Background: an optimization exercise with open tools, aiming at small area and a short achievable clock period. Do not read the settings as production practice. In this exercise RTL edits were held to simulation tests only and were not proved equivalent to the original. The series may have gaps, and a smaller design here may also do less where the tests do not look.

File: flow/design.v
`timescale 1ns / 1ps
module hamming_distance#(
    parameter DEBUG = 0
)(
    input       clk,
    input       reset_n,
    input       i_vld,
    input [1:0] i_mask,
    input [1:0] i_a,
    input [1:0] i_b,    
    output      o_vld,
    output[1:0] o_metric    
);
reg       result[1:0];
reg [1:0] bit_cnt;
reg [1:0] sh_vld;
genvar i;
generate
    for(i=0; i<2; i=i+1) begin   
        always@(posedge clk) begin
            if  (!reset_n) result[i] <= 0;           
            else if(i_vld) result[i] <= (i_a[i] ^ i_b[i]) & i_mask[i];
        end
    end
endgenerate
always@(posedge clk) begin
    if(!reset_n) begin
        sh_vld  <= 0;
        bit_cnt <= 0;
    end else begin
        if(sh_vld[0]) 
            bit_cnt <= result[1] + result[0];
        sh_vld  <= {sh_vld[0], i_vld};        
    end
end
assign o_vld = sh_vld[1];
assign o_metric = bit_cnt;
endmodule
`timescale 1ns / 1ps
module metric_calc#(
    parameter DEBUG = 0
)(
    input       clk,
    input       reset_n,
    input       i_vld,
    input [7:0] i_delta_T,
    input [1:0] i_rib_0,          
    input [1:0] i_rib_1,          
    input [1:0] i_cur_rib,        
    input       A,                
    output              o_vld,
    output        [1:0] o_path,         
    output signed [5:0] o_metric,       
    output              o_decode_sym    
);
localparam mask = 2'b11;
wire             hamm_vld;
wire       [1:0] metric_0, metric_1;
reg              sh_vld;
reg              decode_sym;
reg        [1:0] path;
reg signed [5:0] metric;
reg        [1:0] rib_0r, rib_1r, cur_rib_r;
reg              vld_rsn;
reg        [7:0] delta_T;
always@(posedge clk) begin
    if(!reset_n) delta_T <= i_delta_T;
end
always@(posedge clk) begin
    vld_rsn   <= i_vld;
    rib_0r    <= i_rib_0;
    rib_1r    <= i_rib_1;
    cur_rib_r <= i_cur_rib;
end
hamming_distance#(
    .DEBUG(DEBUG)
) hamm0(
    .clk     (clk      ),
    .reset_n (reset_n  ),
    .i_vld   (vld_rsn  ),
    .i_mask  (mask     ),
    .i_a     (rib_0r   ),
    .i_b     (cur_rib_r),
    .o_vld   (),
    .o_metric(metric_0)
);
hamming_distance#(
    .DEBUG(DEBUG)
) hamm1(
    .clk     (clk      ),
    .reset_n (reset_n  ),
    .i_vld   (vld_rsn  ),
    .i_mask  (mask     ),
    .i_a     (rib_1r   ),
    .i_b     (cur_rib_r),
    .o_vld   (hamm_vld ),
    .o_metric(metric_1 )
);
always@(posedge clk) begin
    if (!reset_n) begin
        path       <= 0;
        decode_sym <= 0;
        metric     <= 0;
        sh_vld     <= 0;
    end else begin
        if (hamm_vld) begin
            if (metric_0 >= metric_1) begin
                path       <= A ? rib_0r : rib_1r;
                decode_sym <= A ? 1'b0 : 1'b1;
                if(metric_1 == 2'b0)                     
                    metric <= A ? $signed({1'b0, metric_0}) * $signed(-delta_T) : $signed(1);                   
                else
                    metric <= A ? $signed({1'b0, metric_0}) * $signed(-delta_T) : $signed({1'b0, metric_1}) * $signed(-delta_T); 
            end else begin                
                path       <= A ? rib_1r : rib_0r;
                decode_sym <= A ? 1'b1 : 1'b0;
                if(metric_0 == 2'b0)
                    metric <= A ? $signed({1'b0, metric_1}) * $signed(-delta_T) : $signed(1);
                else
                    metric <= A ? $signed({1'b0, metric_1}) * $signed(-delta_T) : $signed({1'b0, metric_0}) * $signed(-delta_T);
            end
        end
        sh_vld <= hamm_vld;
    end
end
assign o_path       = path;
assign o_metric     = (metric == 5'b1) ? metric : metric + 5'b1;  
assign o_decode_sym = decode_sym;
assign o_vld        = sh_vld;
endmodule
`timescale 1ns / 1ps
module recover_encoder #(
    parameter DEBUG = 0
)(
    input        clk,
    input        reset_n,
    input        i_diff_en,     
    input [1 :0] i_code_rate,   
    input        i_vld,
    input [88:0] i_data,
    output       o_vld,
    output[1 :0] o_rib_0,
    output[1 :0] o_rib_1    
);
localparam[88:0] mask_1_2 = 89'hD354E3267;                       
localparam[88:0] mask_3_4 = 89'h87AFC51E7688DDEE;                
localparam[88:0] mask_7_8 = 89'o77663166177600720153763372136;   
wire [127:0] data_mask0, data_mask1;
reg  [88 :0] data_r0, data_r1;
reg  [88 :0] mask;
reg  [7  :0] vld_rsn;
reg          diff_reg0, diff_reg1;
reg          parity_0, parity_1;
reg xor_0_0[63 :0];
reg xor_0_1[63 :0];
reg xor_1_0[31 :0];
reg xor_1_1[31 :0];
reg xor_2_0[15 :0];
reg xor_2_1[15 :0];
reg xor_3_0[7  :0];
reg xor_3_1[7  :0];
reg xor_4_0[3  :0];
reg xor_4_1[3  :0];
reg xor_5_0[1  :0];
reg xor_5_1[1  :0];
always@(posedge clk) begin
    if (!reset_n) begin
        case (i_code_rate)
            2'b00:   mask[88:0] <= mask_1_2[88:0];
            2'b01:   mask[88:0] <= mask_3_4[88:0];
            2'b10:   mask[88:0] <= mask_7_8[88:0];
            default: mask[88:0] <= mask_1_2[88:0];
        endcase
    end
end
always@(posedge clk) begin
    if(!reset_n) vld_rsn <= 0;
    else         vld_rsn[7:0] <= {vld_rsn[6:0], i_vld};
end
always@(posedge clk) begin
    if (!reset_n) begin
        diff_reg0  <= 0;
        diff_reg1  <= 1;
    end else if (i_vld) begin  
        if (i_diff_en) begin
            diff_reg0  <= 1'b0 ^ i_data[1];   
            diff_reg1  <= 1'b1 ^ i_data[1];   
        end else begin
            diff_reg0  <= 1'b0;
            diff_reg1  <= 1'b1;
        end
    end
end
always@(posedge clk) begin
    if(!reset_n) begin
        data_r0 <= 0;
        data_r1 <= 0;
    end else begin
        data_r0[88:0] <= {i_data[88:1], diff_reg0} ;  
        data_r1[88:0] <= {i_data[88:1], diff_reg1} ;
    end
end
assign data_mask0 = {{39{1'b0}}, data_r0[88:0]} & mask[88:0];
assign data_mask1 = {{39{1'b0}}, data_r1[88:0]} & mask[88:0];
genvar i;
generate 
    for (i=0; i<64; i++) begin
        always@(posedge clk) begin            
            if (!reset_n) begin
                xor_0_0[i] <= 0;
                xor_0_1[i] <= 0;
            end else begin
                xor_0_0[i] <= data_mask0[2*i] ^ data_mask0[2*i+1];
                xor_0_1[i] <= data_mask1[2*i] ^ data_mask1[2*i+1];
            end
        end
    end
endgenerate
generate
    for (i=0; i<32; i++) begin
        always@(posedge clk) begin
            if (!reset_n) begin
                xor_1_0[i] <= 0;
                xor_1_1[i] <= 0;
            end else begin
                xor_1_0[i] <= xor_0_0[2*i] ^ xor_0_0[2*i+1];
                xor_1_1[i] <= xor_0_1[2*i] ^ xor_0_1[2*i+1];
            end
        end
    end
endgenerate
generate
    for (i=0; i<16; i++) begin
        always@(posedge clk) begin
            if (!reset_n) begin
                xor_2_0[i] <= 0;
                xor_2_1[i] <= 0;
            end else begin
                xor_2_0[i] <= xor_1_0[2*i] ^ xor_1_0[2*i+1];
                xor_2_1[i] <= xor_1_1[2*i] ^ xor_1_1[2*i+1];
            end
        end
    end
endgenerate
generate
    for (i=0; i<8; i++) begin
        always@(posedge clk) begin
            if (!reset_n) begin
                xor_3_0[i] <= 0;
                xor_3_1[i] <= 0;
            end else begin        
                xor_3_0[i] <= xor_2_0[2*i] ^ xor_2_0[2*i+1];
                xor_3_1[i] <= xor_2_1[2*i] ^ xor_2_1[2*i+1];
            end
        end
    end
endgenerate
generate
    for (i=0; i<4; i++) begin
        always@(posedge clk) begin
            if (!reset_n) begin
                xor_4_0[i] <= 0;
                xor_4_1[i] <= 0;
            end else begin
                xor_4_0[i] <= xor_3_0[2*i] ^ xor_3_0[2*i+1];
                xor_4_1[i] <= xor_3_1[2*i] ^ xor_3_1[2*i+1];
            end
        end
    end
endgenerate
generate
    for (i=0; i<2; i++) begin
        always@(posedge clk) begin
            if (!reset_n) begin
                xor_5_0[i] <= 0;
                xor_5_1[i] <= 0;
            end else begin
                xor_5_0[i] <= xor_4_0[2*i] ^ xor_4_0[2*i+1];
                xor_5_1[i] <= xor_4_1[2*i] ^ xor_4_1[2*i+1];
            end
        end
    end
endgenerate
always@(posedge clk) begin
    if (!reset_n) begin
        parity_0 <= 0;
        parity_1 <= 0;
    end else begin
        parity_0 <= xor_5_0[0] ^ xor_5_0[1];
        parity_1 <= xor_5_1[0] ^ xor_5_1[1];
    end
end
assign o_vld   = vld_rsn[7];
assign o_rib_0 = {1'b0, parity_0};
assign o_rib_1 = {1'b1, parity_1};
endmodule
`timescale 1ns / 1ps
module fano_decoder#(
    parameter MAX_SH_W           = 256    
)(
    input                         clk,
    input                         reset_n,
    input                         i_vld,
    input [1                  :0] i_data,              
    input                         i_diff_en,
    input [7                  :0] i_delta_T,
    input [15                 :0] i_forward_step,
    output                        o_vld,
    output                        o_dec_sym
);
localparam code_len1_2 = 36;
localparam mask_1_2    = 89'hFFFFFFFFF;
reg[3:0] state, nextstate;
reg[MAX_SH_W-1:0] A;
reg start_rib_calc;
reg forward_move;
reg back_move;
reg start_init;
reg T_up, T_down;
reg inverse_A;
reg norm_en, norm_en_next;
reg metric_norm;
reg [MAX_SH_W-1:0] pointer;
reg [MAX_SH_W-1:0] sh_d;
reg [MAX_SH_W-1:0] sh_p;
reg [MAX_SH_W-1:0] decode_sh;
reg                metric_vld_sh, forward_move_sh, back_move_sh;
wire[1         :0] rib_0, rib_1;
wire[1         :0] cur_rib;
wire[88        :0] data_to_enc;
wire               rib_d, rib_p;
wire               A_w;
wire               A_back;
wire               to_enc_vld;
wire               encode_vld;
wire               metric_vld;
wire               dec_sym;
wire[1         :0] path;
wire signed[5  :0] metric;
reg                metric_vld_mp_sh;
wire [88       :0] data_to_enc_mp;
wire               to_enc_vld_mp;
wire               rib_mp_d, rib_mp_p;
wire               A_w_mp;
wire [1        :0] cur_rib_mp;
wire [1        :0] rib_1_mp, rib_0_mp;
wire               encode_vld_mp;
wire [1        :0] path_mp;
wire signed [5 :0] metric_mp;
wire               dec_sym_mp;
wire               metric_vld_mp;
reg                A_bit_erase;
reg               in_vld;
reg [1        :0] in_data;
reg signed [15:0] T;
reg signed [15:0] Mp, Mc, Ms;
reg        [11:0] forward_cnt;
reg                nlocal_rst;
always@(posedge clk) begin
    nlocal_rst  <= reset_n;
    in_data     <= i_data;
    if(!reset_n) in_vld <= 1'b0;
    else         in_vld <= i_vld;
end
always@(posedge clk) begin
    if(!nlocal_rst) begin
        sh_d        <= 0;
        sh_p        <= 0;
    end else if(in_vld) begin
        sh_d        <= {sh_d[MAX_SH_W-2:0], in_data[1]};
        sh_p        <= {sh_p[MAX_SH_W-2:0], in_data[0]};
    end
end
assign data_to_enc[88:0] = (decode_sh >> (pointer-1)) & mask_1_2;
assign to_enc_vld = start_rib_calc;
recover_encoder recover_encoder_inst(
    .clk        (clk        ),
    .reset_n    (nlocal_rst ),
    .i_diff_en  (i_diff_en  ),
    .i_code_rate(2'b00      ),
    .i_vld      (to_enc_vld ),
    .i_data     (data_to_enc),
    .o_vld      (encode_vld ),
    .o_rib_0    (rib_0      ),
    .o_rib_1    (rib_1      )
);
assign rib_d = sh_d >> (pointer-1);
assign rib_p = sh_p >> (pointer-1);
assign cur_rib = {rib_d, rib_p};
assign A_w = A >> pointer;
metric_calc metric_calc_inst0(
    .clk         (clk       ),
    .reset_n     (nlocal_rst),
    .i_vld       (encode_vld),
    .i_delta_T   (i_delta_T ),
    .i_rib_0     (rib_0     ),
    .i_rib_1     (rib_1     ),
    .i_cur_rib   (cur_rib   ),
    .A           (A_w       ),
    .o_vld       (metric_vld),
    .o_path      (path      ),
    .o_metric    (metric    ),
    .o_decode_sym(dec_sym   )
);
assign data_to_enc_mp[88:0] = (decode_sh >> pointer) & mask_1_2;
assign to_enc_vld_mp = back_move_sh;
recover_encoder recover_encoder_mp_inst(
    .clk        (clk           ),
    .reset_n    (nlocal_rst    ),
    .i_diff_en  (i_diff_en     ),
    .i_code_rate(2'b00         ),
    .i_vld      (to_enc_vld_mp ),
    .i_data     (data_to_enc_mp),
    .o_vld      (encode_vld_mp ),
    .o_rib_0    (rib_0_mp      ),
    .o_rib_1    (rib_1_mp      )
);
assign rib_mp_d   = sh_d >> pointer;
assign rib_mp_p   = sh_p >> pointer;
assign cur_rib_mp = {rib_mp_d, rib_mp_p};
assign A_w_mp     = A >> (pointer+1);
metric_calc metric_calc_inst1(
    .clk         (clk          ),
    .reset_n     (nlocal_rst   ),
    .i_vld       (encode_vld_mp),
    .i_delta_T   (i_delta_T    ),
    .i_rib_0     (rib_0_mp     ),
    .i_rib_1     (rib_1_mp     ),
    .i_cur_rib   (cur_rib_mp   ),
    .A           (A_w_mp       ),
    .o_vld       (metric_vld_mp),
    .o_path      (path_mp      ),
    .o_metric    (metric_mp    ),
    .o_decode_sym(dec_sym_mp   )
);
always@(posedge clk) begin
    if(!nlocal_rst) begin
        Ms               <= 0;
        metric_vld_sh    <= 0;
        forward_move_sh  <= 0;
        back_move_sh     <= 0;
        metric_vld_mp_sh <= 0;
    end else begin
        if(metric_vld) Ms <= Mc + metric;
        metric_vld_sh     <= metric_vld;
        metric_vld_mp_sh  <= metric_vld_mp;
        forward_move_sh   <= forward_move;
        back_move_sh      <= back_move;
    end
end
always@(posedge clk) begin
    if(!nlocal_rst)
        decode_sh <= 0;
    else if(in_vld)
        decode_sh <= decode_sh << 1;
    else if(forward_move)
        decode_sh <= dec_sym ?  decode_sh |  ({{(MAX_SH_W-1){1'b0}}, 1'b1} << (pointer-1)):
                                decode_sh & ~({{(MAX_SH_W-1){1'b0}}, 1'b1} << (pointer-1));
end
always@(posedge clk) begin
    if(!nlocal_rst) begin
        Mc <= 0;
        Mp <= 0;
    end else if (forward_move) begin
        Mp <= Mc;
        Mc <= Ms;
    end else if (back_move) begin
        Mc <= Mp;
    end else if(metric_norm) begin
        Mp <= Mp >> 1;
        Mc <= Mc >> 1;
    end else if(metric_vld_mp) begin
        if     (forward_cnt == 0) Mp <= -16'd32768;
        else if(forward_cnt == 1) Mp <= 16'd0;
        else                      Mp <= Mp - metric_mp;
    end
end
always@(posedge clk) begin
    if   (!nlocal_rst || start_init) pointer <= 0;
    else if(in_vld || back_move    ) pointer <= pointer < MAX_SH_W - code_len1_2 ? pointer + 1 : pointer;
    else if(forward_move           ) pointer <= pointer > 0                      ? pointer - 1 : 0;
end
always@(posedge clk) begin
    if(!nlocal_rst || start_init) T <= 0;
    else if(T_down              ) T <= T - i_delta_T;
    else if(T_up                ) T <= T + i_delta_T;
    else if(metric_norm         ) T <= T >> 1;
end
always@(posedge clk) begin
    if  (!nlocal_rst || start_init) forward_cnt <= 0;
    else if(forward_move          ) forward_cnt <= forward_cnt < MAX_SH_W ? forward_cnt + 1 : forward_cnt;
    else if(back_move             ) forward_cnt <= forward_cnt > 0        ? forward_cnt - 1 : 0;
end
always@(posedge clk) begin
    if     (!nlocal_rst || start_init  ) A <= 0;
    else if(in_vld                     ) A <= A << 1;
    else if(inverse_A                  ) A <= A |  ({{(MAX_SH_W-1){1'b0}}, 1'b1} << pointer);
    else if(forward_move || A_bit_erase) A <= A & ~({{(MAX_SH_W-1){1'b0}}, 1'b1} << pointer);
end
always@(posedge clk) begin
    if(!nlocal_rst) norm_en <= 1'b0;
    else            norm_en <= norm_en_next;
end
localparam INIT          = 0;
localparam IDLE          = 1;
localparam METRIC_CALC   = 2;
localparam FORWARD_MOVE  = 3;
localparam BACKWARD_MOVE = 4;
always@(posedge clk) begin
    if(!nlocal_rst) state <= INIT;
    else            state <= nextstate;
end
reg signed[15:0] thresh;
always@(posedge clk) begin
    thresh <= T + i_delta_T;
end
assign A_back = A >> (pointer-1);
always@(*) begin
    nextstate         = INIT;
    start_rib_calc    = 0;
    forward_move      = 0;
    back_move         = 0;
    start_init        = 0;
    T_up              = 0;
    T_down            = 0;
    inverse_A         = 0;
    metric_norm       = 0;
    A_bit_erase       = 0;
    norm_en_next      = norm_en;
    case(state)
        INIT: begin
            start_init = 1;
            nextstate  = IDLE;
        end
        IDLE: begin
            nextstate = IDLE;
            if( T == i_forward_step && norm_en) begin
                metric_norm  = 1;
                norm_en_next = 0;
            end
            if(pointer > 0) begin
                start_rib_calc = 1;
                A_bit_erase    = 1;
                nextstate      = METRIC_CALC;
            end
        end
        METRIC_CALC: begin
            nextstate    = METRIC_CALC;
            norm_en_next = 1;
            T_down       = 0;
            if(metric_vld_sh) begin
                if(Ms >= T) begin
                    forward_move = 1;
                    nextstate = FORWARD_MOVE;
                end else if(Mp >= T) begin
                    back_move = 1;
                    nextstate = BACKWARD_MOVE;
                end else begin
                    T_down    = 1;
                    nextstate = IDLE;
                end
            end
        end
        FORWARD_MOVE: begin
            nextstate    = FORWARD_MOVE;
            norm_en_next = 1;
            if(forward_move_sh) begin
                if(Mp < thresh) T_up = 1;
                nextstate = IDLE;
            end
        end
        BACKWARD_MOVE: begin
            nextstate    = BACKWARD_MOVE;
            norm_en_next = 1;
            if(metric_vld_mp_sh) begin
                if (A_back) begin
                    if(Mp >= T) begin
                        back_move = 1;
                        nextstate = BACKWARD_MOVE;
                    end else begin
                        T_down    = 1;
                        nextstate = IDLE;
                    end
                end else begin
                    inverse_A  = 1;
                    start_rib_calc = 1;
                    nextstate  = METRIC_CALC;
                end
            end
        end
        default: begin
            nextstate = INIT;
        end
    endcase
end
assign o_dec_sym = decode_sh[MAX_SH_W-1];
assign o_vld     = in_vld;
endmodule
File: flow/run.sh
#!/bin/bash
# synth_recipe.tcl (not shown) runs the flow's synth.tcl, then flattens the netlist and writes it again
# the make line also repeats each setting of config.mk as NAME=value (left out here)
make -C /OpenROAD-flow-scripts/flow DESIGN_CONFIG=/design/flow/config.mk WORK_HOME=/design/flow/orfs CLKGATE_MAP_FILE= SYNTH_SCRIPT=/design/flow/synth_recipe.tcl finish
File: flow/config.mk
export PLATFORM = sky130hd
export DESIGN_NAME = fano_decoder
export DESIGN_NICKNAME = fano_decoder
export VERILOG_FILES = /design/flow/design.v
export SDC_FILE = /design/flow/constraint.sdc
export NUM_CORES = 4
export LEC_CHECK = 0
export CAP_MARGIN = 20
export CORE_MARGIN = 2
export CORE_UTILIZATION = 40
export PLACE_DENSITY = 0.6
export SLEW_MARGIN = 20
File: flow/constraint.sdc
create_clock -name core_clock -period 11.0 [get_ports {clk}]
set_input_delay 2.2000 -clock core_clock [delete_from_list [all_inputs] [get_ports {clk}]]
set_output_delay 2.2000 -clock core_clock [all_outputs]
set_load 0.01 [all_outputs]
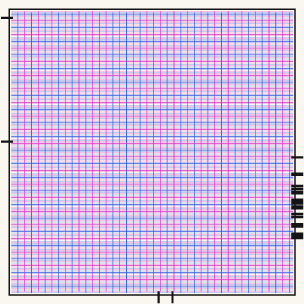
Run 1: floorplan with the power grid
Drawn at 0.5 px/µm. Pins as bars on the die edge.
Key: blue = VSS; magenta = VDD
41 straps on met4. The core has 207 rows. 32 signal pins sit on the boundary.

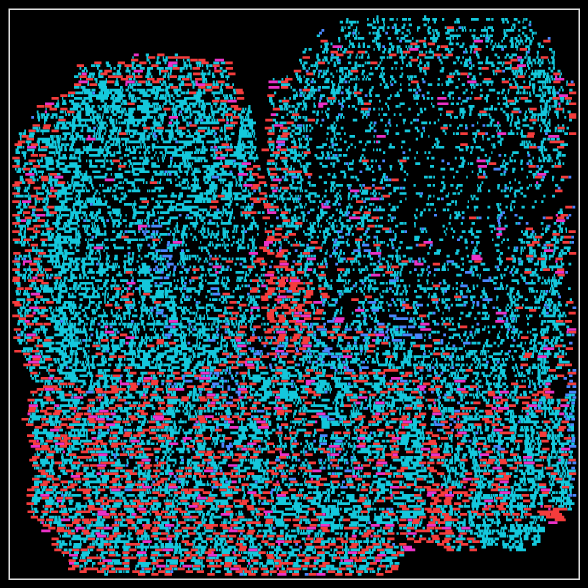
Run 1: cell classes on the final placement
Drawn at 1 px/µm.
Key: magenta = clock drivers and dummy loads [cells 355]; blue = remaining buffers and delay cells [cells 646]; red = sequential cells [cells 1,579]; cyan = remaining logic cells [cells 12,289]

==> implementation parameters, run 1 <==
Parameter                              Value

Setup path
  Largest driver fanout on the critical path ... 40
  Startpoint types ... flop
  Endpoint class of the critical path ... flop

STA
  Achievable clock frequency ... 101.0 MHz
  Final worst path period need ... 9.906 ns
  Worst clock skew ... 0.09261 ns
  Tightest hold margin ... 0.3264 ns
  Final cycle utilization of the critical path ... 0.9005
  Setup Total Neg Slack ... 0 ns
  Hold Vio Cnt, Final ... 0
  Pin slew with the least headroom to its limit ... 1.351 ns

Global route
  Total track usage ... 0.4332

Synthesis
  Fraction of synthesized cell area taken by the top area cell type ... 0.2472
  Largest cells by area after synthesis ... sky130_fd_sc_hd__dfxtp_1, sky130_fd_sc_hd__mux4_2, sky130_fd_sc_hd__mux2i_1, sky130_fd_sc_hd__nor2_1, sky130_fd_sc_hd__nand2_1
  Number of distinct library cell variants in the gate-level netlist after synthesis ... 105
  Part of the Yosys area used for sequential elements ... 0.2486
  Avg Synthesized Cell Area ... 8.141 µm²

Die
  Total Die Area ... 0.3231 mm²
  Width of the chip ... 568.4 µm
  Boundary Pins ... 32

Outcome
  Status ... finished clean

Final layout
  Number of fillers in the final layout ... 31,611
  Layout Cell Area excl Fill ... 0.1394 mm²
  Most frequent standard cell in the layout excluding fill and tap cells ... sky130_fd_sc_hd__dfxtp_1
  Share of cells above drive strength 1 ... 0.1430
  Post-route core utilization ... 0.4390

Drt
  Routed vias/inst ... 7.224
  Total detailed-routing wirelength ... 729.5 mm

Clock tree
  TritonCTS clock tree ... done
  Clock latency reported for the late side of the worst-skew pair ... 0.96 ns
  Num Clock Sinks ... 1,579
  CTS H-tree lvls ... 4
  Clock tree buffer depth ... 4

Min path
  Worst min-delay path class ... flop to flop

Run
  Max-Cap Viols ... 0

Placement
  Placed inst area ... 0.1324 mm²
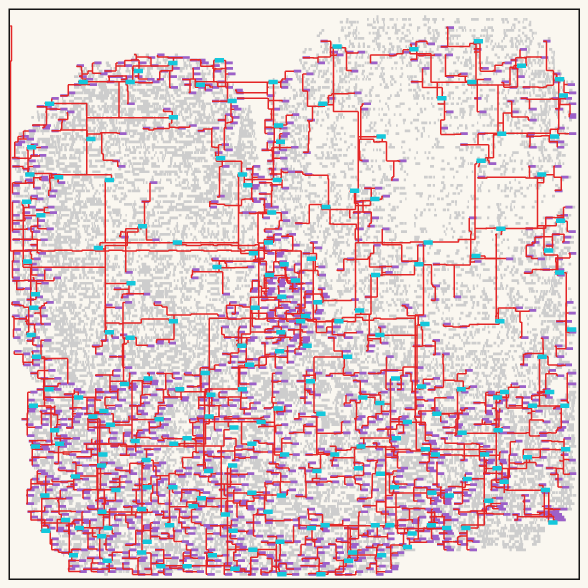
Run 1: clock wires, drivers and flops
Drawn at 1 px/µm.
Key: purple = flip-flops [count 1,579]; cyan = clock-net drivers [count 196]; red = clock wires [length 26.6 mm]
There are 197 routed clock nets.

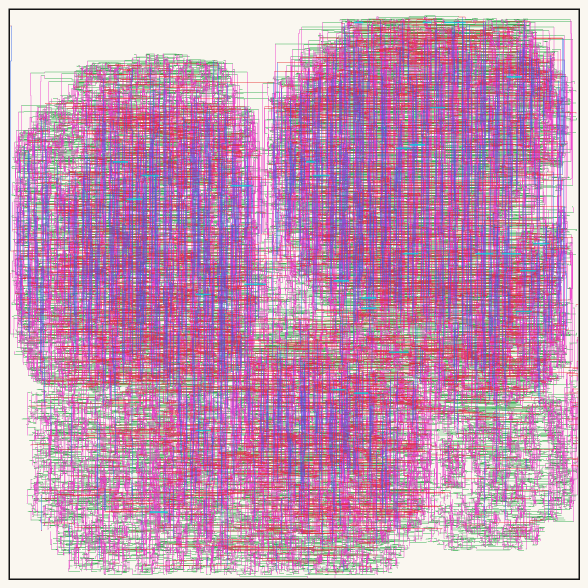
Run 1: wiring by layer
Drawn at 1 px/µm.
Key: green = M1 [wire length 278 mm]; blue = M4 [wire length 63.4 mm]; red = M3 [wire length 99.5 mm]; magenta = M2 [wire length 288 mm]; cyan = M5 [wire length 417 µm]

[run 1: final cells by class]
cell class	count	share of cell area
well taps	4180	0.03752
repair buffers	646	0.04124
clock buffers	279	0.04126
multi-input cells	12126	0.6399
clock inverters	76	0.007181
inverters	163	0.004668
diodes	43	0.0007720
flip-flops and latches	1579	0.2275
[run 1: cells by family after synthesis]
group                    after synthesis  synth area share
AND/OR/NAND/NOR                     5752            0.2174
AO/OA/AOI/OAI                       3844            0.2034
buffers and inverters               1946           0.05880
flip-flops                          1579            0.2486
multiplexers                        1859            0.2209
XOR/XNOR                             524           0.03602
adder cells (fa/ha/maj)              147           0.01491
[run 1: worst paths after layout]
check | startpoint | endpoint | slack [ns]
max | pointer[0] | metric_calc_inst1.metric[4] | 1.09
min | recover_encoder_inst.parity_1 | metric_calc_inst0.rib_1r[0] | 0.33
max reg2reg | pointer[0] | metric_calc_inst1.metric[4] | 1.09
min reg2reg | recover_encoder_inst.parity_1 | metric_calc_inst0.rib_1r[0] | 0.33
[run 1: cell usage after synthesis, drive strengths merged, types with 68 or more instances]
| cell type | number |
|---|---|
| nand2 | 1452 |
| ha | 139 |
| a211oi | 314 |
| o311ai | 108 |
| mux2i | 978 |
| or2 | 68 |
| nand3 | 638 |
| a221oi | 165 |
| or3 | 134 |
| a21oi | 907 |
| inv | 163 |
| o22ai | 82 |
| o31ai | 134 |
| a211o | 141 |
| buf | 456 |
| clkbuf | 1326 |
| and2 | 184 |
| a22oi | 213 |
| nor3 | 483 |
| mux4 | 749 |
| o21ai | 611 |
| nand4 | 309 |
| and3 | 148 |
| xor2 | 169 |
| xnor2 | 355 |
| a22o | 76 |
| mux2 | 132 |
| or4 | 117 |
| dfxtp | 1573 |
| nor2 | 1611 |
| a31oi | 273 |
| o211ai | 328 |
| nor4 | 321 |
[run 1: through the flow]
step / instances / setup WS (ns)
after CTS: 19045 / 2.089
after floorplan: 15651 / 0.6967
after global routing: 19054 / 1.481
after detailed placement: 18690 / 2.144
after global placement: 18689 / 1.905
final: 19092 / 1.094
[run 1: routing by layer]
layer	GRT usage	routed length, µm	vias to the layer above
met5	0	416	-
met4	0.3067	63350	58
met3	0.1540	99450	2439
met2	0.5937	288200	10416
met1	0.5600	278200	67665
li1	-	-	57342
--- run 2 (changed files replaced; the others as in run 1) ---
==> flow/design.v <==
`timescale 1ns / 1ps
module fano_decoder#(
    parameter MAX_SH_W           = 256    
)(
    input                         clk,
    input                         reset_n,
    input                         i_vld,
    input [1                  :0] i_data,              
    input                         i_diff_en,
    input [7                  :0] i_delta_T,
    input [15                 :0] i_forward_step,
    output                        o_vld,
    output                        o_dec_sym
);
localparam        PMAX   = MAX_SH_W - 36;    
localparam [35:0] PMASK  = 36'hD354E3267;
localparam        AW     = PMAX + 2;         
localparam        SW     = PMAX + 1;         
localparam [2:0] S_INIT = 3'd0, S_IDLE = 3'd1, S_MC = 3'd2, S_FM = 3'd3, S_BM = 3'd4;
reg        nlocal_rst;
reg        in_vld;
reg [1:0]  in_data;
reg        diff_en;
reg [7:0]  dT;
reg [15:0] fstep;
always @(posedge clk) begin
    nlocal_rst <= reset_n;
    in_data    <= i_data;
    in_vld     <= reset_n & i_vld;
    diff_en    <= i_diff_en;
    dT         <= i_delta_T;
    fstep      <= i_forward_step;
end
reg [2:0]          state;
reg [3:0]          ph;           
reg                norm_en;
reg [7:0]          pointer;
reg [8:0]          fcnt;
reg [SW-1:0]       sh_d, sh_p;
reg [MAX_SH_W-1:0] decode_sh;
reg [AW-1:0]       A;
reg signed [15:0]  T, Mp, Mc, Ms;
reg                tup;          
reg        diff0, diffm;         
reg        par;                  
reg        e_r, d_r;             
reg        sym;                  
reg [5:0]  om;                   
wire st_mc = state == S_MC;
wire st_bm = state == S_BM;
wire [35:0] win   = decode_sh >> pointer;           
wire [7:0]  shidx = pointer - {7'd0, st_mc};        
wire        rd_d  = sh_d >> shidx;
wire        rd_p  = sh_p >> shidx;
wire [2:0]  awin  = {A, 1'b0} >> pointer;           
function automatic par0_f(input [35:0] w);          
    integer k;
    begin
        par0_f = 1'b0;
        for (k = 1; k < 36; k = k + 1) par0_f = par0_f ^ (PMASK[k] & w[k-1]);
    end
endfunction
function automatic parm_f(input [35:0] w);          
    integer k;
    begin
        parm_f = 1'b0;
        for (k = 1; k < 36; k = k + 1) parm_f = parm_f ^ (PMASK[k] & w[k]);
    end
endfunction
wire [5:0] nd  = -dT[5:0];
wire [5:0] n2  = {nd[4:0], 1'b0};
wire [5:0] c1  = (nd == 6'd1) ? 6'd1 : nd + 6'd1;    
wire [5:0] c2  = n2 + 6'd1;                          
reg [2:0] nextstate;
reg start_rib_calc, forward_move, back_move, T_up, T_down, inverse_A, metric_norm, A_bit_erase;
reg norm_en_next;
wire ptr_nz  = pointer != 8'd0;
wire ptr_sat = pointer == PMAX[7:0];
always @(*) begin
    nextstate      = S_INIT;
    start_rib_calc = 1'b0;
    forward_move   = 1'b0;
    back_move      = 1'b0;
    T_up           = 1'b0;
    T_down         = 1'b0;
    inverse_A      = 1'b0;
    metric_norm    = 1'b0;
    A_bit_erase    = 1'b0;
    norm_en_next   = norm_en;
    case (state)
        S_INIT: nextstate = S_IDLE;
        S_IDLE: begin
            nextstate = S_IDLE;
            if (T == $signed(fstep) && norm_en) begin
                metric_norm  = 1'b1;
                norm_en_next = 1'b0;
            end
            if (ptr_nz) begin
                start_rib_calc = 1'b1;
                A_bit_erase    = 1'b1;
                nextstate      = S_MC;
            end
        end
        S_MC: begin
            nextstate    = S_MC;
            norm_en_next = 1'b1;
            if (ph == 4'd13) begin
                if (Ms >= T) begin
                    forward_move = 1'b1;
                    nextstate    = S_FM;
                end else if (Mp >= T) begin
                    back_move    = 1'b1;
                    nextstate    = S_BM;
                end else begin
                    T_down       = 1'b1;
                    nextstate    = S_IDLE;
                end
            end
        end
        S_FM: begin
            norm_en_next = 1'b1;
            T_up         = tup;
            nextstate    = S_IDLE;
        end
        S_BM: begin
            nextstate    = S_BM;
            norm_en_next = 1'b1;
            if (ph == 4'd14) begin
                if (awin[0]) begin
                    if (Mp >= T) begin
                        back_move = 1'b1;
                    end else begin
                        T_down    = 1'b1;
                        nextstate = S_IDLE;
                    end
                end else begin
                    inverse_A      = 1'b1;
                    start_rib_calc = 1'b1;
                    nextstate      = S_MC;
                end
            end
        end
        default: nextstate = S_INIT;
    endcase
end
wire start_init = state == S_INIT;
always @(posedge clk) begin
    if (!nlocal_rst) begin
        state   <= S_INIT;
        norm_en <= 1'b0;
        ph      <= 4'd0;
    end else begin
        state   <= nextstate;
        norm_en <= norm_en_next;
        ph      <= (start_rib_calc || back_move) ? 4'd1 : ph + 4'd1;
    end
end
always @(posedge clk) begin
    if (!nlocal_rst) begin
        diff0 <= 1'b0;
        diffm <= 1'b0;
        par   <= 1'b0;
        e_r   <= 1'b0;
        d_r   <= 1'b0;
        sym   <= 1'b0;
        om    <= 6'd0;
    end else begin
        if (start_rib_calc) begin
            par   <= par0_f(win) ^ diff0;
            diff0 <= diff_en & win[0];
        end else if (st_bm && ph == 4'd1) begin
            par   <= parm_f(win) ^ diffm;
            diffm <= diff_en & win[1];
        end
        if ((st_mc && ph == 4'd8) || (st_bm && ph == 4'd9)) begin
            e_r <= rd_d ^ rd_p ^ par;
            d_r <= rd_d;
        end
        if (st_mc && ph == 4'd11) begin
            om  <= e_r ? c1 : awin[1] ? c2 : 6'd1;
            sym <= awin[1] ^ (e_r | d_r);
        end else if (st_bm && ph == 4'd12) begin
            om  <= e_r ? c1 : awin[2] ? c2 : 6'd1;
        end
    end
end
always @(posedge clk) begin
    if (!nlocal_rst) begin
        sh_d <= {SW{1'b0}};
        sh_p <= {SW{1'b0}};
    end else if (in_vld) begin
        sh_d <= {sh_d[SW-2:0], in_data[1]};
        sh_p <= {sh_p[SW-2:0], in_data[0]};
    end
end
always @(posedge clk) begin
    if (!nlocal_rst)
        decode_sh <= {MAX_SH_W{1'b0}};
    else if (in_vld)
        decode_sh <= decode_sh << 1;
    else if (forward_move)
        decode_sh <= sym ? decode_sh |  ({{(MAX_SH_W-1){1'b0}}, 1'b1} << (pointer - 8'd1))
                         : decode_sh & ~({{(MAX_SH_W-1){1'b0}}, 1'b1} << (pointer - 8'd1));
end
always @(posedge clk) begin
    if (!nlocal_rst || start_init) A <= {AW{1'b0}};
    else if (in_vld)               A <= A << 1;
    else if (inverse_A)            A <= A |  ({{(AW-1){1'b0}}, 1'b1} << pointer);
    else if (forward_move || A_bit_erase)
                                   A <= A & ~({{(AW-1){1'b0}}, 1'b1} << pointer);
end
always @(posedge clk) begin
    if (!nlocal_rst || start_init)  pointer <= 8'd0;
    else if (in_vld || back_move)   pointer <= ptr_sat ? pointer : pointer + 8'd1;
    else if (forward_move)          pointer <= pointer - 8'd1;
end
always @(posedge clk) begin
    if (!nlocal_rst || start_init)  fcnt <= 9'd0;
    else if (forward_move)          fcnt <= fcnt[8] ? fcnt : fcnt + 9'd1;
    else if (back_move)             fcnt <= (fcnt != 9'd0) ? fcnt - 9'd1 : 9'd0;
end
always @(posedge clk) begin
    if (!nlocal_rst || start_init)  T <= 16'sd0;
    else if (T_down)                T <= T - $signed({8'd0, dT});
    else if (T_up)                  T <= T + $signed({8'd0, dT});
    else if (metric_norm)           T <= {1'b0, T[15:1]};
end
always @(posedge clk) begin
    if (!nlocal_rst) tup <= 1'b0;
    else             tup <= Mc < (T + $signed({8'd0, dT}));
end
wire signed [15:0] om_x = {{10{om[5]}}, om};
always @(posedge clk) begin
    if (!nlocal_rst)
        Ms <= 16'sd0;
    else if (st_mc && ph == 4'd12)
        Ms <= Mc + om_x;
end
always @(posedge clk) begin
    if (!nlocal_rst) begin
        Mc <= 16'sd0;
        Mp <= 16'sd0;
    end else if (forward_move) begin
        Mp <= Mc;
        Mc <= Ms;
    end else if (back_move) begin
        Mc <= Mp;
    end else if (metric_norm) begin
        Mp <= {1'b0, Mp[15:1]};
        Mc <= {1'b0, Mc[15:1]};
    end else if (st_bm && ph == 4'd13) begin
        if      (fcnt == 9'd0) Mp <= 16'h8000;
        else if (fcnt == 9'd1) Mp <= 16'sd0;
        else                   Mp <= Mp - om_x;
    end
end
assign o_dec_sym = decode_sh[MAX_SH_W-1];
assign o_vld     = in_vld;
endmodule
==> implementation parameters, run 2 <==
Parameter                              Value

Min path
  Source of the worst hold timing path ... sh_d[195]
  Worst min-delay path class ... flop to flop

Synthesis
  Number of distinct library cell variants in the gate-level netlist after synthesis ... 87
  Most frequently used cell type in the post-synthesis netlist ... sky130_fd_sc_hd__dfxtp_1
  Largest cells by area after synthesis ... sky130_fd_sc_hd__dfxtp_1, sky130_fd_sc_hd__mux4_2, sky130_fd_sc_hd__mux2i_1, sky130_fd_sc_hd__nor2_1, sky130_fd_sc_hd__o21ai_0
  Avg Synthesized Cell Area ... 9.549 µm²
  Ranking of synthesized cells by instance count ... sky130_fd_sc_hd__dfxtp_1, sky130_fd_sc_hd__mux2i_1, sky130_fd_sc_hd__nor2_1
  Part of the Yosys area used for sequential elements ... 0.2755
  Fraction of synthesized cell area taken by the top area cell type ... 0.2755

Die
  Width of the chip ... 440.9 µm
  Boundary Pins ... 32
  Total Die Area ... 0.1944 mm²

STA
  Hold Vio Cnt, Final ... 0
  Final cycle utilization of the critical path ... 0.5944
  Tightest hold margin ... 0.4684 ns
  Setup ws final ... 4.462 ns
  Setup Total Neg Slack ... 0 ns
  Pin slew with the least headroom to its limit ... 1.272 ns
  Final worst path period need ... 6.538 ns

Placement
  Placed inst area ... 0.07769 mm²
  Pre-CTS setup slack ... 4.437 ns
  Placed cell count ... 9,853

Run
  Max-Cap Viols ... 0

Drt
  Total detailed-routing wirelength ... 315.0 mm
  Number of antenna-violating nets in the routed design ... 0
  Routed vias/inst ... 6.818

Setup path
  Worst-case register-to-register setup slack ... 4.46 ns
  Startpoint types ... flop
  Launching point of the worst reg2reg path ... pointer[0]
  Endpoint class of the critical path ... flop

Clock tree
  TritonCTS clock tree ... done
  Num Clock Sinks ... 1,051
  Clock latency reported for the late side of the worst-skew pair ... 0.84 ns
  CTS H-tree lvls ... 3

Global route
  First-pass GRT wire length ... 457.0 mm
  Total track usage ... 0.3148

Final layout
  Non-filler cells in the finished layout ... 10,079
  Layout Cell Area excl Fill ... 0.08173 mm²
  Most frequent standard cell in the layout excluding fill and tap cells ... sky130_fd_sc_hd__dfxtp_1

Outcome
  Status ... finished clean
run 2: layout make-up:
cell class                 count  area (µm²)  share of cell area
clock inverter                44       591.8            0.007241
sequential                  1051       21080              0.2579
multi-input combinational   6014       51440              0.6294
antenna                        7       17.52           0.0002143
inverter                      93       376.6            0.004608
clock buffer                 174        3393             0.04152
timing repair buffer         185        1694             0.02073
tap                         2511        3142             0.03844
run 2: logic make-up after synthesis:
group / after synthesis / synth area share
mux: 1819 / 0.3545
compound gates: 1896 / 0.1655
buf+inv: 932 / 0.05394
simple gates: 2076 / 0.1182
fa+ha+maj: 118 / 0.01973
flops: 1051 / 0.2755
xor+xnor: 105 / 0.01258
run 2: routing by layer:
layer / GRT usage / share of wire
met1: 0.4213 / 0.40
met3: 0.09268 / 0.11
met4: 0.1628 / 0.061
met2: 0.4578 / 0.42
met5: 0 / 0.00077
run 2: worst max path at each step:
stage	to	slack [ns]	start	cells past startpoint
global placement	flop	4.55	pointer[0]	13
floorplan	e_r	5.31	pointer[0]	22
finish	flop	4.46	pointer[0]	13
global route	flop	4.01	pointer[0]	13
detailed placement	flop	4.44	pointer[0]	13
CTS	flop	4.42	pointer[0]	13
run 2: metrics by stage:
stage | util
floorplan | -
global placement | 0.4087
detailed placement | 0.4089
CTS | 0.4299
global route | 0.4301
finish | 0.4302
run 2: worst reg2reg max path, delay by kind of cell, from the launching register on:
family                 cells  cell delay, ns
AO/OA/AOI/OAI              3            0.83
AND/OR/NAND/NOR            4            1.13
flip-flops                 1            0.59
buffers and inverters      4            2.82
multiplexers               2            1.09
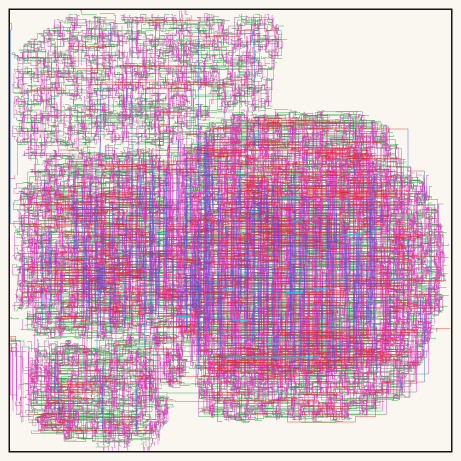
Run 2: wiring by layer
Drawn at 1 px/µm.
Key: cyan = M5 [wire length 243 µm]; red = M3 [wire length 35.7 mm]; green = M1 [wire length 127 mm]; blue = M4 [wire length 19,100 µm]; magenta = M2 [wire length 133 mm]

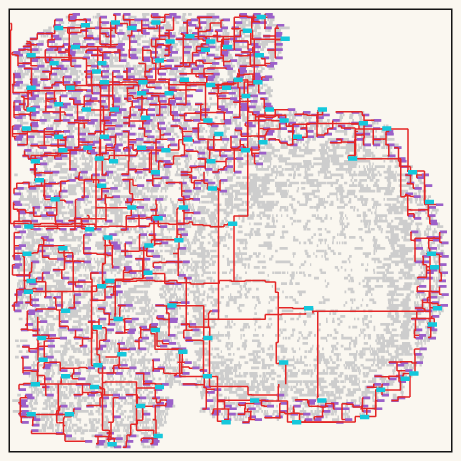
Run 2: clock wires, drivers and flops
Drawn at 1 px/µm.
Key: purple = flip-flops [count 1,051]; cyan = clock-net drivers [count 118]; red = clock wires [length 15,700 µm]
There are 119 routed clock nets.

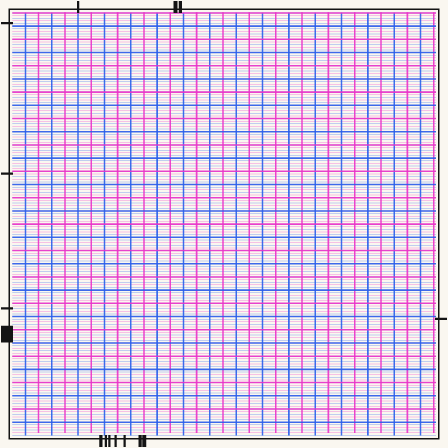
Run 2: floorplan with the power grid
Pins as bars on the die edge.
Key: magenta = VDD; blue = VSS
32 straps on met4. The core has 160 rows. 32 straps on met5.

## Run 3: files that changed since run 2, shown whole
==> flow/design.v <==
`timescale 1ns / 1ps
module fano_decoder#(
    parameter MAX_SH_W           = 256    
)(
    input                         clk,
    input                         reset_n,
    input                         i_vld,
    input [1                  :0] i_data,              
    input                         i_diff_en,
    input [7                  :0] i_delta_T,
    input [15                 :0] i_forward_step,
    output                        o_vld,
    output                        o_dec_sym
);
localparam        PMAX   = MAX_SH_W - 36;    
localparam [35:0] PMASK  = 36'hD354E3267;
localparam        AW     = PMAX + 2;         
localparam        SW     = PMAX + 1;         
localparam        NW     = 36;               
localparam [2:0] S_INIT = 3'd0, S_IDLE = 3'd1, S_MC = 3'd2, S_FM = 3'd3, S_BM = 3'd4;
reg        nlocal_rst;
reg        in_vld;
reg [1:0]  in_data;
reg        diff_en;
reg [7:0]  dT;
reg [15:0] fstep;
always @(posedge clk) begin
    nlocal_rst <= reset_n;
    in_data    <= i_data;
    in_vld     <= reset_n & i_vld;
    diff_en    <= i_diff_en;
    dT         <= i_delta_T;
    fstep      <= i_forward_step;
end
reg [2:0]          state;
reg [3:0]          ph;           
reg                norm_en;
reg [7:0]          pointer;
reg [8:0]          fcnt;
reg [SW-1:0]       sh_d, sh_p;
reg [MAX_SH_W-1:0] decode_sh;
reg [AW-1:0]       A;
reg [NW-1:0]       W;            
reg signed [15:0]  T, Mp, Mc, Ms;
reg                tup;          
reg        diff0, diffm;         
reg        par;                  
reg        e_r, d_r;             
reg        sym;                  
reg [5:0]  om;                   
reg        fm_r, bm_r, td_r, inv_r;    
wire st_init = state == S_INIT;
wire st_idle = state == S_IDLE;
wire st_mc   = state == S_MC;
wire st_fm   = state == S_FM;
wire st_bm   = state == S_BM;
wire ptr_nz  = |pointer;
wire ptr_sat = pointer == PMAX[7:0];
wire metric_norm    = st_idle & norm_en & (T == $signed(fstep));
wire A_bit_erase    = st_idle & ptr_nz;
wire forward_move   = fm_r;
wire back_move      = bm_r;
wire T_down         = td_r;
wire inverse_A      = inv_r;
wire start_rib_calc = A_bit_erase | inv_r;
wire T_up           = st_fm & tup;
reg  [7:0] ridx;
wire [7:0] ptr_next = (!nlocal_rst || st_init) ? 8'd0 :
                      (in_vld || back_move)    ? (ptr_sat ? pointer : pointer + 8'd1) :
                      forward_move             ? pointer - 8'd1 : pointer;
wire       k_neg    = (st_mc && ph == 4'd7) || (st_bm && ph == 4'd12);
wire       k_pos    = st_bm && ph == 4'd11;
always @(posedge clk) begin
    ridx <= ptr_next + {{7{k_neg}}, k_neg | k_pos};
end
wire [AW-1:0] rsel;
genvar gi;
generate
    for (gi = 0; gi < AW; gi = gi + 1) begin : g_sel
        assign rsel[gi] = ridx == gi;
    end
endgenerate
reg  [7:0] nrx;
always @(posedge clk) begin
    if (!nlocal_rst)                 nrx <= 8'd0;
    else if (in_vld && nrx != SW[7:0]) nrx <= nrx + 8'd1;
end
wire rx_ok  = ridx < nrx;
wire rd_d   = rx_ok & |(rsel[SW-1:0] & sh_d);
wire rd_p   = rx_ok & |(rsel[SW-1:0] & sh_p);
wire rd_a   = |(rsel & A);
wire rd_top = |(rsel[PMAX-1:0] & decode_sh[MAX_SH_W-1:NW]);    
function automatic par0_f(input [NW-1:0] w);          
    integer k;
    begin
        par0_f = 1'b0;
        for (k = 1; k < 36; k = k + 1) par0_f = par0_f ^ (PMASK[k] & w[k-1]);
    end
endfunction
function automatic parm_f(input [NW-1:0] w);          
    integer k;
    begin
        parm_f = 1'b0;
        for (k = 1; k < 36; k = k + 1) parm_f = parm_f ^ (PMASK[k] & w[k]);
    end
endfunction
wire [5:0] nd  = -dT[5:0];
wire [5:0] c1  = (nd == 6'd1) ? 6'd1 : nd + 6'd1;    
wire [5:0] c2  = {nd[4:0], 1'b1};                    
wire signed [15:0] om_x = {{10{om[5]}}, om};
always @(posedge clk) begin
    if (!nlocal_rst) begin
        state   <= S_INIT;
        norm_en <= 1'b0;
        ph      <= 4'd0;
    end else begin
        case (state)
            S_INIT: state <= S_IDLE;
            S_IDLE: if (ptr_nz) state <= S_MC;
            S_MC:   if (fm_r) state <= S_FM; else if (bm_r) state <= S_BM; else if (td_r) state <= S_IDLE;
            S_FM:   state <= S_IDLE;
            S_BM:   if (td_r) state <= S_IDLE; else if (inv_r) state <= S_MC;
            default: state <= S_INIT;
        endcase
        if (st_idle) begin
            if (metric_norm) norm_en <= 1'b0;
        end else if (!st_init) norm_en <= 1'b1;
        ph <= (start_rib_calc || back_move) ? 4'd1 : ph + 4'd1;
    end
end
wire signed [15:0] ms_n = Mc + om_x;
wire signed [15:0] mp_n = (fcnt == 9'd0) ? 16'sh8000 : (fcnt == 9'd1) ? 16'sd0 : Mp - om_x;
wire fwd_n  = ms_n >= T;
wire bck_n  = Mp >= T;
wire mpge_n = mp_n >= T;
wire dmc    = st_mc && ph == 4'd12;
wire dbm    = st_bm && ph == 4'd13;
wire ab_n   = (in_vld && ptr_sat) ? A[PMAX-2] : rd_a;      
always @(posedge clk) begin
    if (!nlocal_rst) begin
        fm_r  <= 1'b0;
        bm_r  <= 1'b0;
        td_r  <= 1'b0;
        inv_r <= 1'b0;
    end else begin
        fm_r  <= dmc & fwd_n;
        bm_r  <= (dmc & ~fwd_n & bck_n) | (dbm & ab_n & mpge_n);
        td_r  <= (dmc & ~fwd_n & ~bck_n) | (dbm & ab_n & ~mpge_n);
        inv_r <= dbm & ~ab_n;
    end
end
always @(posedge clk) begin
    if (!nlocal_rst) begin
        diff0 <= 1'b0;
        diffm <= 1'b0;
        par   <= 1'b0;
        e_r   <= 1'b0;
        d_r   <= 1'b0;
        sym   <= 1'b0;
        om    <= 6'd0;
    end else begin
        if (start_rib_calc) begin
            par   <= par0_f(W) ^ diff0;
            diff0 <= diff_en & W[0];
        end else if (st_bm && ph == 4'd1) begin
            par   <= parm_f(W) ^ diffm;
            diffm <= diff_en & W[1];
        end
        if ((st_mc && ph == 4'd8) || (st_bm && ph == 4'd9)) begin
            e_r <= rd_d ^ rd_p ^ par;
            d_r <= rd_d;
        end
        if (st_mc && ph == 4'd11) begin
            om  <= e_r ? c1 : rd_a ? c2 : 6'd1;
            sym <= rd_a ^ (e_r | d_r);
        end else if (st_bm && ph == 4'd12) begin
            om  <= e_r ? c1 : rd_a ? c2 : 6'd1;
        end
    end
end
always @(posedge clk) begin
    if (in_vld) begin
        sh_d <= {sh_d[SW-2:0], in_data[1]};
        sh_p <= {sh_p[SW-2:0], in_data[0]};
    end
end
wire [MAX_SH_W-1:0] wsel = {{(MAX_SH_W-AW+1){1'b0}}, rsel[AW-1:1]};   
always @(posedge clk) begin
    if (!nlocal_rst)
        decode_sh <= {MAX_SH_W{1'b0}};
    else if (in_vld)
        decode_sh <= decode_sh << 1;
    else if (forward_move)
        decode_sh <= (decode_sh & ~wsel) | ({MAX_SH_W{sym}} & wsel);
end
wire a_wr = inverse_A | forward_move | A_bit_erase;
always @(posedge clk) begin
    if (!nlocal_rst || st_init) A <= {AW{1'b0}};
    else if (in_vld)            A <= A << 1;
    else if (a_wr)              A <= (A & ~rsel) | ({AW{inverse_A}} & rsel);
end
always @(posedge clk) begin
    if (!nlocal_rst || st_init) W <= {NW{1'b0}};
    else if (in_vld) begin
        if (ptr_sat)            W <= {W[NW-2:0], decode_sh[PMAX-1]};
    end else if (back_move) begin
        if (!ptr_sat)           W <= {rd_top, W[NW-1:1]};
    end else if (forward_move)  W <= {W[NW-2:0], sym};
end
always @(posedge clk) begin
    pointer <= ptr_next;
end
always @(posedge clk) begin
    if (!nlocal_rst || st_init)  fcnt <= 9'd0;
    else if (forward_move)       fcnt <= fcnt[8] ? fcnt : fcnt + 9'd1;
    else if (back_move)          fcnt <= (fcnt != 9'd0) ? fcnt - 9'd1 : 9'd0;
end
always @(posedge clk) begin
    if (!nlocal_rst || st_init)  T <= 16'sd0;
    else if (T_down)             T <= T - $signed({8'd0, dT});
    else if (T_up)               T <= T + $signed({8'd0, dT});
    else if (metric_norm)        T <= {1'b0, T[15:1]};
end
always @(posedge clk) begin
    if (!nlocal_rst) tup <= 1'b0;
    else             tup <= Mc < (T + $signed({8'd0, dT}));
end
always @(posedge clk) begin
    if (!nlocal_rst) Ms <= 16'sd0;
    else if (dmc)    Ms <= ms_n;
end
always @(posedge clk) begin
    if (!nlocal_rst) begin
        Mc <= 16'sd0;
        Mp <= 16'sd0;
    end else if (forward_move) begin
        Mp <= Mc;
        Mc <= Ms;
    end else if (back_move) begin
        Mc <= Mp;
    end else if (metric_norm) begin
        Mp <= {1'b0, Mp[15:1]};
        Mc <= {1'b0, Mc[15:1]};
    end else if (dbm) begin
        Mp <= mp_n;
    end
end
assign o_dec_sym = decode_sh[MAX_SH_W-1];
assign o_vld     = in_vld;
endmodule
==> implementation parameters, run 3 <==
Parameter                              Value

Outcome
  Status ... finished clean

Drt
  Total detailed-routing wirelength ... 235.6 mm
  Routed vias/inst ... 6.398

Setup path
  CP startpoint ... ridx[1]
  Startpoint types ... flop
  Destination of the worst register-to-register timing path ... td_r
  Cell count along the critical path ... 10
  Worst-case register-to-register setup slack ... 5.61 ns

Clock tree
  TritonCTS clock tree ... done
  Clock latency reported for the late side of the worst-skew pair ... 0.82 ns
  CTS H-tree lvls ... 4

Min path
  Worst min-delay path class ... flop to flop

Global route
  First-pass GRT wire length ... 339.5 mm
  Total track usage ... 0.2988

Synthesis
  Largest cells by area after synthesis ... sky130_fd_sc_hd__dfxtp_1, sky130_fd_sc_hd__edfxtp_1, sky130_fd_sc_hd__mux2i_1, sky130_fd_sc_hd__nand2_1, sky130_fd_sc_hd__a21oi_1
  Most frequently used cell type in the post-synthesis netlist ... sky130_fd_sc_hd__nand2_1
  Ranking of synthesized cells by instance count ... sky130_fd_sc_hd__nand2_1, sky130_fd_sc_hd__dfxtp_1, sky130_fd_sc_hd__mux2i_1
  Avg Synthesized Cell Area ... 8.975 µm²

Die
  Boundary Pins ... 32
  Width of the chip ... 389.6 µm

Final layout
  Footprint of the flip-flops and latches ... 0.02662 mm²
  Share of cells above drive strength 1 ... 0.06604
  Number of fillers in the final layout ... 14,059

STA
  Achievable clock frequency ... 185.6 MHz
  Final cycle utilization of the critical path ... 0.4899
  Final worst path period need ... 5.389 ns

Placement
  Pre-CTS setup slack ... 5.816 ns
[run 3: cell types whose count changed after synthesis, moves of 108 or more]
cell | before | now
sky130_fd_sc_hd__mux4_2 | 697 | 0
sky130_fd_sc_hd__nand2_1 | 419 | 990
sky130_fd_sc_hd__a211oi_1 | 268 | 54
sky130_fd_sc_hd__clkbuf_1 | 519 | 405
sky130_fd_sc_hd__and2_1 | 24 | 228
sky130_fd_sc_hd__o21ai_0 | 514 | 286
sky130_fd_sc_hd__a22oi_1 | 67 | 175
sky130_fd_sc_hd__o22ai_1 | 51 | 252
sky130_fd_sc_hd__nor3_1 | 186 | 72
sky130_fd_sc_hd__nor2_1 | 1010 | 405
sky130_fd_sc_hd__mux2i_1 | 1016 | 485
sky130_fd_sc_hd__nand3_1 | 154 | 352
sky130_fd_sc_hd__edfxtp_1 | 0 | 442
sky130_fd_sc_hd__dfxtp_1 | 1051 | 665
[run 3: through the flow]
stage	instance area [µm²]	instances	utilization
after detailed placement	60890	8100	0.4124
after global placement	60860	8099	0.4122
after CTS	65340	8334	0.4425
after floorplan	59470	6626	-
final	65380	8338	0.4428
after global routing	65370	8335	0.4427
[run 3: logic make-up after synthesis]
kind of cell	share of synthesized area
AOI/OAI and AO/OA	0.1672
xor gates and xnor gates	0.01753
DFF	0.4470
buffers and inverters	0.04852
adders and majority gates	0.03051
and+or+nand+nor	0.2037
muxes	0.08548
[run 3: metal layers]
metal	global-route usage	share of wire
met1	0.4107	0.40
met2	0.4271	0.42
met3	0.08819	0.13
met4	0.1412	0.053
met5	0.006699	0.00076
[run 3: cell type report]
type | instances | share of cell area
inverter | 75 | 0.004306
tap | 1930 | 0.03694
clock inverter | 63 | 0.01261
antenna | 3 | 0.0001148
multi-input combinational | 4843 | 0.4639
timing repair buffer | 146 | 0.01952
sequential | 1107 | 0.4072
clock buffer | 171 | 0.05542
[run 3: worst min-delay path by stage]
stage / from / slack, ns / cells past startpoint / to
4_1_cts: in_data[0] / 0.41 / 0 / sh_p[0]
5_1_grt: in_data[0] / 0.41 / 0 / sh_p[0]
6_report: in_data[0] / 0.41 / 0 / sh_p[0]
3_3_place_gp: in_data[0] / 0.40 / 0 / sh_p[0]
3_5_place_dp: in_data[0] / 0.39 / 0 / sh_p[0]
2_1_floorplan: in_data[1] / 0.39 / 0 / sh_d[0]
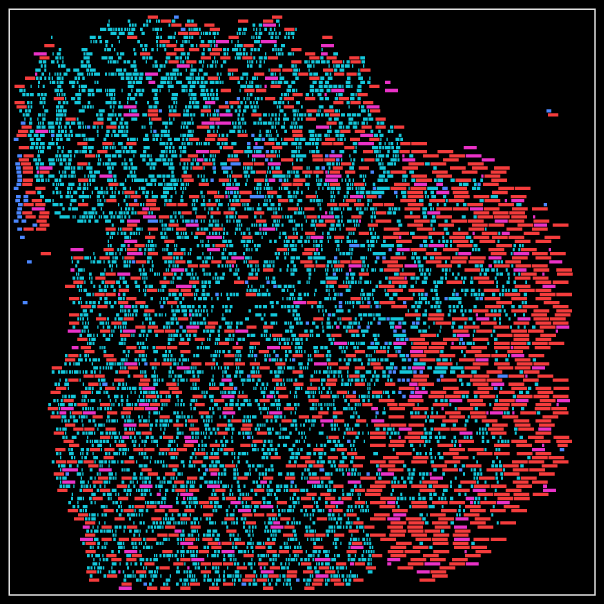
Run 3: cell classes on the final placement
Drawn at 1.5 px/µm.
Key: red = sequential cells [cells 1,107]; blue = remaining buffers and delay cells [cells 146]; magenta = clock drivers and dummy loads [cells 234]; cyan = remaining logic cells [cells 4,918]

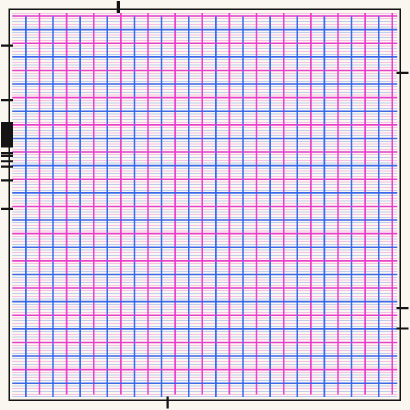
Run 3: floorplan with the power grid
Drawn at 1 px/µm. Pins as bars on the die edge.
Key: blue = VSS; magenta = VDD
32 signal pins sit on the boundary. 28 straps on met4. The core has 141 rows. 28 straps on met5.

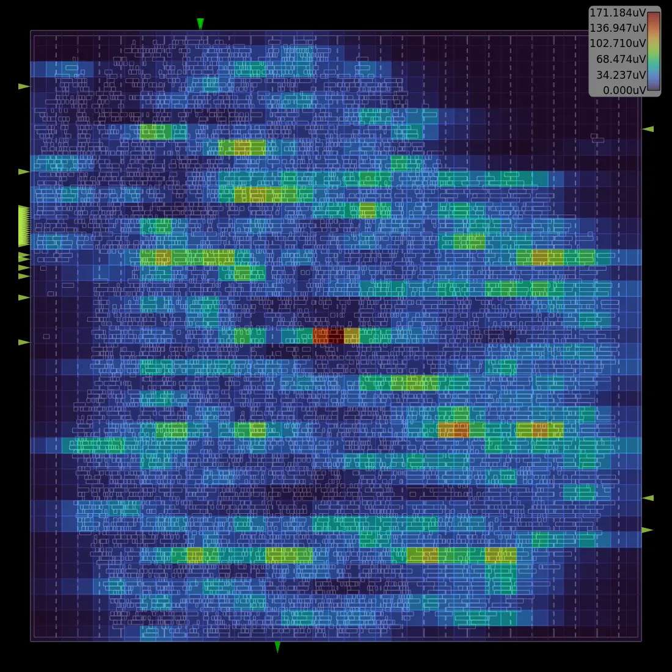
Run 3: static IR drop

==> run 3 -> run 4 <==
--- a/flow/design.v
+++ b/flow/design.v
@@ -74,11 +74,24 @@
     ridx <= ptr_next + {{7{k_neg}}, k_neg | k_pos};
 end
-wire [AW-1:0] rsel;
+wire [15:0] hi_r, lo_r;
 genvar gi;
 generate
-    for (gi = 0; gi < AW; gi = gi + 1) begin : g_sel
-        assign rsel[gi] = ridx == gi;
+    for (gi = 0; gi < 16; gi = gi + 1) begin : g_pre
+        assign hi_r[gi] = ridx[7:4] == gi;
+        assign lo_r[gi] = ridx[3:0] == gi;
     end
 endgenerate
+function automatic rd_f(input [255:0] x, input [15:0] h, input [15:0] l);
+    integer a, b;
+    reg g;
+    begin
+        rd_f = 1'b0;
+        for (a = 0; a < 16; a = a + 1) begin
+            g = 1'b0;
+            for (b = 0; b < 16; b = b + 1) g = g | (l[b] & x[16*a+b]);
+            rd_f = rd_f | (h[a] & g);
+        end
+    end
+endfunction
 reg  [7:0] nrx;
 always @(posedge clk) begin
@@ -87,8 +100,8 @@
 end
 wire rx_ok  = ridx < nrx;
-wire rd_d   = rx_ok & |(rsel[SW-1:0] & sh_d);
-wire rd_p   = rx_ok & |(rsel[SW-1:0] & sh_p);
-wire rd_a   = |(rsel & A);
-wire rd_top = |(rsel[PMAX-1:0] & decode_sh[MAX_SH_W-1:NW]);    
+wire rd_d   = rx_ok & rd_f({{(256-SW){1'b0}}, sh_d}, hi_r, lo_r);
+wire rd_p   = rx_ok & rd_f({{(256-SW){1'b0}}, sh_p}, hi_r, lo_r);
+wire rd_a   = rd_f({{(256-AW){1'b0}}, A}, hi_r, lo_r);
+wire rd_top = rd_f({{(256-PMAX){1'b0}}, decode_sh[MAX_SH_W-1:NW]}, hi_r, lo_r);    
 function automatic par0_f(input [NW-1:0] w);          
     integer k;
@@ -185,19 +198,39 @@
     end
 end
-wire [MAX_SH_W-1:0] wsel = {{(MAX_SH_W-AW+1){1'b0}}, rsel[AW-1:1]};   
-always @(posedge clk) begin
-    if (!nlocal_rst)
-        decode_sh <= {MAX_SH_W{1'b0}};
-    else if (in_vld)
-        decode_sh <= decode_sh << 1;
-    else if (forward_move)
-        decode_sh <= (decode_sh & ~wsel) | ({MAX_SH_W{sym}} & wsel);
-end
-wire a_wr = inverse_A | forward_move | A_bit_erase;
-always @(posedge clk) begin
-    if (!nlocal_rst || st_init) A <= {AW{1'b0}};
-    else if (in_vld)            A <= A << 1;
-    else if (a_wr)              A <= (A & ~rsel) | ({AW{inverse_A}} & rsel);
-end
+wire        clr_a  = !nlocal_rst || st_init;
+wire        a_wr   = inverse_A | forward_move | A_bit_erase;
+wire [15:0] hi_wa  = (hi_r & {16{a_wr}}) | {16{clr_a}};
+wire [15:0] lo_wa  = lo_r | {16{clr_a}};
+wire        a_dat  = inverse_A & !clr_a;
+wire        a_sh   = in_vld & !st_init;
+wire        clr_d  = !nlocal_rst;
+wire [15:0] hi_wd  = (hi_r & {16{forward_move}}) | {16{clr_d}};
+wire [15:0] lo_wd  = lo_r | {16{clr_d}};
+wire        d_dat  = sym & !clr_d;
+always @(posedge clk) begin
+    if (in_vld) decode_sh[0] <= 1'b0;
+    else if (hi_wd[0] & lo_wd[1]) decode_sh[0] <= d_dat;        
+end
+generate
+    for (gi = 1; gi < MAX_SH_W; gi = gi + 1) begin : g_dec
+        if (gi < PMAX) begin : g_w
+            always @(posedge clk) begin
+                if (in_vld)                                        decode_sh[gi] <= decode_sh[gi-1];
+                else if (hi_wd[(gi+1)/16] & lo_wd[(gi+1)%16])    decode_sh[gi] <= d_dat;
+            end
+        end else begin : g_nw
+            always @(posedge clk) begin
+                if (in_vld)      decode_sh[gi] <= decode_sh[gi-1];
+                else if (clr_d)  decode_sh[gi] <= 1'b0;
+            end
+        end
+    end
+    for (gi = 0; gi < AW; gi = gi + 1) begin : g_a
+        always @(posedge clk) begin
+            if (a_sh)                              A[gi] <= (gi == 0) ? 1'b0 : A[(gi == 0) ? 0 : gi-1];
+            else if (hi_wa[gi/16] & lo_wa[gi%16])  A[gi] <= a_dat;
+        end
+    end
+endgenerate
 always @(posedge clk) begin
     if (!nlocal_rst || st_init) W <= {NW{1'b0}};
==> implementation parameters, run 4 <==
Parameter                              Value

Run
  Max-Cap Viols ... 0

Setup path
  Largest driver fanout on the critical path ... 14
  Startpoint types ... flop
  Endpoint class of the critical path ... flop
  Launching point of the worst reg2reg path ... om[5]
  CP startpoint ... om[5]

Min path
  Source of the worst hold timing path ... in_data[1]
  Worst min-delay path class ... flop to flop

STA
  Achievable clock frequency ... 199.5 MHz
  Setup Total Neg Slack ... 0 ns
  Hold Vio Cnt, Final ... 0
  Pin slew with the least headroom to its limit ... 1.342 ns
  Final worst path period need ... 5.012 ns
  Final cycle utilization of the critical path ... 0.4556
  Worst clock skew ... 0.07000 ns

Synthesis
  Ranking of synthesized cells by instance count ... sky130_fd_sc_hd__edfxtp_1, sky130_fd_sc_hd__nand2_1, sky130_fd_sc_hd__o21ai_0
  Post-Syn Instances ... 4,874
  Avg Synthesized Cell Area ... 11.11 µm²
  Most frequently used cell type in the post-synthesis netlist ... sky130_fd_sc_hd__edfxtp_1
  Part of the Yosys area used for sequential elements ... 0.5791
  Number of distinct library cell variants in the gate-level netlist after synthesis ... 90
  Fraction of synthesized cell area taken by the top area cell type ... 0.5092
  Largest cells by area after synthesis ... sky130_fd_sc_hd__edfxtp_1, sky130_fd_sc_hd__dfxtp_1, sky130_fd_sc_hd__o21ai_0, sky130_fd_sc_hd__nand2_1, sky130_fd_sc_hd__a21o_1

Placement
  Placed inst area ... 0.05595 mm²
  Placed cell count ... 6,351

Clock tree
  CTS H-tree lvls ... 3
  TritonCTS clock tree ... done
  Num Clock Sinks ... 1,107
  Clock tree buffer depth ... 3
  Resized cells post-CTS ... 0

Outcome
  Status ... finished clean

Drt
  Routed vias/inst ... 6.263
  Total detailed-routing wirelength ... 175.3 mm
  Number of antenna-violating nets in the routed design ... 0
  Total iterations of the first detailed-routing run ... 9

Die
  Total Die Area ... 0.1383 mm²
  Width of the chip ... 371.9 µm

Final layout
  Most frequent standard cell in the layout excluding fill and tap cells ... sky130_fd_sc_hd__edfxtp_1
  Non-filler cells in the finished layout ... 6,572
  Share of cells above drive strength 1 ... 0.08118
  Post-route core utilization ... 0.4471

Global route
  Initial antenna violation count ... 4
  Total track usage ... 0.2477
  First-pass GRT wire length ... 257.9 mm
[run 4: cell count changes after synthesis, sizes merged, moves of 244 or more]
cell / previous run / this run
dfxtp: 665 / 189
edfxtp: 442 / 918
mux2i: 485 / 85
nand2: 990 / 670
nand3: 353 / 67
o21ai: 288 / 551
a21oi: 379 / 135
[run 4: path summary, 6_finish.rpt]
path,slack [ns],end,depth (start not counted)
worst min register to register,0.42,sh_d[0],0
worst max register to register,5.99,bm_r,17
worst max-delay path,5.99,bm_r,17
worst min-delay path,0.42,sh_d[0],0
[run 4: logic make-up after synthesis]
group | count (synthesis) | synth area share
muxes | 117 | 0.02307
buffers and inverters | 493 | 0.03689
AOI/OAI and AO/OA | 1612 | 0.1993
DFF | 1107 | 0.5791
and+or+nand+nor | 1287 | 0.1091
xor gates and xnor gates | 116 | 0.01902
adders and majority gates | 142 | 0.03351
[run 4: final cells by class]
| cell class | count | area, µm² |
|---|---|---|
| clock buffers | 155 | 3162 |
| clock inverters | 64 | 715.7 |
| fillers | 12242 | 74070 |
| inverters | 78 | 292.8 |
| multi-input cells | 3274 | 21060 |
| flip-flops and latches | 1107 | 31370 |
| well taps | 1768 | 2212 |
| repair buffers | 126 | 1076 |
[run 4: per-layer routing]
metal / track usage / wire (µm)
met2: 0.3716 / 77150
met4: 0.07956 / 5929
met5: 0 / 10
met3: 0.05696 / 19210
met1: 0.3536 / 73030
[run 4: through the flow]
stage	worst slack, ns	hold slack (ns)
2_1_floorplan	2.076	0.3855
3_3_place_gp	6.231	0.4070
3_5_place_dp	6.115	0.3921
4_1_cts	6.085	0.4284
5_1_grt	5.697	0.4236
6_report	5.988	0.4187
[run 4: critical path, stage by stage (launching register included)]
cell and delay, ns:
sky130_fd_sc_hd__dfxtp_1 0.82, sky130_fd_sc_hd__inv_1 0.39, sky130_fd_sc_hd__ha_1 0.48, sky130_fd_sc_hd__o21a_1 0.17, sky130_fd_sc_hd__o2111a_1 0.17, sky130_fd_sc_hd__o41a_1 0.19, sky130_fd_sc_hd__nor3_1 0.09, sky130_fd_sc_hd__o31ai_1 0.41
sky130_fd_sc_hd__a21oi_1 0.16, sky130_fd_sc_hd__or3_1 0.36, sky130_fd_sc_hd__nand3_1 0.12, sky130_fd_sc_hd__ha_1 0.22, sky130_fd_sc_hd__nand3_1 0.11, sky130_fd_sc_hd__or3_1 0.41, sky130_fd_sc_hd__nand2b_1 0.16, sky130_fd_sc_hd__a22oi_1 0.24
sky130_fd_sc_hd__o32ai_1 0.14, sky130_fd_sc_hd__o32ai_1 0.27
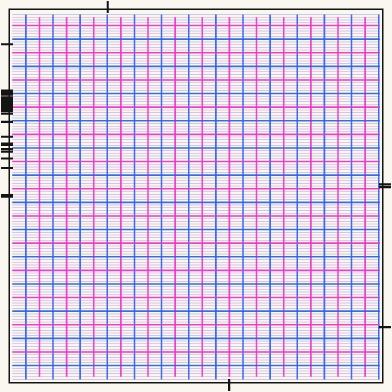
Run 4: floorplan with the power grid
Drawn at 1 px/µm. Pins as bars on the die edge.
Key: magenta = VDD; blue = VSS
135 met1 rails follow the rows. 26 straps on met5. 27 straps on met4. 32 signal pins sit on the boundary. The core has 134 rows.

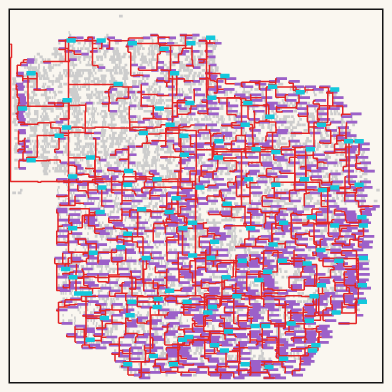
Run 4: clock wires, drivers and flops
Drawn at 1 px/µm.
Key: red = clock wires [length 14,900 µm]; purple = flip-flops [count 1,107]; cyan = clock-net drivers [count 117]
There are 118 routed clock nets. Position of the flops: spread over the die.

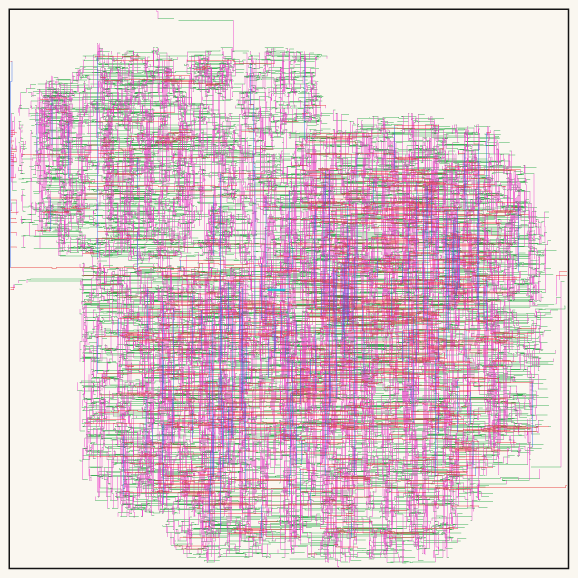
Run 4: wiring by layer
Drawn at 1.5 px/µm.
Key: green = M1 [wire length 73.0 mm]; cyan = M5 [wire length 10.1 µm]; red = M3 [wire length 19,200 µm]; magenta = M2 [wire length 77.1 mm]; blue = M4 [wire length 5,930 µm]

==> run 5: a larger rewrite; changed files in full <==
==> flow/design.v <==
`timescale 1ns / 1ps
module fano_decoder#(
    parameter MAX_SH_W           = 256    
)(
    input                         clk,
    input                         reset_n,
    input                         i_vld,
    input [1                  :0] i_data,              
    input                         i_diff_en,
    input [7                  :0] i_delta_T,
    input [15                 :0] i_forward_step,
    output                        o_vld,
    output                        o_dec_sym
);
localparam        PMAX   = MAX_SH_W - 36;    
localparam [35:0] PMASK  = 36'hD354E3267;
localparam        AW     = PMAX + 2;         
localparam        SW     = PMAX + 1;         
localparam        NW     = 36;               
localparam [2:0] S_INIT = 3'd0, S_IDLE = 3'd1, S_MC = 3'd2, S_FM = 3'd3, S_BM = 3'd4;
reg        nlocal_rst;
reg        in_vld;
reg [1:0]  in_data;
reg        diff_en;
reg [7:0]  dT;
reg [15:0] fstep;
always @(posedge clk) begin
    nlocal_rst <= reset_n;
    in_data    <= i_data;
    in_vld     <= reset_n & i_vld;
    diff_en    <= i_diff_en;
    dT         <= i_delta_T;
    fstep      <= i_forward_step;
end
reg [2:0]          state;
reg [3:0]          ph;           
reg                norm_en;
reg [7:0]          pointer;
reg [7:0]          ridx;         
reg [7:0]          nrx;          
reg [8:0]          fcnt;
reg [SW-1:0]       sh_d, sh_p;
reg [MAX_SH_W-1:0] decode_sh;
reg [AW-1:0]       A;
reg [NW-1:0]       W;            
reg signed [15:0]  T, Mp, Mc;
reg signed [15:0]  thr;          
reg                tup;          
reg                mp_ge;        
reg        diff0, diffm;         
reg        par;                  
reg        rdd, rdp;             
reg        rda;                  
reg        ab;                   
reg        top;                  
reg        e_r, d_r;             
reg signed [15:0] s;             
reg        f0, f1;               
reg        fm_r, bm_r, td_r, inv_r;    
wire st_init = state == S_INIT;
wire st_idle = state == S_IDLE;
wire st_mc   = state == S_MC;
wire st_fm   = state == S_FM;
wire st_bm   = state == S_BM;
wire ptr_nz  = |pointer;
wire ptr_sat = pointer == PMAX[7:0];
wire sat_sh  = in_vld & ptr_sat;           
wire [3:0] q = st_bm ? ph - 4'd1 : ph;
wire metric_norm    = st_idle & norm_en & (T == $signed(fstep));
wire A_bit_erase    = st_idle & ptr_nz;
wire forward_move   = fm_r;
wire back_move      = bm_r;
wire T_down         = td_r;
wire inverse_A      = inv_r;
wire start_rib_calc = A_bit_erase | inv_r;
wire T_up           = st_fm & tup;
always @(posedge clk) begin
    if (!nlocal_rst) begin
        state   <= S_INIT;
        norm_en <= 1'b0;
        ph      <= 4'd0;
    end else begin
        case (state)
            S_INIT: state <= S_IDLE;
            S_IDLE: if (ptr_nz) state <= S_MC;
            S_MC:   if (fm_r) state <= S_FM; else if (bm_r) state <= S_BM; else if (td_r) state <= S_IDLE;
            S_FM:   state <= S_IDLE;
            S_BM:   if (td_r) state <= S_IDLE; else if (inv_r) state <= S_MC;
            default: state <= S_INIT;
        endcase
        if (st_idle) begin
            if (metric_norm) norm_en <= 1'b0;
        end else if (!st_init) norm_en <= 1'b1;
        ph <= (start_rib_calc || back_move) ? 4'd1 : ph + 4'd1;
    end
end
wire [7:0] ptr_next = (!nlocal_rst || st_init) ? 8'd0 :
                      (in_vld || back_move)    ? (ptr_sat ? pointer : pointer + 8'd1) :
                      forward_move             ? pointer - 8'd1 : pointer;
wire k_neg = (st_mc && ph == 4'd6) || (st_bm && ph == 4'd9);
wire k_pos = st_bm && ph == 4'd10;
always @(posedge clk) begin
    pointer <= ptr_next;
    ridx    <= ptr_next + {{7{k_neg}}, k_neg | k_pos};
end
always @(posedge clk) begin
    if (!nlocal_rst || st_init)  fcnt <= 9'd0;
    else if (forward_move)       fcnt <= fcnt[8] ? fcnt : fcnt + 9'd1;
    else if (back_move)          fcnt <= (fcnt != 9'd0) ? fcnt - 9'd1 : 9'd0;
end
wire [15:0] hi_r, lo_r;
genvar gi;
generate
    for (gi = 0; gi < 16; gi = gi + 1) begin : g_pre
        assign hi_r[gi] = ridx[7:4] == gi;
        assign lo_r[gi] = ridx[3:0] == gi;
    end
endgenerate
function automatic rd_f(input [255:0] x, input [15:0] h, input [15:0] l);
    integer a, b;
    reg g;
    begin
        rd_f = 1'b0;
        for (a = 0; a < 16; a = a + 1) begin
            g = 1'b0;
            for (b = 0; b < 16; b = b + 1) g = g | (l[b] & x[16*a+b]);
            rd_f = rd_f | (h[a] & g);
        end
    end
endfunction
always @(posedge clk) begin
    if (!nlocal_rst)                   nrx <= 8'd0;
    else if (in_vld && nrx != SW[7:0]) nrx <= nrx + 8'd1;
end
wire pl_d   = (ridx < nrx) & rd_f({{(256-SW){1'b0}}, sh_d}, hi_r, lo_r);
wire pl_p   = (ridx < nrx) & rd_f({{(256-SW){1'b0}}, sh_p}, hi_r, lo_r);
wire pl_a   = rd_f({{(256-AW){1'b0}}, A}, hi_r, lo_r);
wire pl_top = rd_f({{(256-PMAX){1'b0}}, decode_sh[MAX_SH_W-1:NW]}, hi_r, lo_r);
always @(posedge clk) begin
    if (st_mc && ph == 4'd7) begin            
        rdd <= sat_sh ? sh_d[PMAX-2] & (nrx > PMAX-2) : pl_d;
        rdp <= sat_sh ? sh_p[PMAX-2] & (nrx > PMAX-2) : pl_p;
    end else if (st_bm && ph == 4'd8) begin   
        rdd <= sat_sh ? sh_d[PMAX-1] & (nrx > PMAX-1) : pl_d;
        rdp <= sat_sh ? sh_p[PMAX-1] & (nrx > PMAX-1) : pl_p;
    end
    if (st_mc && ph == 4'd10)                 
        rda <= sat_sh ? A[PMAX-1] : pl_a;
    else if (st_bm && ph == 4'd11)            
        rda <= sat_sh ? A[PMAX] : pl_a;
    if (st_bm && ph == 4'd10)                 
        ab  <= sat_sh ? A[PMAX-2] : pl_a;
    else if (sat_sh)
        ab  <= A[PMAX-2];
    if ((st_mc && ph == 4'd12) || (st_bm && ph == 4'd13))
        top <= pl_top;                        
end
function automatic par0_f(input [NW-1:0] w);          
    integer k;
    begin
        par0_f = 1'b0;
        for (k = 1; k < 36; k = k + 1) par0_f = par0_f ^ (PMASK[k] & w[k-1]);
    end
endfunction
function automatic parm_f(input [NW-1:0] w);          
    integer k;
    begin
        parm_f = 1'b0;
        for (k = 1; k < 36; k = k + 1) parm_f = parm_f ^ (PMASK[k] & w[k]);
    end
endfunction
always @(posedge clk) begin
    if (!nlocal_rst) begin
        diff0 <= 1'b0;
        diffm <= 1'b0;
        par   <= 1'b0;
        e_r   <= 1'b0;
        d_r   <= 1'b0;
    end else begin
        if (start_rib_calc) begin
            par   <= par0_f(W) ^ diff0;
            diff0 <= diff_en & W[0];
        end else if (st_bm && ph == 4'd1) begin
            par   <= parm_f(W) ^ diffm;
            diffm <= diff_en & W[1];
        end
        if (q == 4'd8 && (st_mc || st_bm)) begin
            e_r <= rdd ^ rdp ^ par;
            d_r <= rdd;
        end
    end
end
wire [5:0] nd  = -dT[5:0];
wire [5:0] c1  = (nd == 6'd1) ? 6'd1 : nd + 6'd1;
wire [5:0] c2  = {nd[4:0], 1'b1};
wire [5:0] om  = e_r ? c1 : (q == 4'd9 || (q == 4'd10 ? 1'b0 : !rda)) ? 6'd1 : c2;
wire signed [15:0] om_x = {{10{om[5]}}, om};
wire       sym = rda ^ (e_r | d_r);               
always @(posedge clk) begin
    s   <= st_bm ? Mp - om_x : Mc + om_x;
    if (q == 4'd10) f0 <= s >= T;
    if (q == 4'd11) f1 <= s >= T;
    thr   <= T + $signed({8'd0, dT});
    tup   <= Mc < thr;
    mp_ge <= Mp >= T;
end
wire dmc    = st_mc && ph == 4'd12;
wire dbm    = st_bm && ph == 4'd13;
wire fwd    = rda ? f1 : f0;
wire mpge_n = (fcnt == 9'd0) ? (T == 16'sh8000) :
              (fcnt == 9'd1) ? (T <= 16'sd0)    : fwd;
wire ab_n   = sat_sh ? A[PMAX-2] : ab;
always @(posedge clk) begin
    if (!nlocal_rst) begin
        fm_r  <= 1'b0;
        bm_r  <= 1'b0;
        td_r  <= 1'b0;
        inv_r <= 1'b0;
    end else begin
        fm_r  <= dmc & fwd;
        bm_r  <= (dmc & ~fwd & mp_ge) | (dbm & ab_n & mpge_n);
        td_r  <= (dmc & ~fwd & ~mp_ge) | (dbm & ab_n & ~mpge_n);
        inv_r <= dbm & ~ab_n;
    end
end
always @(posedge clk) begin
    if (!nlocal_rst || st_init)  T <= 16'sd0;
    else if (T_down)             T <= T - $signed({8'd0, dT});
    else if (T_up)               T <= thr;
    else if (metric_norm)        T <= {1'b0, T[15:1]};
end
always @(posedge clk) begin
    if (!nlocal_rst) begin
        Mc <= 16'sd0;
        Mp <= 16'sd0;
    end else if (forward_move) begin
        Mp <= Mc;
        Mc <= s;
    end else if (back_move) begin
        Mc <= Mp;
    end else if (metric_norm) begin
        Mp <= {1'b0, Mp[15:1]};
        Mc <= {1'b0, Mc[15:1]};
    end else if (dbm) begin
        Mp <= (fcnt == 9'd0) ? 16'sh8000 : (fcnt == 9'd1) ? 16'sd0 : s;
    end
end
wire        clr_a  = !nlocal_rst || st_init;
wire        a_wr   = inverse_A | forward_move | A_bit_erase;
wire [15:0] hi_wa  = (hi_r & {16{a_wr}}) | {16{clr_a}};
wire [15:0] lo_wa  = lo_r | {16{clr_a}};
wire        a_dat  = inverse_A & !clr_a;
wire        a_sh   = in_vld & !st_init;
wire        clr_d  = !nlocal_rst;
wire [15:0] hi_wd  = (hi_r & {16{forward_move}}) | {16{clr_d}};
wire [15:0] lo_wd  = lo_r | {16{clr_d}};
wire        d_dat  = sym & !clr_d;
always @(posedge clk) begin
    if (in_vld) begin
        sh_d <= {sh_d[SW-2:0], in_data[1]};
        sh_p <= {sh_p[SW-2:0], in_data[0]};
    end
end
always @(posedge clk) begin
    if (in_vld) decode_sh[0] <= 1'b0;
    else if (hi_wd[0] & lo_wd[1]) decode_sh[0] <= d_dat;        
end
generate
    for (gi = 1; gi < MAX_SH_W; gi = gi + 1) begin : g_dec
        if (gi < PMAX) begin : g_w
            always @(posedge clk) begin
                if (in_vld)                                      decode_sh[gi] <= decode_sh[gi-1];
                else if (hi_wd[(gi+1)/16] & lo_wd[(gi+1)%16])    decode_sh[gi] <= d_dat;
            end
        end else begin : g_nw
            always @(posedge clk) begin
                if (in_vld)      decode_sh[gi] <= decode_sh[gi-1];
                else if (clr_d)  decode_sh[gi] <= 1'b0;
            end
        end
    end
    for (gi = 0; gi < AW; gi = gi + 1) begin : g_a
        always @(posedge clk) begin
            if (a_sh)                              A[gi] <= (gi == 0) ? 1'b0 : A[(gi == 0) ? 0 : gi-1];
            else if (hi_wa[gi/16] & lo_wa[gi%16])  A[gi] <= a_dat;
        end
    end
endgenerate
always @(posedge clk) begin
    if (!nlocal_rst || st_init) W <= {NW{1'b0}};
    else if (in_vld) begin
        if (ptr_sat)            W <= {W[NW-2:0], decode_sh[PMAX-1]};
    end else if (back_move) begin
        if (!ptr_sat)           W <= {top, W[NW-1:1]};
    end else if (forward_move)  W <= {W[NW-2:0], sym};
end
assign o_dec_sym = decode_sh[MAX_SH_W-1];
assign o_vld     = in_vld;
endmodule
==> flow/config.mk <==
export PLATFORM = sky130hd
export DESIGN_NAME = fano_decoder
export DESIGN_NICKNAME = fano_decoder
export VERILOG_FILES = /design/flow/design.v
export SDC_FILE = /design/flow/constraint.sdc
export NUM_CORES = 4
export LEC_CHECK = 0
export CAP_MARGIN = 20
export CORE_MARGIN = 2
export CORE_UTILIZATION = 60
export PLACE_DENSITY = 0.75
export SETUP_SLACK_MARGIN = 5
export SLEW_MARGIN = 20
==> implementation parameters, run 5 <==
Parameter                              Value

Clock tree
  Num Clock Sinks ... 1,124
  TritonCTS clock tree ... done
  Clock latency reported for the late side of the worst-skew pair ... 0.74 ns
  Resized cells post-CTS ... 0
  Clock tree buffer depth ... 3

STA
  Worst clock skew ... 0.04923 ns
  Achievable clock frequency ... 192.7 MHz
  Pin slew with the least headroom to its limit ... 1.271 ns
  Tightest hold margin ... 0.4032 ns
  Hold Vio Cnt, Final ... 0
  Setup Total Neg Slack ... 0 ns

Synthesis
  Ranking of synthesized cells by instance count ... sky130_fd_sc_hd__edfxtp_1, sky130_fd_sc_hd__nand2_1, sky130_fd_sc_hd__o21ai_0
  Number of distinct library cell variants in the gate-level netlist after synthesis ... 93
  Avg Synthesized Cell Area ... 11.14 µm²
  Largest cells by area after synthesis ... sky130_fd_sc_hd__edfxtp_1, sky130_fd_sc_hd__dfxtp_1, sky130_fd_sc_hd__o21ai_0, sky130_fd_sc_hd__nand2_1, sky130_fd_sc_hd__a21o_1
  Most frequently used cell type in the post-synthesis netlist ... sky130_fd_sc_hd__edfxtp_1
  Post-Syn Instances ... 4,896

Final layout
  Share of cells above drive strength 1 ... 0.08356
  Footprint of the flip-flops and latches ... 0.03177 mm²

Global route
  Total track usage ... 0.3652

Setup path
  Largest driver fanout on the critical path ... 12
  Worst r2r path cells ... 22
  Destination of the worst register-to-register timing path ... s[15]
  Endpoint class of the critical path ... flop
  Launching point of the worst reg2reg path ... ph[0]

Die
  Width of the chip ... 305.5 µm
  Boundary Pins ... 32
  Total Die Area ... 0.09330 mm²

Run
  Max-Cap Viols ... 0

Outcome
  Status ... finished clean
-- run 5: cell types whose count changed after synthesis, moves of 20 or more --
cell                       delta
sky130_fd_sc_hd__nor3_1      -32
sky130_fd_sc_hd__nor2_1      +76
sky130_fd_sc_hd__a22oi_1     -23
sky130_fd_sc_hd__buf_1       -20
sky130_fd_sc_hd__a21boi_0    -23
sky130_fd_sc_hd__clkbuf_1    -33
sky130_fd_sc_hd__buf_2       +21
-- run 5: cell type report --
cell class              instances  area share
well taps                    1176     0.02471
repair buffers                125     0.01809
multi-input cells            3287      0.3527
flip-flops and latches       1124      0.5336
inverters                      89    0.005610
clock inverters                79     0.01315
clock buffers                 143     0.05184
diodes                          7   0.0002942
-- run 5: how the worst max path moves through the flow --
stage	startpoint	to	slack, ns	depth (start not counted)
after global routing	ph[0]	s[15]	5.36	22
after detailed placement	ph[0]	s[15]	5.97	22
after global placement	ph[0]	s[15]	6.02	22
final	ph[0]	s[15]	5.81	22
after CTS	ph[0]	s[15]	5.92	22
after floorplan	in_vld	ridx[6]	5.19	13
-- run 5: cell families (layout without fill, tap and decap cells) --
kind of cell / after synthesis / count (layout) / share of synthesized area
muxes: 144 / 144 / 0.02841
buffers and inverters: 485 / 436 / 0.03752
adders and majority gates: 128 / 128 / 0.03006
other: 0 / 7 / 0
DFF: 1124 / 1124 / 0.5823
and+or+nand+nor: 1281 / 1281 / 0.1033
xor gates and xnor gates: 123 / 123 / 0.01976
AOI/OAI and AO/OA: 1611 / 1611 / 0.1986
-- run 5: critical path, cell delays in order (launching register included) --
cell	delay [ns]
sky130_fd_sc_hd__dfxtp_1	0.50
sky130_fd_sc_hd__inv_1	0.15
sky130_fd_sc_hd__ha_1	0.25
sky130_fd_sc_hd__and2_1	0.18
sky130_fd_sc_hd__a21o_1	0.15
sky130_fd_sc_hd__a21oi_1	0.14
sky130_fd_sc_hd__nor3_1	0.06
sky130_fd_sc_hd__a31oi_1	0.23
sky130_fd_sc_hd__o21ai_0	0.21
sky130_fd_sc_hd__nor3b_1	0.20
sky130_fd_sc_hd__a211oi_1	0.20
sky130_fd_sc_hd__buf_4	0.25
sky130_fd_sc_hd__inv_1	0.20
sky130_fd_sc_hd__ha_1	0.28
sky130_fd_sc_hd__nor3_1	0.33
sky130_fd_sc_hd__inv_1	0.08
sky130_fd_sc_hd__o311a_1	0.36
sky130_fd_sc_hd__o41ai_1	0.49
sky130_fd_sc_hd__o2111ai_1	0.21
sky130_fd_sc_hd__o211ai_1	0.18
sky130_fd_sc_hd__xor2_1	0.17
sky130_fd_sc_hd__mux2i_1	0.09
sky130_fd_sc_hd__xnor2_1	0.15
-- run 5: per-layer routing --
metal	global-route usage	vias up
li1	-	18054
met1	0.4962	20591
met2	0.5394	3535
met3	0.09491	691
met4	0.1973	4
met5	0	-
-- run 5: metrics by stage --
stage,util,std cells
after floorplan,-,4896
after global placement,0.6177,5800
after detailed placement,0.6178,5800
after CTS,0.6608,6022
after global routing,0.6614,6024
final,0.6616,6030
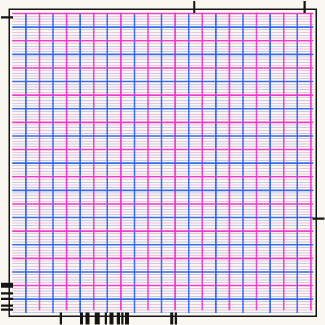
Run 5: floorplan with the power grid
Drawn at 1 px/µm. Pins as bars on the die edge.
Key: magenta = VDD; blue = VSS
The core has 110 rows. 111 met1 rails follow the rows. 32 signal pins sit on the boundary.

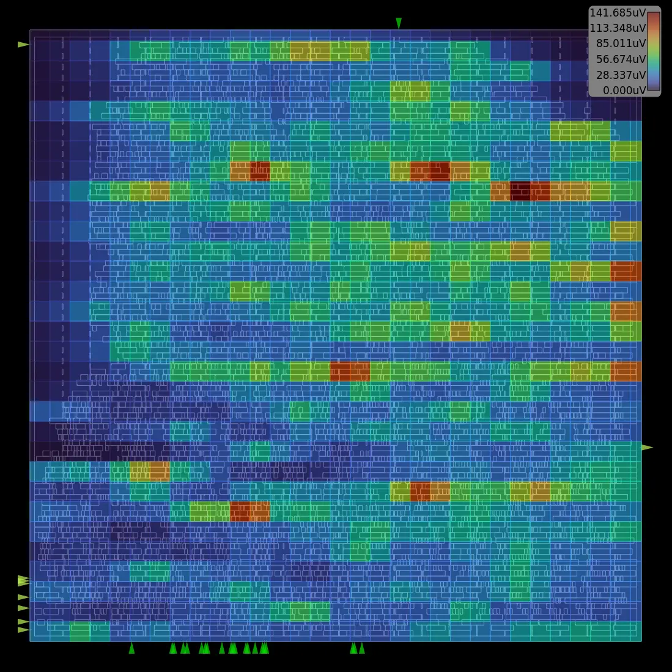
Run 5: static IR drop

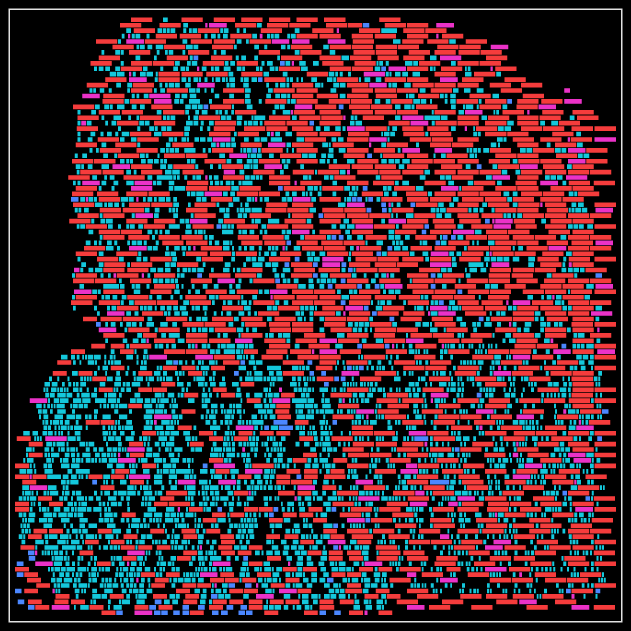
Run 5: cell classes on the final placement
Drawn at 2 px/µm.
Key: cyan = remaining logic cells [cells 3,376]; blue = remaining buffers and delay cells [cells 125]; red = sequential cells [cells 1,124]; magenta = clock drivers and dummy loads [cells 222]

==> run 5 -> run 6 <==
--- a/flow/config.mk
+++ b/flow/config.mk
@@ -8,6 +8,5 @@
 export CAP_MARGIN = 20
 export CORE_MARGIN = 2
-export CORE_UTILIZATION = 60
-export PLACE_DENSITY = 0.75
-export SETUP_SLACK_MARGIN = 5
+export CORE_UTILIZATION = 40
+export PLACE_DENSITY = 0.6
 export SLEW_MARGIN = 20
==> implementation parameters, run 6 <==
Parameter                              Value

Synthesis
  Basic-gate share of the synthesized area counting and, or, nand and nor cells ... 0.1033
  Post-Syn Instances ... 4,896
  Part of the Yosys area used for sequential elements ... 0.5823
  Multiplexer share of the synthesized area ... 0.02841
  Avg Synthesized Cell Area ... 11.14 µm²
  Dominant combinational cell family by area after synthesis ... compound AO/OA/AOI/OAI gates

Setup path
  Slowest stage delay, CP ... 0.60 ns
  Most used cell, CP ... sky130_fd_sc_hd__inv_1
  Crit-path leading delay family ... compound AO/OA/AOI/OAI gates
  Launching point of the worst reg2reg path ... ph[0]
  Worst r2r path cells ... 22
  End point of the critical path ... s[15]
  Startpoint types ... flop
  Cell count along the critical path ... 22

Placement
  Pre-CTS setup slack ... 5.892 ns
  Placed cell count ... 6,428

Run
  Max-Cap Viols ... 0

Min path
  Worst min-delay path class ... flop to flop

Outcome
  Status ... finished clean

Die
  Width of the chip ... 373.2 µm
  Total Die Area ... 0.1393 mm²
  Boundary Pins ... 32

Final layout
  Post-route core utilization ... 0.4467
  Non-filler cells in the finished layout ... 6,652
  Number of fillers in the final layout ... 12,381
  Layout Cell Area excl Fill ... 0.06044 mm²
  Share of cells above drive strength 1 ... 0.08955

Global route
  Initial antenna violation count ... 6
  First-pass GRT wire length ... 267.1 mm

Clock tree
  Clock latency reported for the late side of the worst-skew pair ... 0.76 ns
  TritonCTS clock tree ... done
  Resized cells post-CTS ... 0

Drt
  Total iterations of the first detailed-routing run ... 10
  Number of antenna-violating nets in the routed design ... 0
  Total detailed-routing wirelength ... 183.9 mm

STA
  Pin slew with the least headroom to its limit ... 1.259 ns
run 6: how the worst min path moves through the flow:
| stage | startpoint | cells past startpoint | slack, ns | to |
|---|---|---|---|---|
| final | in_data[1] | 0 | 0.41 | sh_d[0] |
| after global routing | in_data[1] | 0 | 0.43 | sh_d[0] |
| after CTS | in_data[1] | 0 | 0.41 | sh_d[0] |
| after detailed placement | in_data[1] | 0 | 0.40 | sh_d[0] |
| after global placement | in_data[1] | 0 | 0.42 | sh_d[0] |
| after floorplan | in_data[1] | 0 | 0.39 | sh_d[0] |
run 6: metal layers:
layer,GRT usage,vias up,share of wire
met3,0.05505,478,0.12
met2,0.3957,2560,0.45
met4,0.1134,10,0.049
li1,-,18107,-
met5,0,-,0.00033
met1,0.3430,20570,0.39
run 6: logic make-up (layout without fill, tap and decap cells):
| family | Yosys count | count (layout) |
|---|---|---|
| AO/OA/AOI/OAI | 1611 | 1611 |
| XOR/XNOR | 123 | 123 |
| adder cells (fa/ha/maj) | 128 | 128 |
| buffers and inverters | 485 | 458 |
| flip-flops | 1124 | 1124 |
| multiplexers | 144 | 144 |
| other | 0 | 2 |
| AND/OR/NAND/NOR | 1281 | 1281 |
run 6: area by class of cell:
| class | instances | share of cell area |
|---|---|---|
| Timing Repair Buffer | 148 | 0.02087 |
| Tap cell | 1781 | 0.03687 |
| Antenna cell | 2 | 0.00008281 |
| Clock inverter | 64 | 0.008819 |
| Clock buffer | 157 | 0.05472 |
| Sequential cell | 1124 | 0.5258 |
| Multi-Input combinational cell | 3287 | 0.3474 |
| Inverter | 89 | 0.005527 |
run 6: through the flow:
step | hold slack [ns]
final | 0.4080
after detailed placement | 0.3962
after global routing | 0.4315
after CTS | 0.4117
after global placement | 0.4188
after floorplan | 0.3855
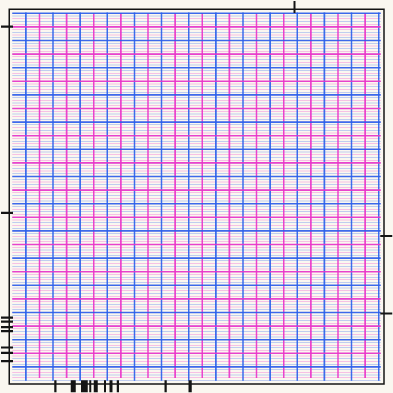
Run 6: floorplan with the power grid
Drawn at 1 px/µm. Pins as bars on the die edge.
Key: magenta = VDD; blue = VSS
27 straps on met5. The core has 135 rows.

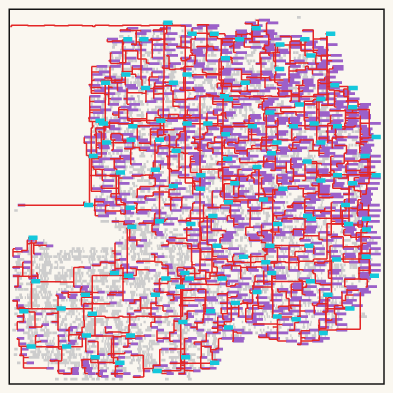
Run 6: clock wires, drivers and flops
Drawn at 1 px/µm.
Key: red = clock wires [length 15,300 µm]; cyan = clock-net drivers [count 120]; purple = flip-flops [count 1,124]
Position of the flops: spread over the die. There are 121 routed clock nets.

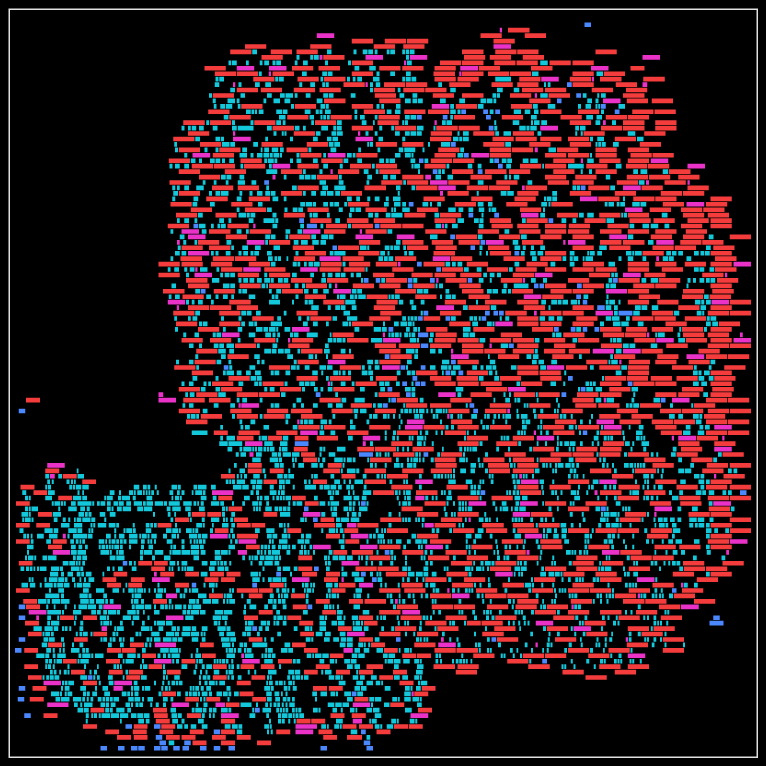
Run 6: cell classes on the final placement
Drawn at 2 px/µm.
Key: magenta = clock drivers and dummy loads [cells 221]; cyan = remaining logic cells [cells 3,376]; red = sequential cells [cells 1,124]; blue = remaining buffers and delay cells [cells 148]

==> run 6 -> run 7 <==
--- a/flow/design.v
+++ b/flow/design.v
@@ -66,5 +66,11 @@
 wire ptr_sat = pointer == PMAX[7:0];
 wire sat_sh  = in_vld & ptr_sat;           
-wire [3:0] q = st_bm ? ph - 4'd1 : ph;
+reg q8, q9, q10, q11;
+always @(posedge clk) begin
+    q8  <= (st_mc && ph == 4'd7)  || (st_bm && ph == 4'd8);
+    q9  <= (st_mc && ph == 4'd8)  || (st_bm && ph == 4'd9);
+    q10 <= (st_mc && ph == 4'd9)  || (st_bm && ph == 4'd10);
+    q11 <= (st_mc && ph == 4'd10) || (st_bm && ph == 4'd11);
+end
 wire metric_norm    = st_idle & norm_en & (T == $signed(fstep));
 wire A_bit_erase    = st_idle & ptr_nz;
@@ -185,5 +191,5 @@
             diffm <= diff_en & W[1];
         end
-        if (q == 4'd8 && (st_mc || st_bm)) begin
+        if (q8) begin
             e_r <= rdd ^ rdp ^ par;
             d_r <= rdd;
@@ -192,13 +198,20 @@
 end
 wire [5:0] nd  = -dT[5:0];
-wire [5:0] c1  = (nd == 6'd1) ? 6'd1 : nd + 6'd1;
-wire [5:0] c2  = {nd[4:0], 1'b1};
-wire [5:0] om  = e_r ? c1 : (q == 4'd9 || (q == 4'd10 ? 1'b0 : !rda)) ? 6'd1 : c2;
+reg  [5:0] c1, c2;
+always @(posedge clk) begin
+    c1 <= (nd == 6'd1) ? 6'd1 : nd + 6'd1;
+    c2 <= {nd[4:0], 1'b1};
+end
+wire [5:0] om  = e_r ? c1 : q9 ? 6'd1 : c2;      
 wire signed [15:0] om_x = {{10{om[5]}}, om};
 wire       sym = rda ^ (e_r | d_r);               
+reg signed [15:0] s0;
 always @(posedge clk) begin
-    s   <= st_bm ? Mp - om_x : Mc + om_x;
-    if (q == 4'd10) f0 <= s >= T;
-    if (q == 4'd11) f1 <= s >= T;
+    if (q9 || q10) s <= st_bm ? Mp - om_x : Mc + om_x;
+    if (q10) begin
+        s0 <= s;
+        f0 <= s >= T;
+    end
+    if (q11) f1 <= s >= T;
     thr   <= T + $signed({8'd0, dT});
     tup   <= Mc < thr;
@@ -208,4 +221,5 @@
 wire dbm    = st_bm && ph == 4'd13;
 wire fwd    = rda ? f1 : f0;
+wire signed [15:0] s_m = rda ? s : s0;          
 wire mpge_n = (fcnt == 9'd0) ? (T == 16'sh8000) :
               (fcnt == 9'd1) ? (T <= 16'sd0)    : fwd;
@@ -236,5 +250,5 @@
     end else if (forward_move) begin
         Mp <= Mc;
-        Mc <= s;
+        Mc <= s_m;
     end else if (back_move) begin
         Mc <= Mp;
@@ -243,5 +257,5 @@
         Mc <= {1'b0, Mc[15:1]};
     end else if (dbm) begin
-        Mp <= (fcnt == 9'd0) ? 16'sh8000 : (fcnt == 9'd1) ? 16'sd0 : s;
+        Mp <= (fcnt == 9'd0) ? 16'sh8000 : (fcnt == 9'd1) ? 16'sd0 : s_m;
     end
 end
==> flow/flow/run.sh (new file) <==
#!/bin/bash
set -euo pipefail
bash standard.sh SETUP_SLACK_MARGIN=7.7 finish > standard_flow.log 2>&1
==> flow/standard.sh (new file) <==
#!/bin/bash
# synth_recipe.tcl (not shown) runs the flow's synth.tcl, then flattens the netlist and writes it again
# the make line also repeats each setting of config.mk as NAME=value (left out here)
make -C /OpenROAD-flow-scripts/flow DESIGN_CONFIG=/design/flow/config.mk WORK_HOME=/design/flow/orfs CLKGATE_MAP_FILE= SYNTH_SCRIPT=/design/flow/synth_recipe.tcl "${@:-finish}"
--- a/flow/config.mk
+++ b/flow/config.mk
@@ -8,5 +8,7 @@
 export CAP_MARGIN = 20
 export CORE_MARGIN = 2
-export CORE_UTILIZATION = 40
-export PLACE_DENSITY = 0.6
+export CORE_UTILIZATION = 55
+export CTS_CLUSTER_DIAMETER = 100
+export CTS_CLUSTER_SIZE = 20
+export PLACE_DENSITY = 0.7
 export SLEW_MARGIN = 20
removed: flow/run.sh
==> implementation parameters, run 7 <==
Parameter                              Value

Die
  Total Die Area ... 0.1031 mm²

STA
  Pin slew with the least headroom to its limit ... 1.282 ns
  Final cycle utilization of the critical path ... 0.3208
  Final worst path period need ... 3.529 ns
  Setup Total Neg Slack ... 0 ns
  Hold Vio Cnt, Final ... 0

Synthesis
  Number of distinct library cell variants in the gate-level netlist after synthesis ... 85
  Most frequently used cell type in the post-synthesis netlist ... sky130_fd_sc_hd__edfxtp_1
  Avg Synthesized Cell Area ... 11.29 µm²
  Ranking of synthesized cells by instance count ... sky130_fd_sc_hd__edfxtp_1, sky130_fd_sc_hd__nand2_1, sky130_fd_sc_hd__o21ai_0
  Post-Syn Instances ... 4,895
  Largest cells by area after synthesis ... sky130_fd_sc_hd__edfxtp_1, sky130_fd_sc_hd__dfxtp_1, sky130_fd_sc_hd__o21ai_0, sky130_fd_sc_hd__nand2_1, sky130_fd_sc_hd__a21o_1

Outcome
  Status ... finished clean

Clock tree
  CTS H-tree lvls ... 3
  Num Clock Sinks ... 1,155

Global route
  Total track usage ... 0.3396
  Initial antenna violation count ... 9

Drt
  Total iterations of the first detailed-routing run ... 10
  Total detailed-routing wirelength ... 180.4 mm

Setup path
  Number of buffers and inverters on the critical path ... 3
  Largest driver fanout on the critical path ... 20
  CP max stage cell ... sky130_fd_sc_hd__a222oi_1

Min path
  Worst min-delay path class ... flop to flop

Final layout
  Layout Cell Area excl Fill ... 0.06000 mm²

Run
  Max-Cap Viols ... 0
-- run 7: cell types whose count changed in the layout (fill, tap and decap cells not counted), moves of 23 or more --
cell / change
sky130_fd_sc_hd__a211oi_1: +48
sky130_fd_sc_hd__clkbuf_16: -50
sky130_fd_sc_hd__clkinv_1: -26
sky130_fd_sc_hd__clkinv_2: -24
sky130_fd_sc_hd__edfxtp_1: +32
sky130_fd_sc_hd__inv_1: +23
sky130_fd_sc_hd__nand2_1: -94
sky130_fd_sc_hd__nor2_1: -38
sky130_fd_sc_hd__nor2b_1: +33
sky130_fd_sc_hd__o21ai_0: -27
-- run 7: area by class of cell --
type,instances,area (µm²)
fill,8129,39860
sequential,1155,32720
multi-input combinational,3228,21230
timing repair buffer,184,1922
clock buffer,107,1879
tap,1298,1624
inverter,113,439.2
clock inverter,9,160.2
antenna,8,20.02
timing repair inverter,1,7.507
-- run 7: repair_timing --
action / CTS / global route
gates resized for setup: 92 / 68
gates cloned: 3 / 5
setup endpoints to repair: 728 / 248
pin swaps: 6 / 18
buffers inserted: 23 / 22
-- run 7: final timing paths --
path	from	endpoint	slack (ns)	cells past startpoint
setup / recovery	ridx[0]	rdd	7.47	12
setup reg to reg	ridx[0]	rdd	7.47	12
hold reg to reg	in_data[1]	sh_d[0]	0.43	0
hold / removal	in_data[1]	sh_d[0]	0.43	0
-- run 7: through the flow --
step | hold WS, ns | util | instances | setup slack, ns
floorplan | 0.3855 | - | 4895 | 5.559
global placement | 0.4093 | 0.5680 | 5925 | 6.457
detailed placement | 0.4076 | 0.5681 | 5925 | 6.313
CTS | 0.4310 | 0.5945 | 6067 | 7.480
global route | 0.4322 | 0.6007 | 6097 | 7.428
finish | 0.4299 | 0.6009 | 6103 | 7.471
-- run 7: cells by family (layout without fill, tap and decap cells) --
family,after synthesis,in the layout,share of synthesized area
compound gates,1624,1624,0.1948
simple gates,1211,1211,0.09917
flops,1155,1155,0.5914
buf+inv,512,414,0.03764
mux,147,147,0.02863
fa+ha+maj,128,128,0.02961
xor+xnor,118,118,0.01870
other cells,0,8,0
-- run 7: per-layer routing --
layer	vias to the layer above	share of wire	GRT usage
met1	20638	0.38	0.4793
met2	3426	0.42	0.4848
met4	2	0.055	0.1590
li1	18066	-	-
met3	640	0.15	0.09684
met5	-	0.000072	0
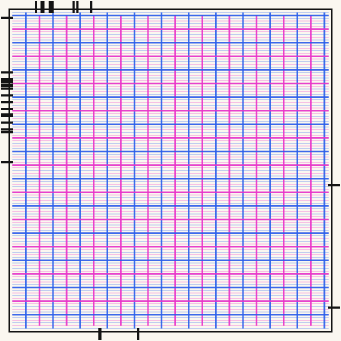
Run 7: floorplan with the power grid
Drawn at 1 px/µm. Pins as bars on the die edge.
Key: magenta = VDD; blue = VSS
117 met1 rails follow the rows. 32 signal pins sit on the boundary. 23 straps on met4.

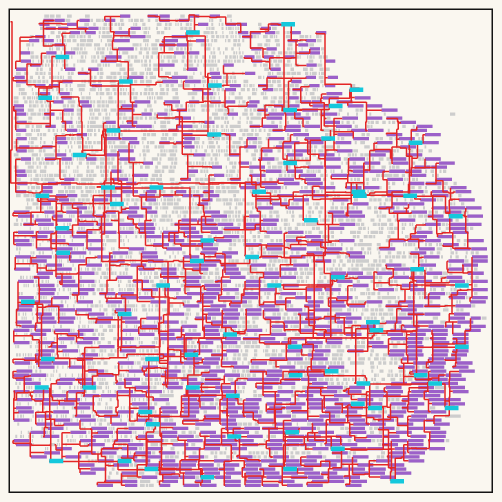
Run 7: clock wires, drivers and flops
Drawn at 1.5 px/µm.
Key: red = clock wires [length 13,300 µm]; cyan = clock-net drivers [count 68]; purple = flip-flops [count 1,155]
There are 69 routed clock nets.

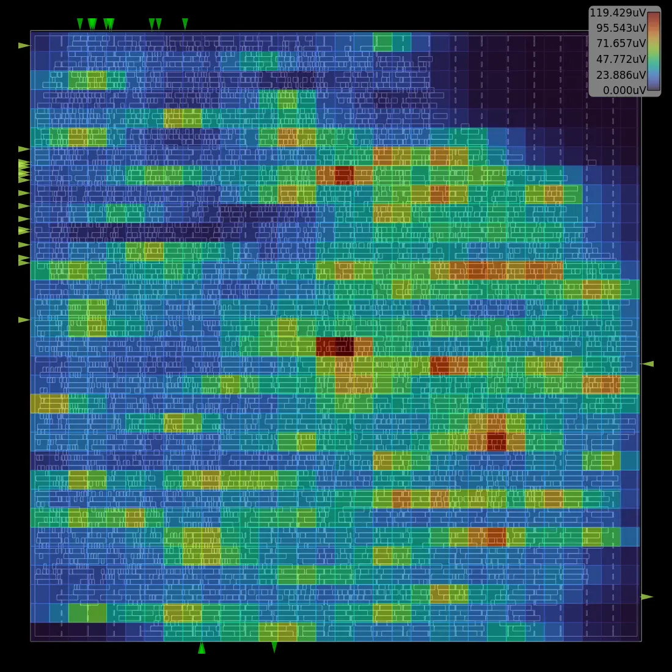
Run 7: static IR drop

==> run 7 -> run 8 <==
--- a/flow/config.mk
+++ b/flow/config.mk
@@ -9,6 +9,4 @@
 export CORE_MARGIN = 2
 export CORE_UTILIZATION = 55
-export CTS_CLUSTER_DIAMETER = 100
-export CTS_CLUSTER_SIZE = 20
 export PLACE_DENSITY = 0.7
 export SLEW_MARGIN = 20
==> implementation parameters, run 8 <==
Parameter                              Value

Outcome
  Status ... finished clean

Synthesis
  Most frequently used cell type in the post-synthesis netlist ... sky130_fd_sc_hd__edfxtp_1
  Part of the Yosys area used for sequential elements ... 0.5914
  Post-Syn Instances ... 4,895
  Ranking of synthesized cells by instance count ... sky130_fd_sc_hd__edfxtp_1, sky130_fd_sc_hd__nand2_1, sky130_fd_sc_hd__o21ai_0
  Avg Synthesized Cell Area ... 11.29 µm²

Setup path
  Startpoint types ... flop
  Worst-case register-to-register setup slack ... 7.62 ns
  Largest driver fanout on the critical path ... 5
  Slowest stage delay, CP ... 0.41 ns
  Number of buffers and inverters on the critical path ... 1
  Worst r2r path cells ... 12
  Endpoint class of the critical path ... primary output
  Crit-path leading delay family ... flip-flops
  Critical-path cell list ... buf_8
  CP max stage cell ... sky130_fd_sc_hd__dfxtp_4
  Launching point of the worst reg2reg path ... ridx[3]

Drt
  Routed vias/inst ... 6.962
  Total iterations of the first detailed-routing run ... 12
  Total detailed-routing wirelength ... 182.0 mm

Run
  Max-Cap Viols ... 0

STA
  Worst clock skew ... 0.04479 ns
  Final worst path period need ... 3.504 ns
  Achievable clock frequency ... 285.4 MHz
  Tightest hold margin ... 0.4254 ns
  Hold Vio Cnt, Final ... 0
  Final cycle utilization of the critical path ... 0.3185
  Pin slew with the least headroom to its limit ... 1.304 ns
  Setup Total Neg Slack ... 0 ns

Global route
  First-pass GRT wire length ... 264.5 mm
  Initial antenna violation count ... 7
  Total track usage ... 0.3443

Final layout
  Most frequent standard cell in the layout excluding fill and tap cells ... sky130_fd_sc_hd__edfxtp_1
  Share of cells above drive strength 1 ... 0.1134
  Post-route core utilization ... 0.6200

Die
  Total Die Area ... 0.1031 mm²
  Width of the chip ... 321.0 µm

Clock tree
  Clock tree buffer depth ... 3
  Num Clock Sinks ... 1,155
  CTS H-tree lvls ... 3

Min path
  Worst min-delay path class ... flop to flop
  Source of the worst hold timing path ... in_data[1]
run 8: logic make-up after synthesis:
kind of cell | after synthesis | synth area share
compound gates | 1624 | 0.1948
xor+xnor | 118 | 0.01870
fa+ha+maj | 128 | 0.02961
buf+inv | 512 | 0.03764
flops | 1155 | 0.5914
mux | 147 | 0.02863
simple gates | 1211 | 0.09917
run 8: per-stage QoR:
step	cell area [µm²]	std cells	worst slack, ns
floorplan	55900	4895	5.559
global placement	56720	5925	6.457
detailed placement	56730	5925	6.313
CTS	61330	6179	7.265
global route	61890	6202	7.469
finish	61910	6211	7.496
run 8: worst max path at each step:
stage | startpoint | to | slack (ns) | depth (start not counted)
2_1_floorplan | in_vld | o_vld | 5.56 | 0
3_3_place_gp | ridx[2] | rda | 6.46 | 11
3_5_place_dp | ridx[2] | rdd | 6.31 | 10
4_1_cts | in_vld | o_vld | 7.26 | 1
6_report | in_vld | o_vld | 7.50 | 1
5_1_grt | in_vld | o_vld | 7.47 | 1
run 8: per-layer routing:
metal | track usage | wire length (µm) | vias to the layer above
met1 | 0.4822 | 67690 | 20820
met4 | 0.1619 | 10520 | 2
met3 | 0.1083 | 27820 | 710
met2 | 0.4877 | 75930 | 3483
met5 | 0 | 13 | -
li1 | - | - | 18229
run 8: area by class of cell:
cell class	count	area [µm²]	area share
clock inverters	67	733.2	0.01184
clock buffers	155	3183	0.05141
diodes	9	22.52	0.0003638
inverters	113	439.2	0.007093
well taps	1298	1624	0.02623
repair buffers	184	1877	0.03031
multi-input cells	3229	21310	0.3441
flip-flops and latches	1155	32720	0.5285
repair inverters	1	7.507	0.0001213
run 8: timing repair:
action,in CTS,in global routing
resized for setup,95,84
setup endpoints to repair,728,314
pin swaps,6,19
setup buffers,29,20
gates cloned,3,3
hold endpoints to repair,0,0
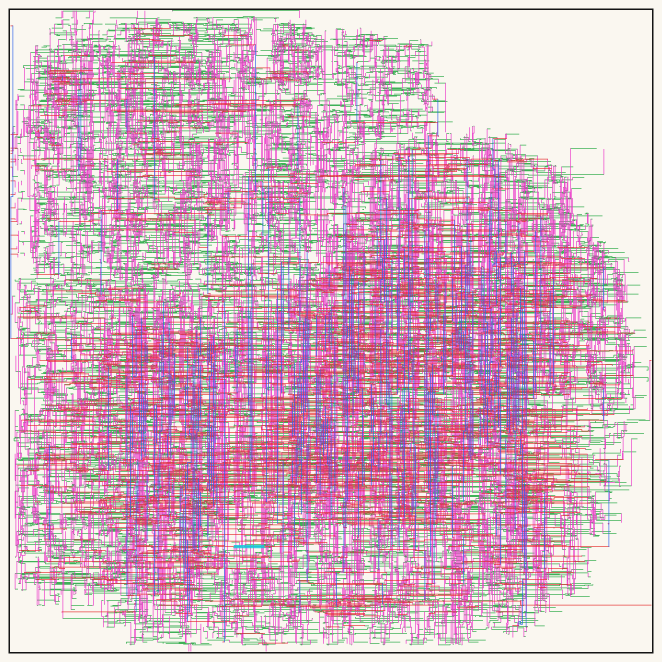
Run 8: wiring by layer
Drawn at 2 px/µm.
Key: blue = M4 [wire length 10,500 µm]; cyan = M5 [wire length 13.8 µm]; green = M1 [wire length 67.7 mm]; magenta = M2 [wire length 75.9 mm]; red = M3 [wire length 27.8 mm]

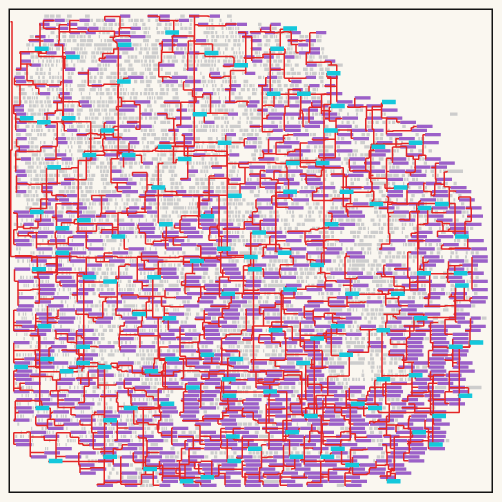
Run 8: clock wires, drivers and flops
Drawn at 1.5 px/µm.
Key: cyan = clock-net drivers [count 118]; red = clock wires [length 14,400 µm]; purple = flip-flops [count 1,155]
There are 119 routed clock nets.

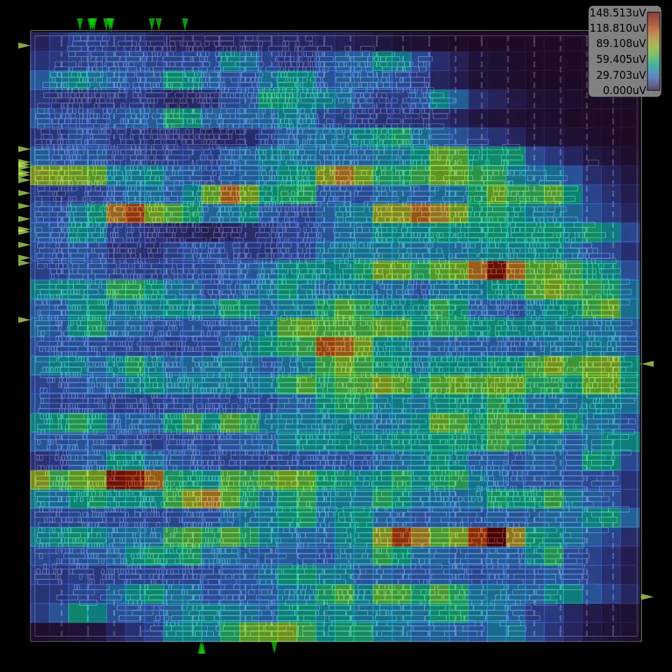
Run 8: static IR drop


==> layout pictures side by side <==
Wiring by layer.
shot_01.png
Drawn at 1.5 px/µm.
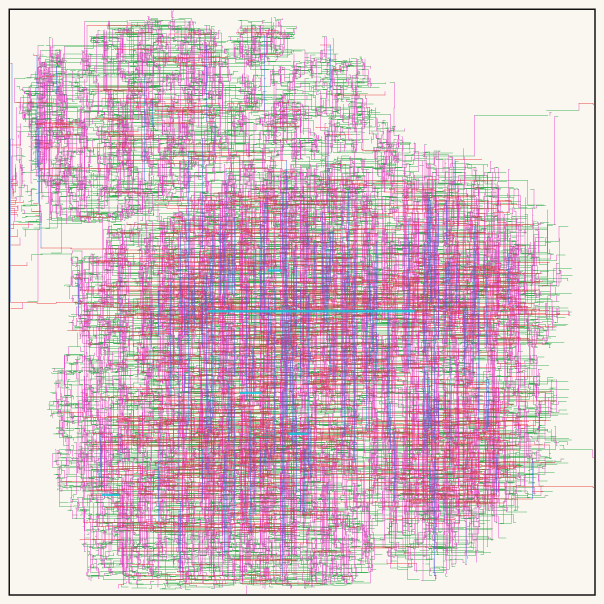
shot_02.png
Drawn at 2 px/µm.
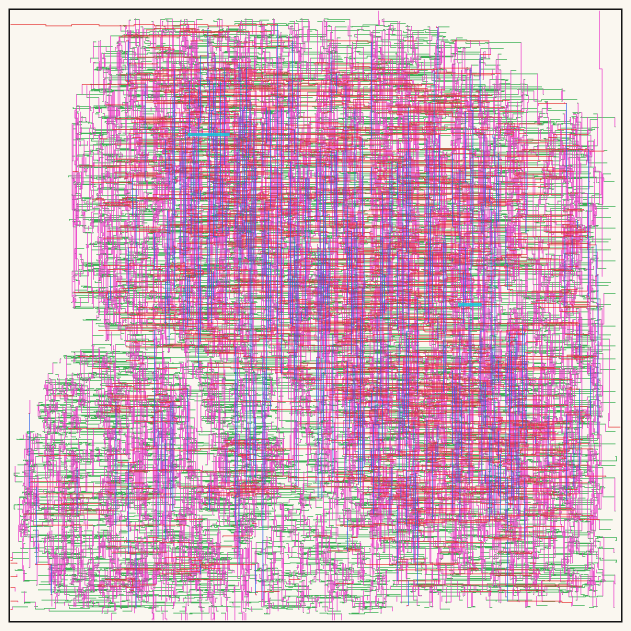
shot_03.png
Drawn at 1.5 px/µm.
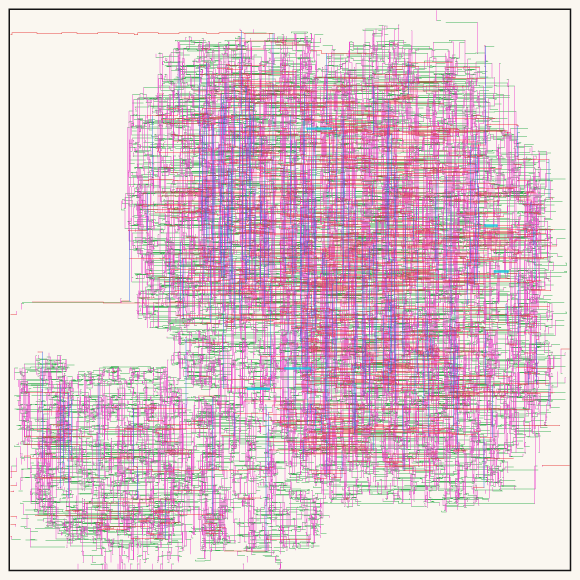
shot_04.png
Drawn at 2 px/µm.
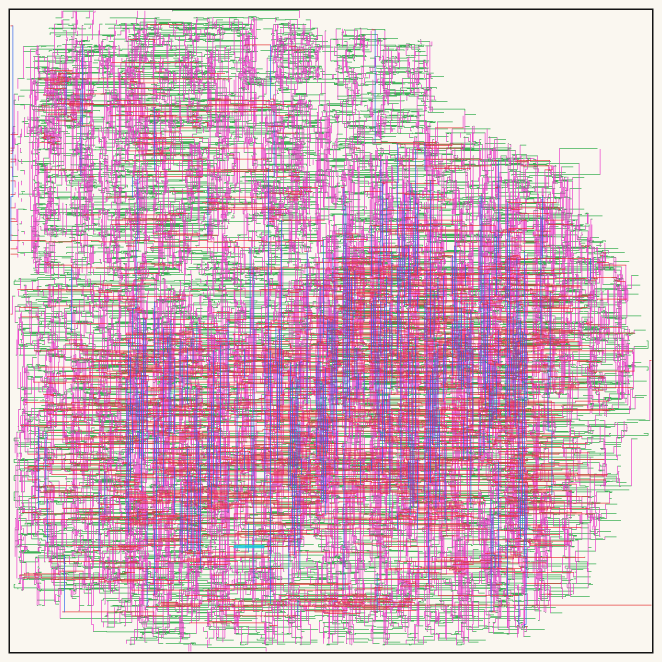
shot_04.png is run 7.
shot_03.png is run 6.
shot_01.png is run 3.
shot_02.png is run 5.
The one with the most wire is shot_01.png.

Key to shot_01.png:
Key: red = M3 [wire length 30.5 mm]; blue = M4 [wire length 12,400 µm]; green = M1 [wire length 94.6 mm]; cyan = M5 [wire length 179 µm]; magenta = M2 [wire length 97.9 mm]


==> screenshots <==
Cell classes on the final placement.
picture 1
Drawn at 2 px/µm.
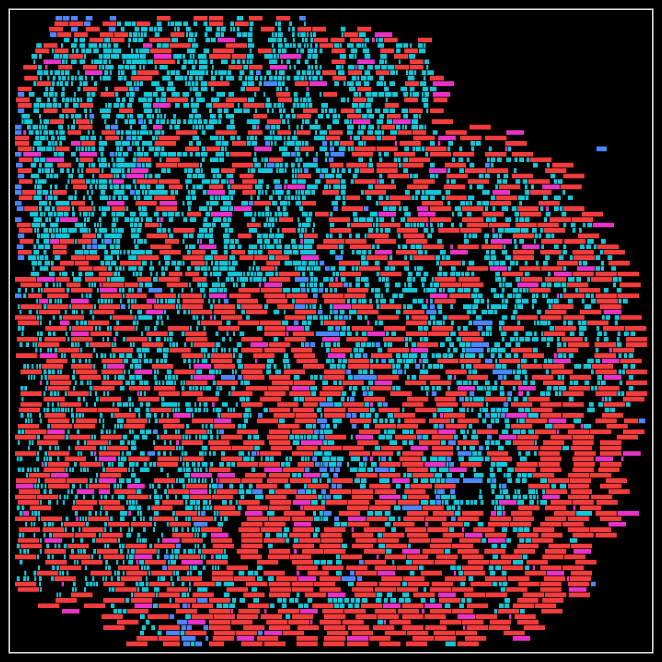
picture 2
Drawn at 1.5 px/µm.
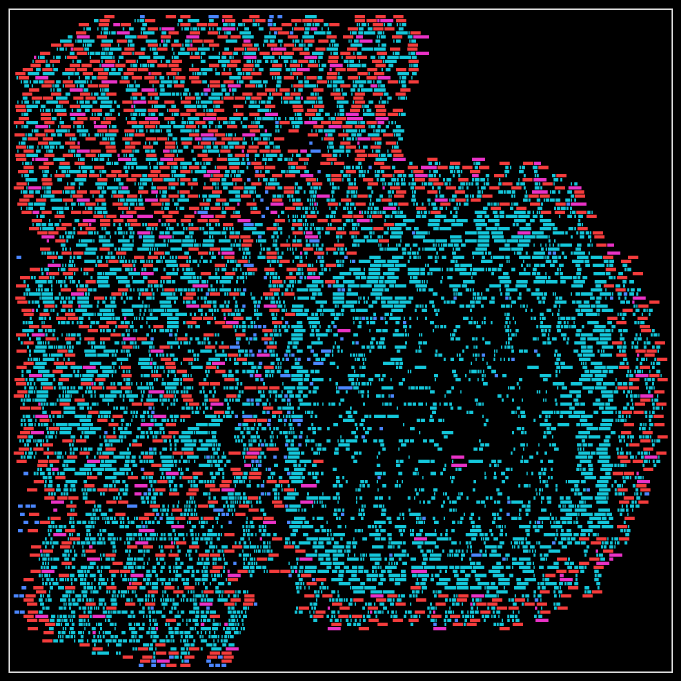
Picture 2 is run 2.
Picture 1 is run 8.

-- port drivers added, routing unchanged --
In the flow no input, the clock included, has a driving cell. The finished layouts below were timed again as built, in two steps. Step 1 (the two cells are an assumption about what drives the block):
set clk [get_ports {clk}]
set_driving_cell -lib_cell sky130_fd_sc_hd__clkbuf_16 $clk
set_driving_cell -lib_cell sky130_fd_sc_hd__buf_2 [delete_from_list [all_inputs] $clk]
Step 2 also shifts input and output timing later by t, the mid clock arrival at the registers, as if the neighbouring blocks saw the same clock. Three values: ideal, step 1, step 2; two values: the first two.
run | t, ns | slack for setup (ns) | worst setup path at the end
run 1 | 1.026 | 1.094 / 1.094 / 1.094 | register to register
run 2 | 0.887 | 4.462 / 4.462 / 4.462 | register to register
run 3 | 0.879 | 5.611 / 5.611 / 5.611 | register to register
run 4 | 0.809 | 5.988 / 5.988 / 5.988 | register to register
run 5 | 0.798 | 5.809 / 5.809 / 5.809 | register to register
run 6 | 0.825 | 5.777 / 5.777 / 5.777 | register to register
run 7 | 0.750 | 7.471 / 7.471 / 7.471 | register to register
run 8 | 0.809 | 7.496 / 7.425 / 7.620 | register to register
After both steps setup and hold are still met in every run listed.
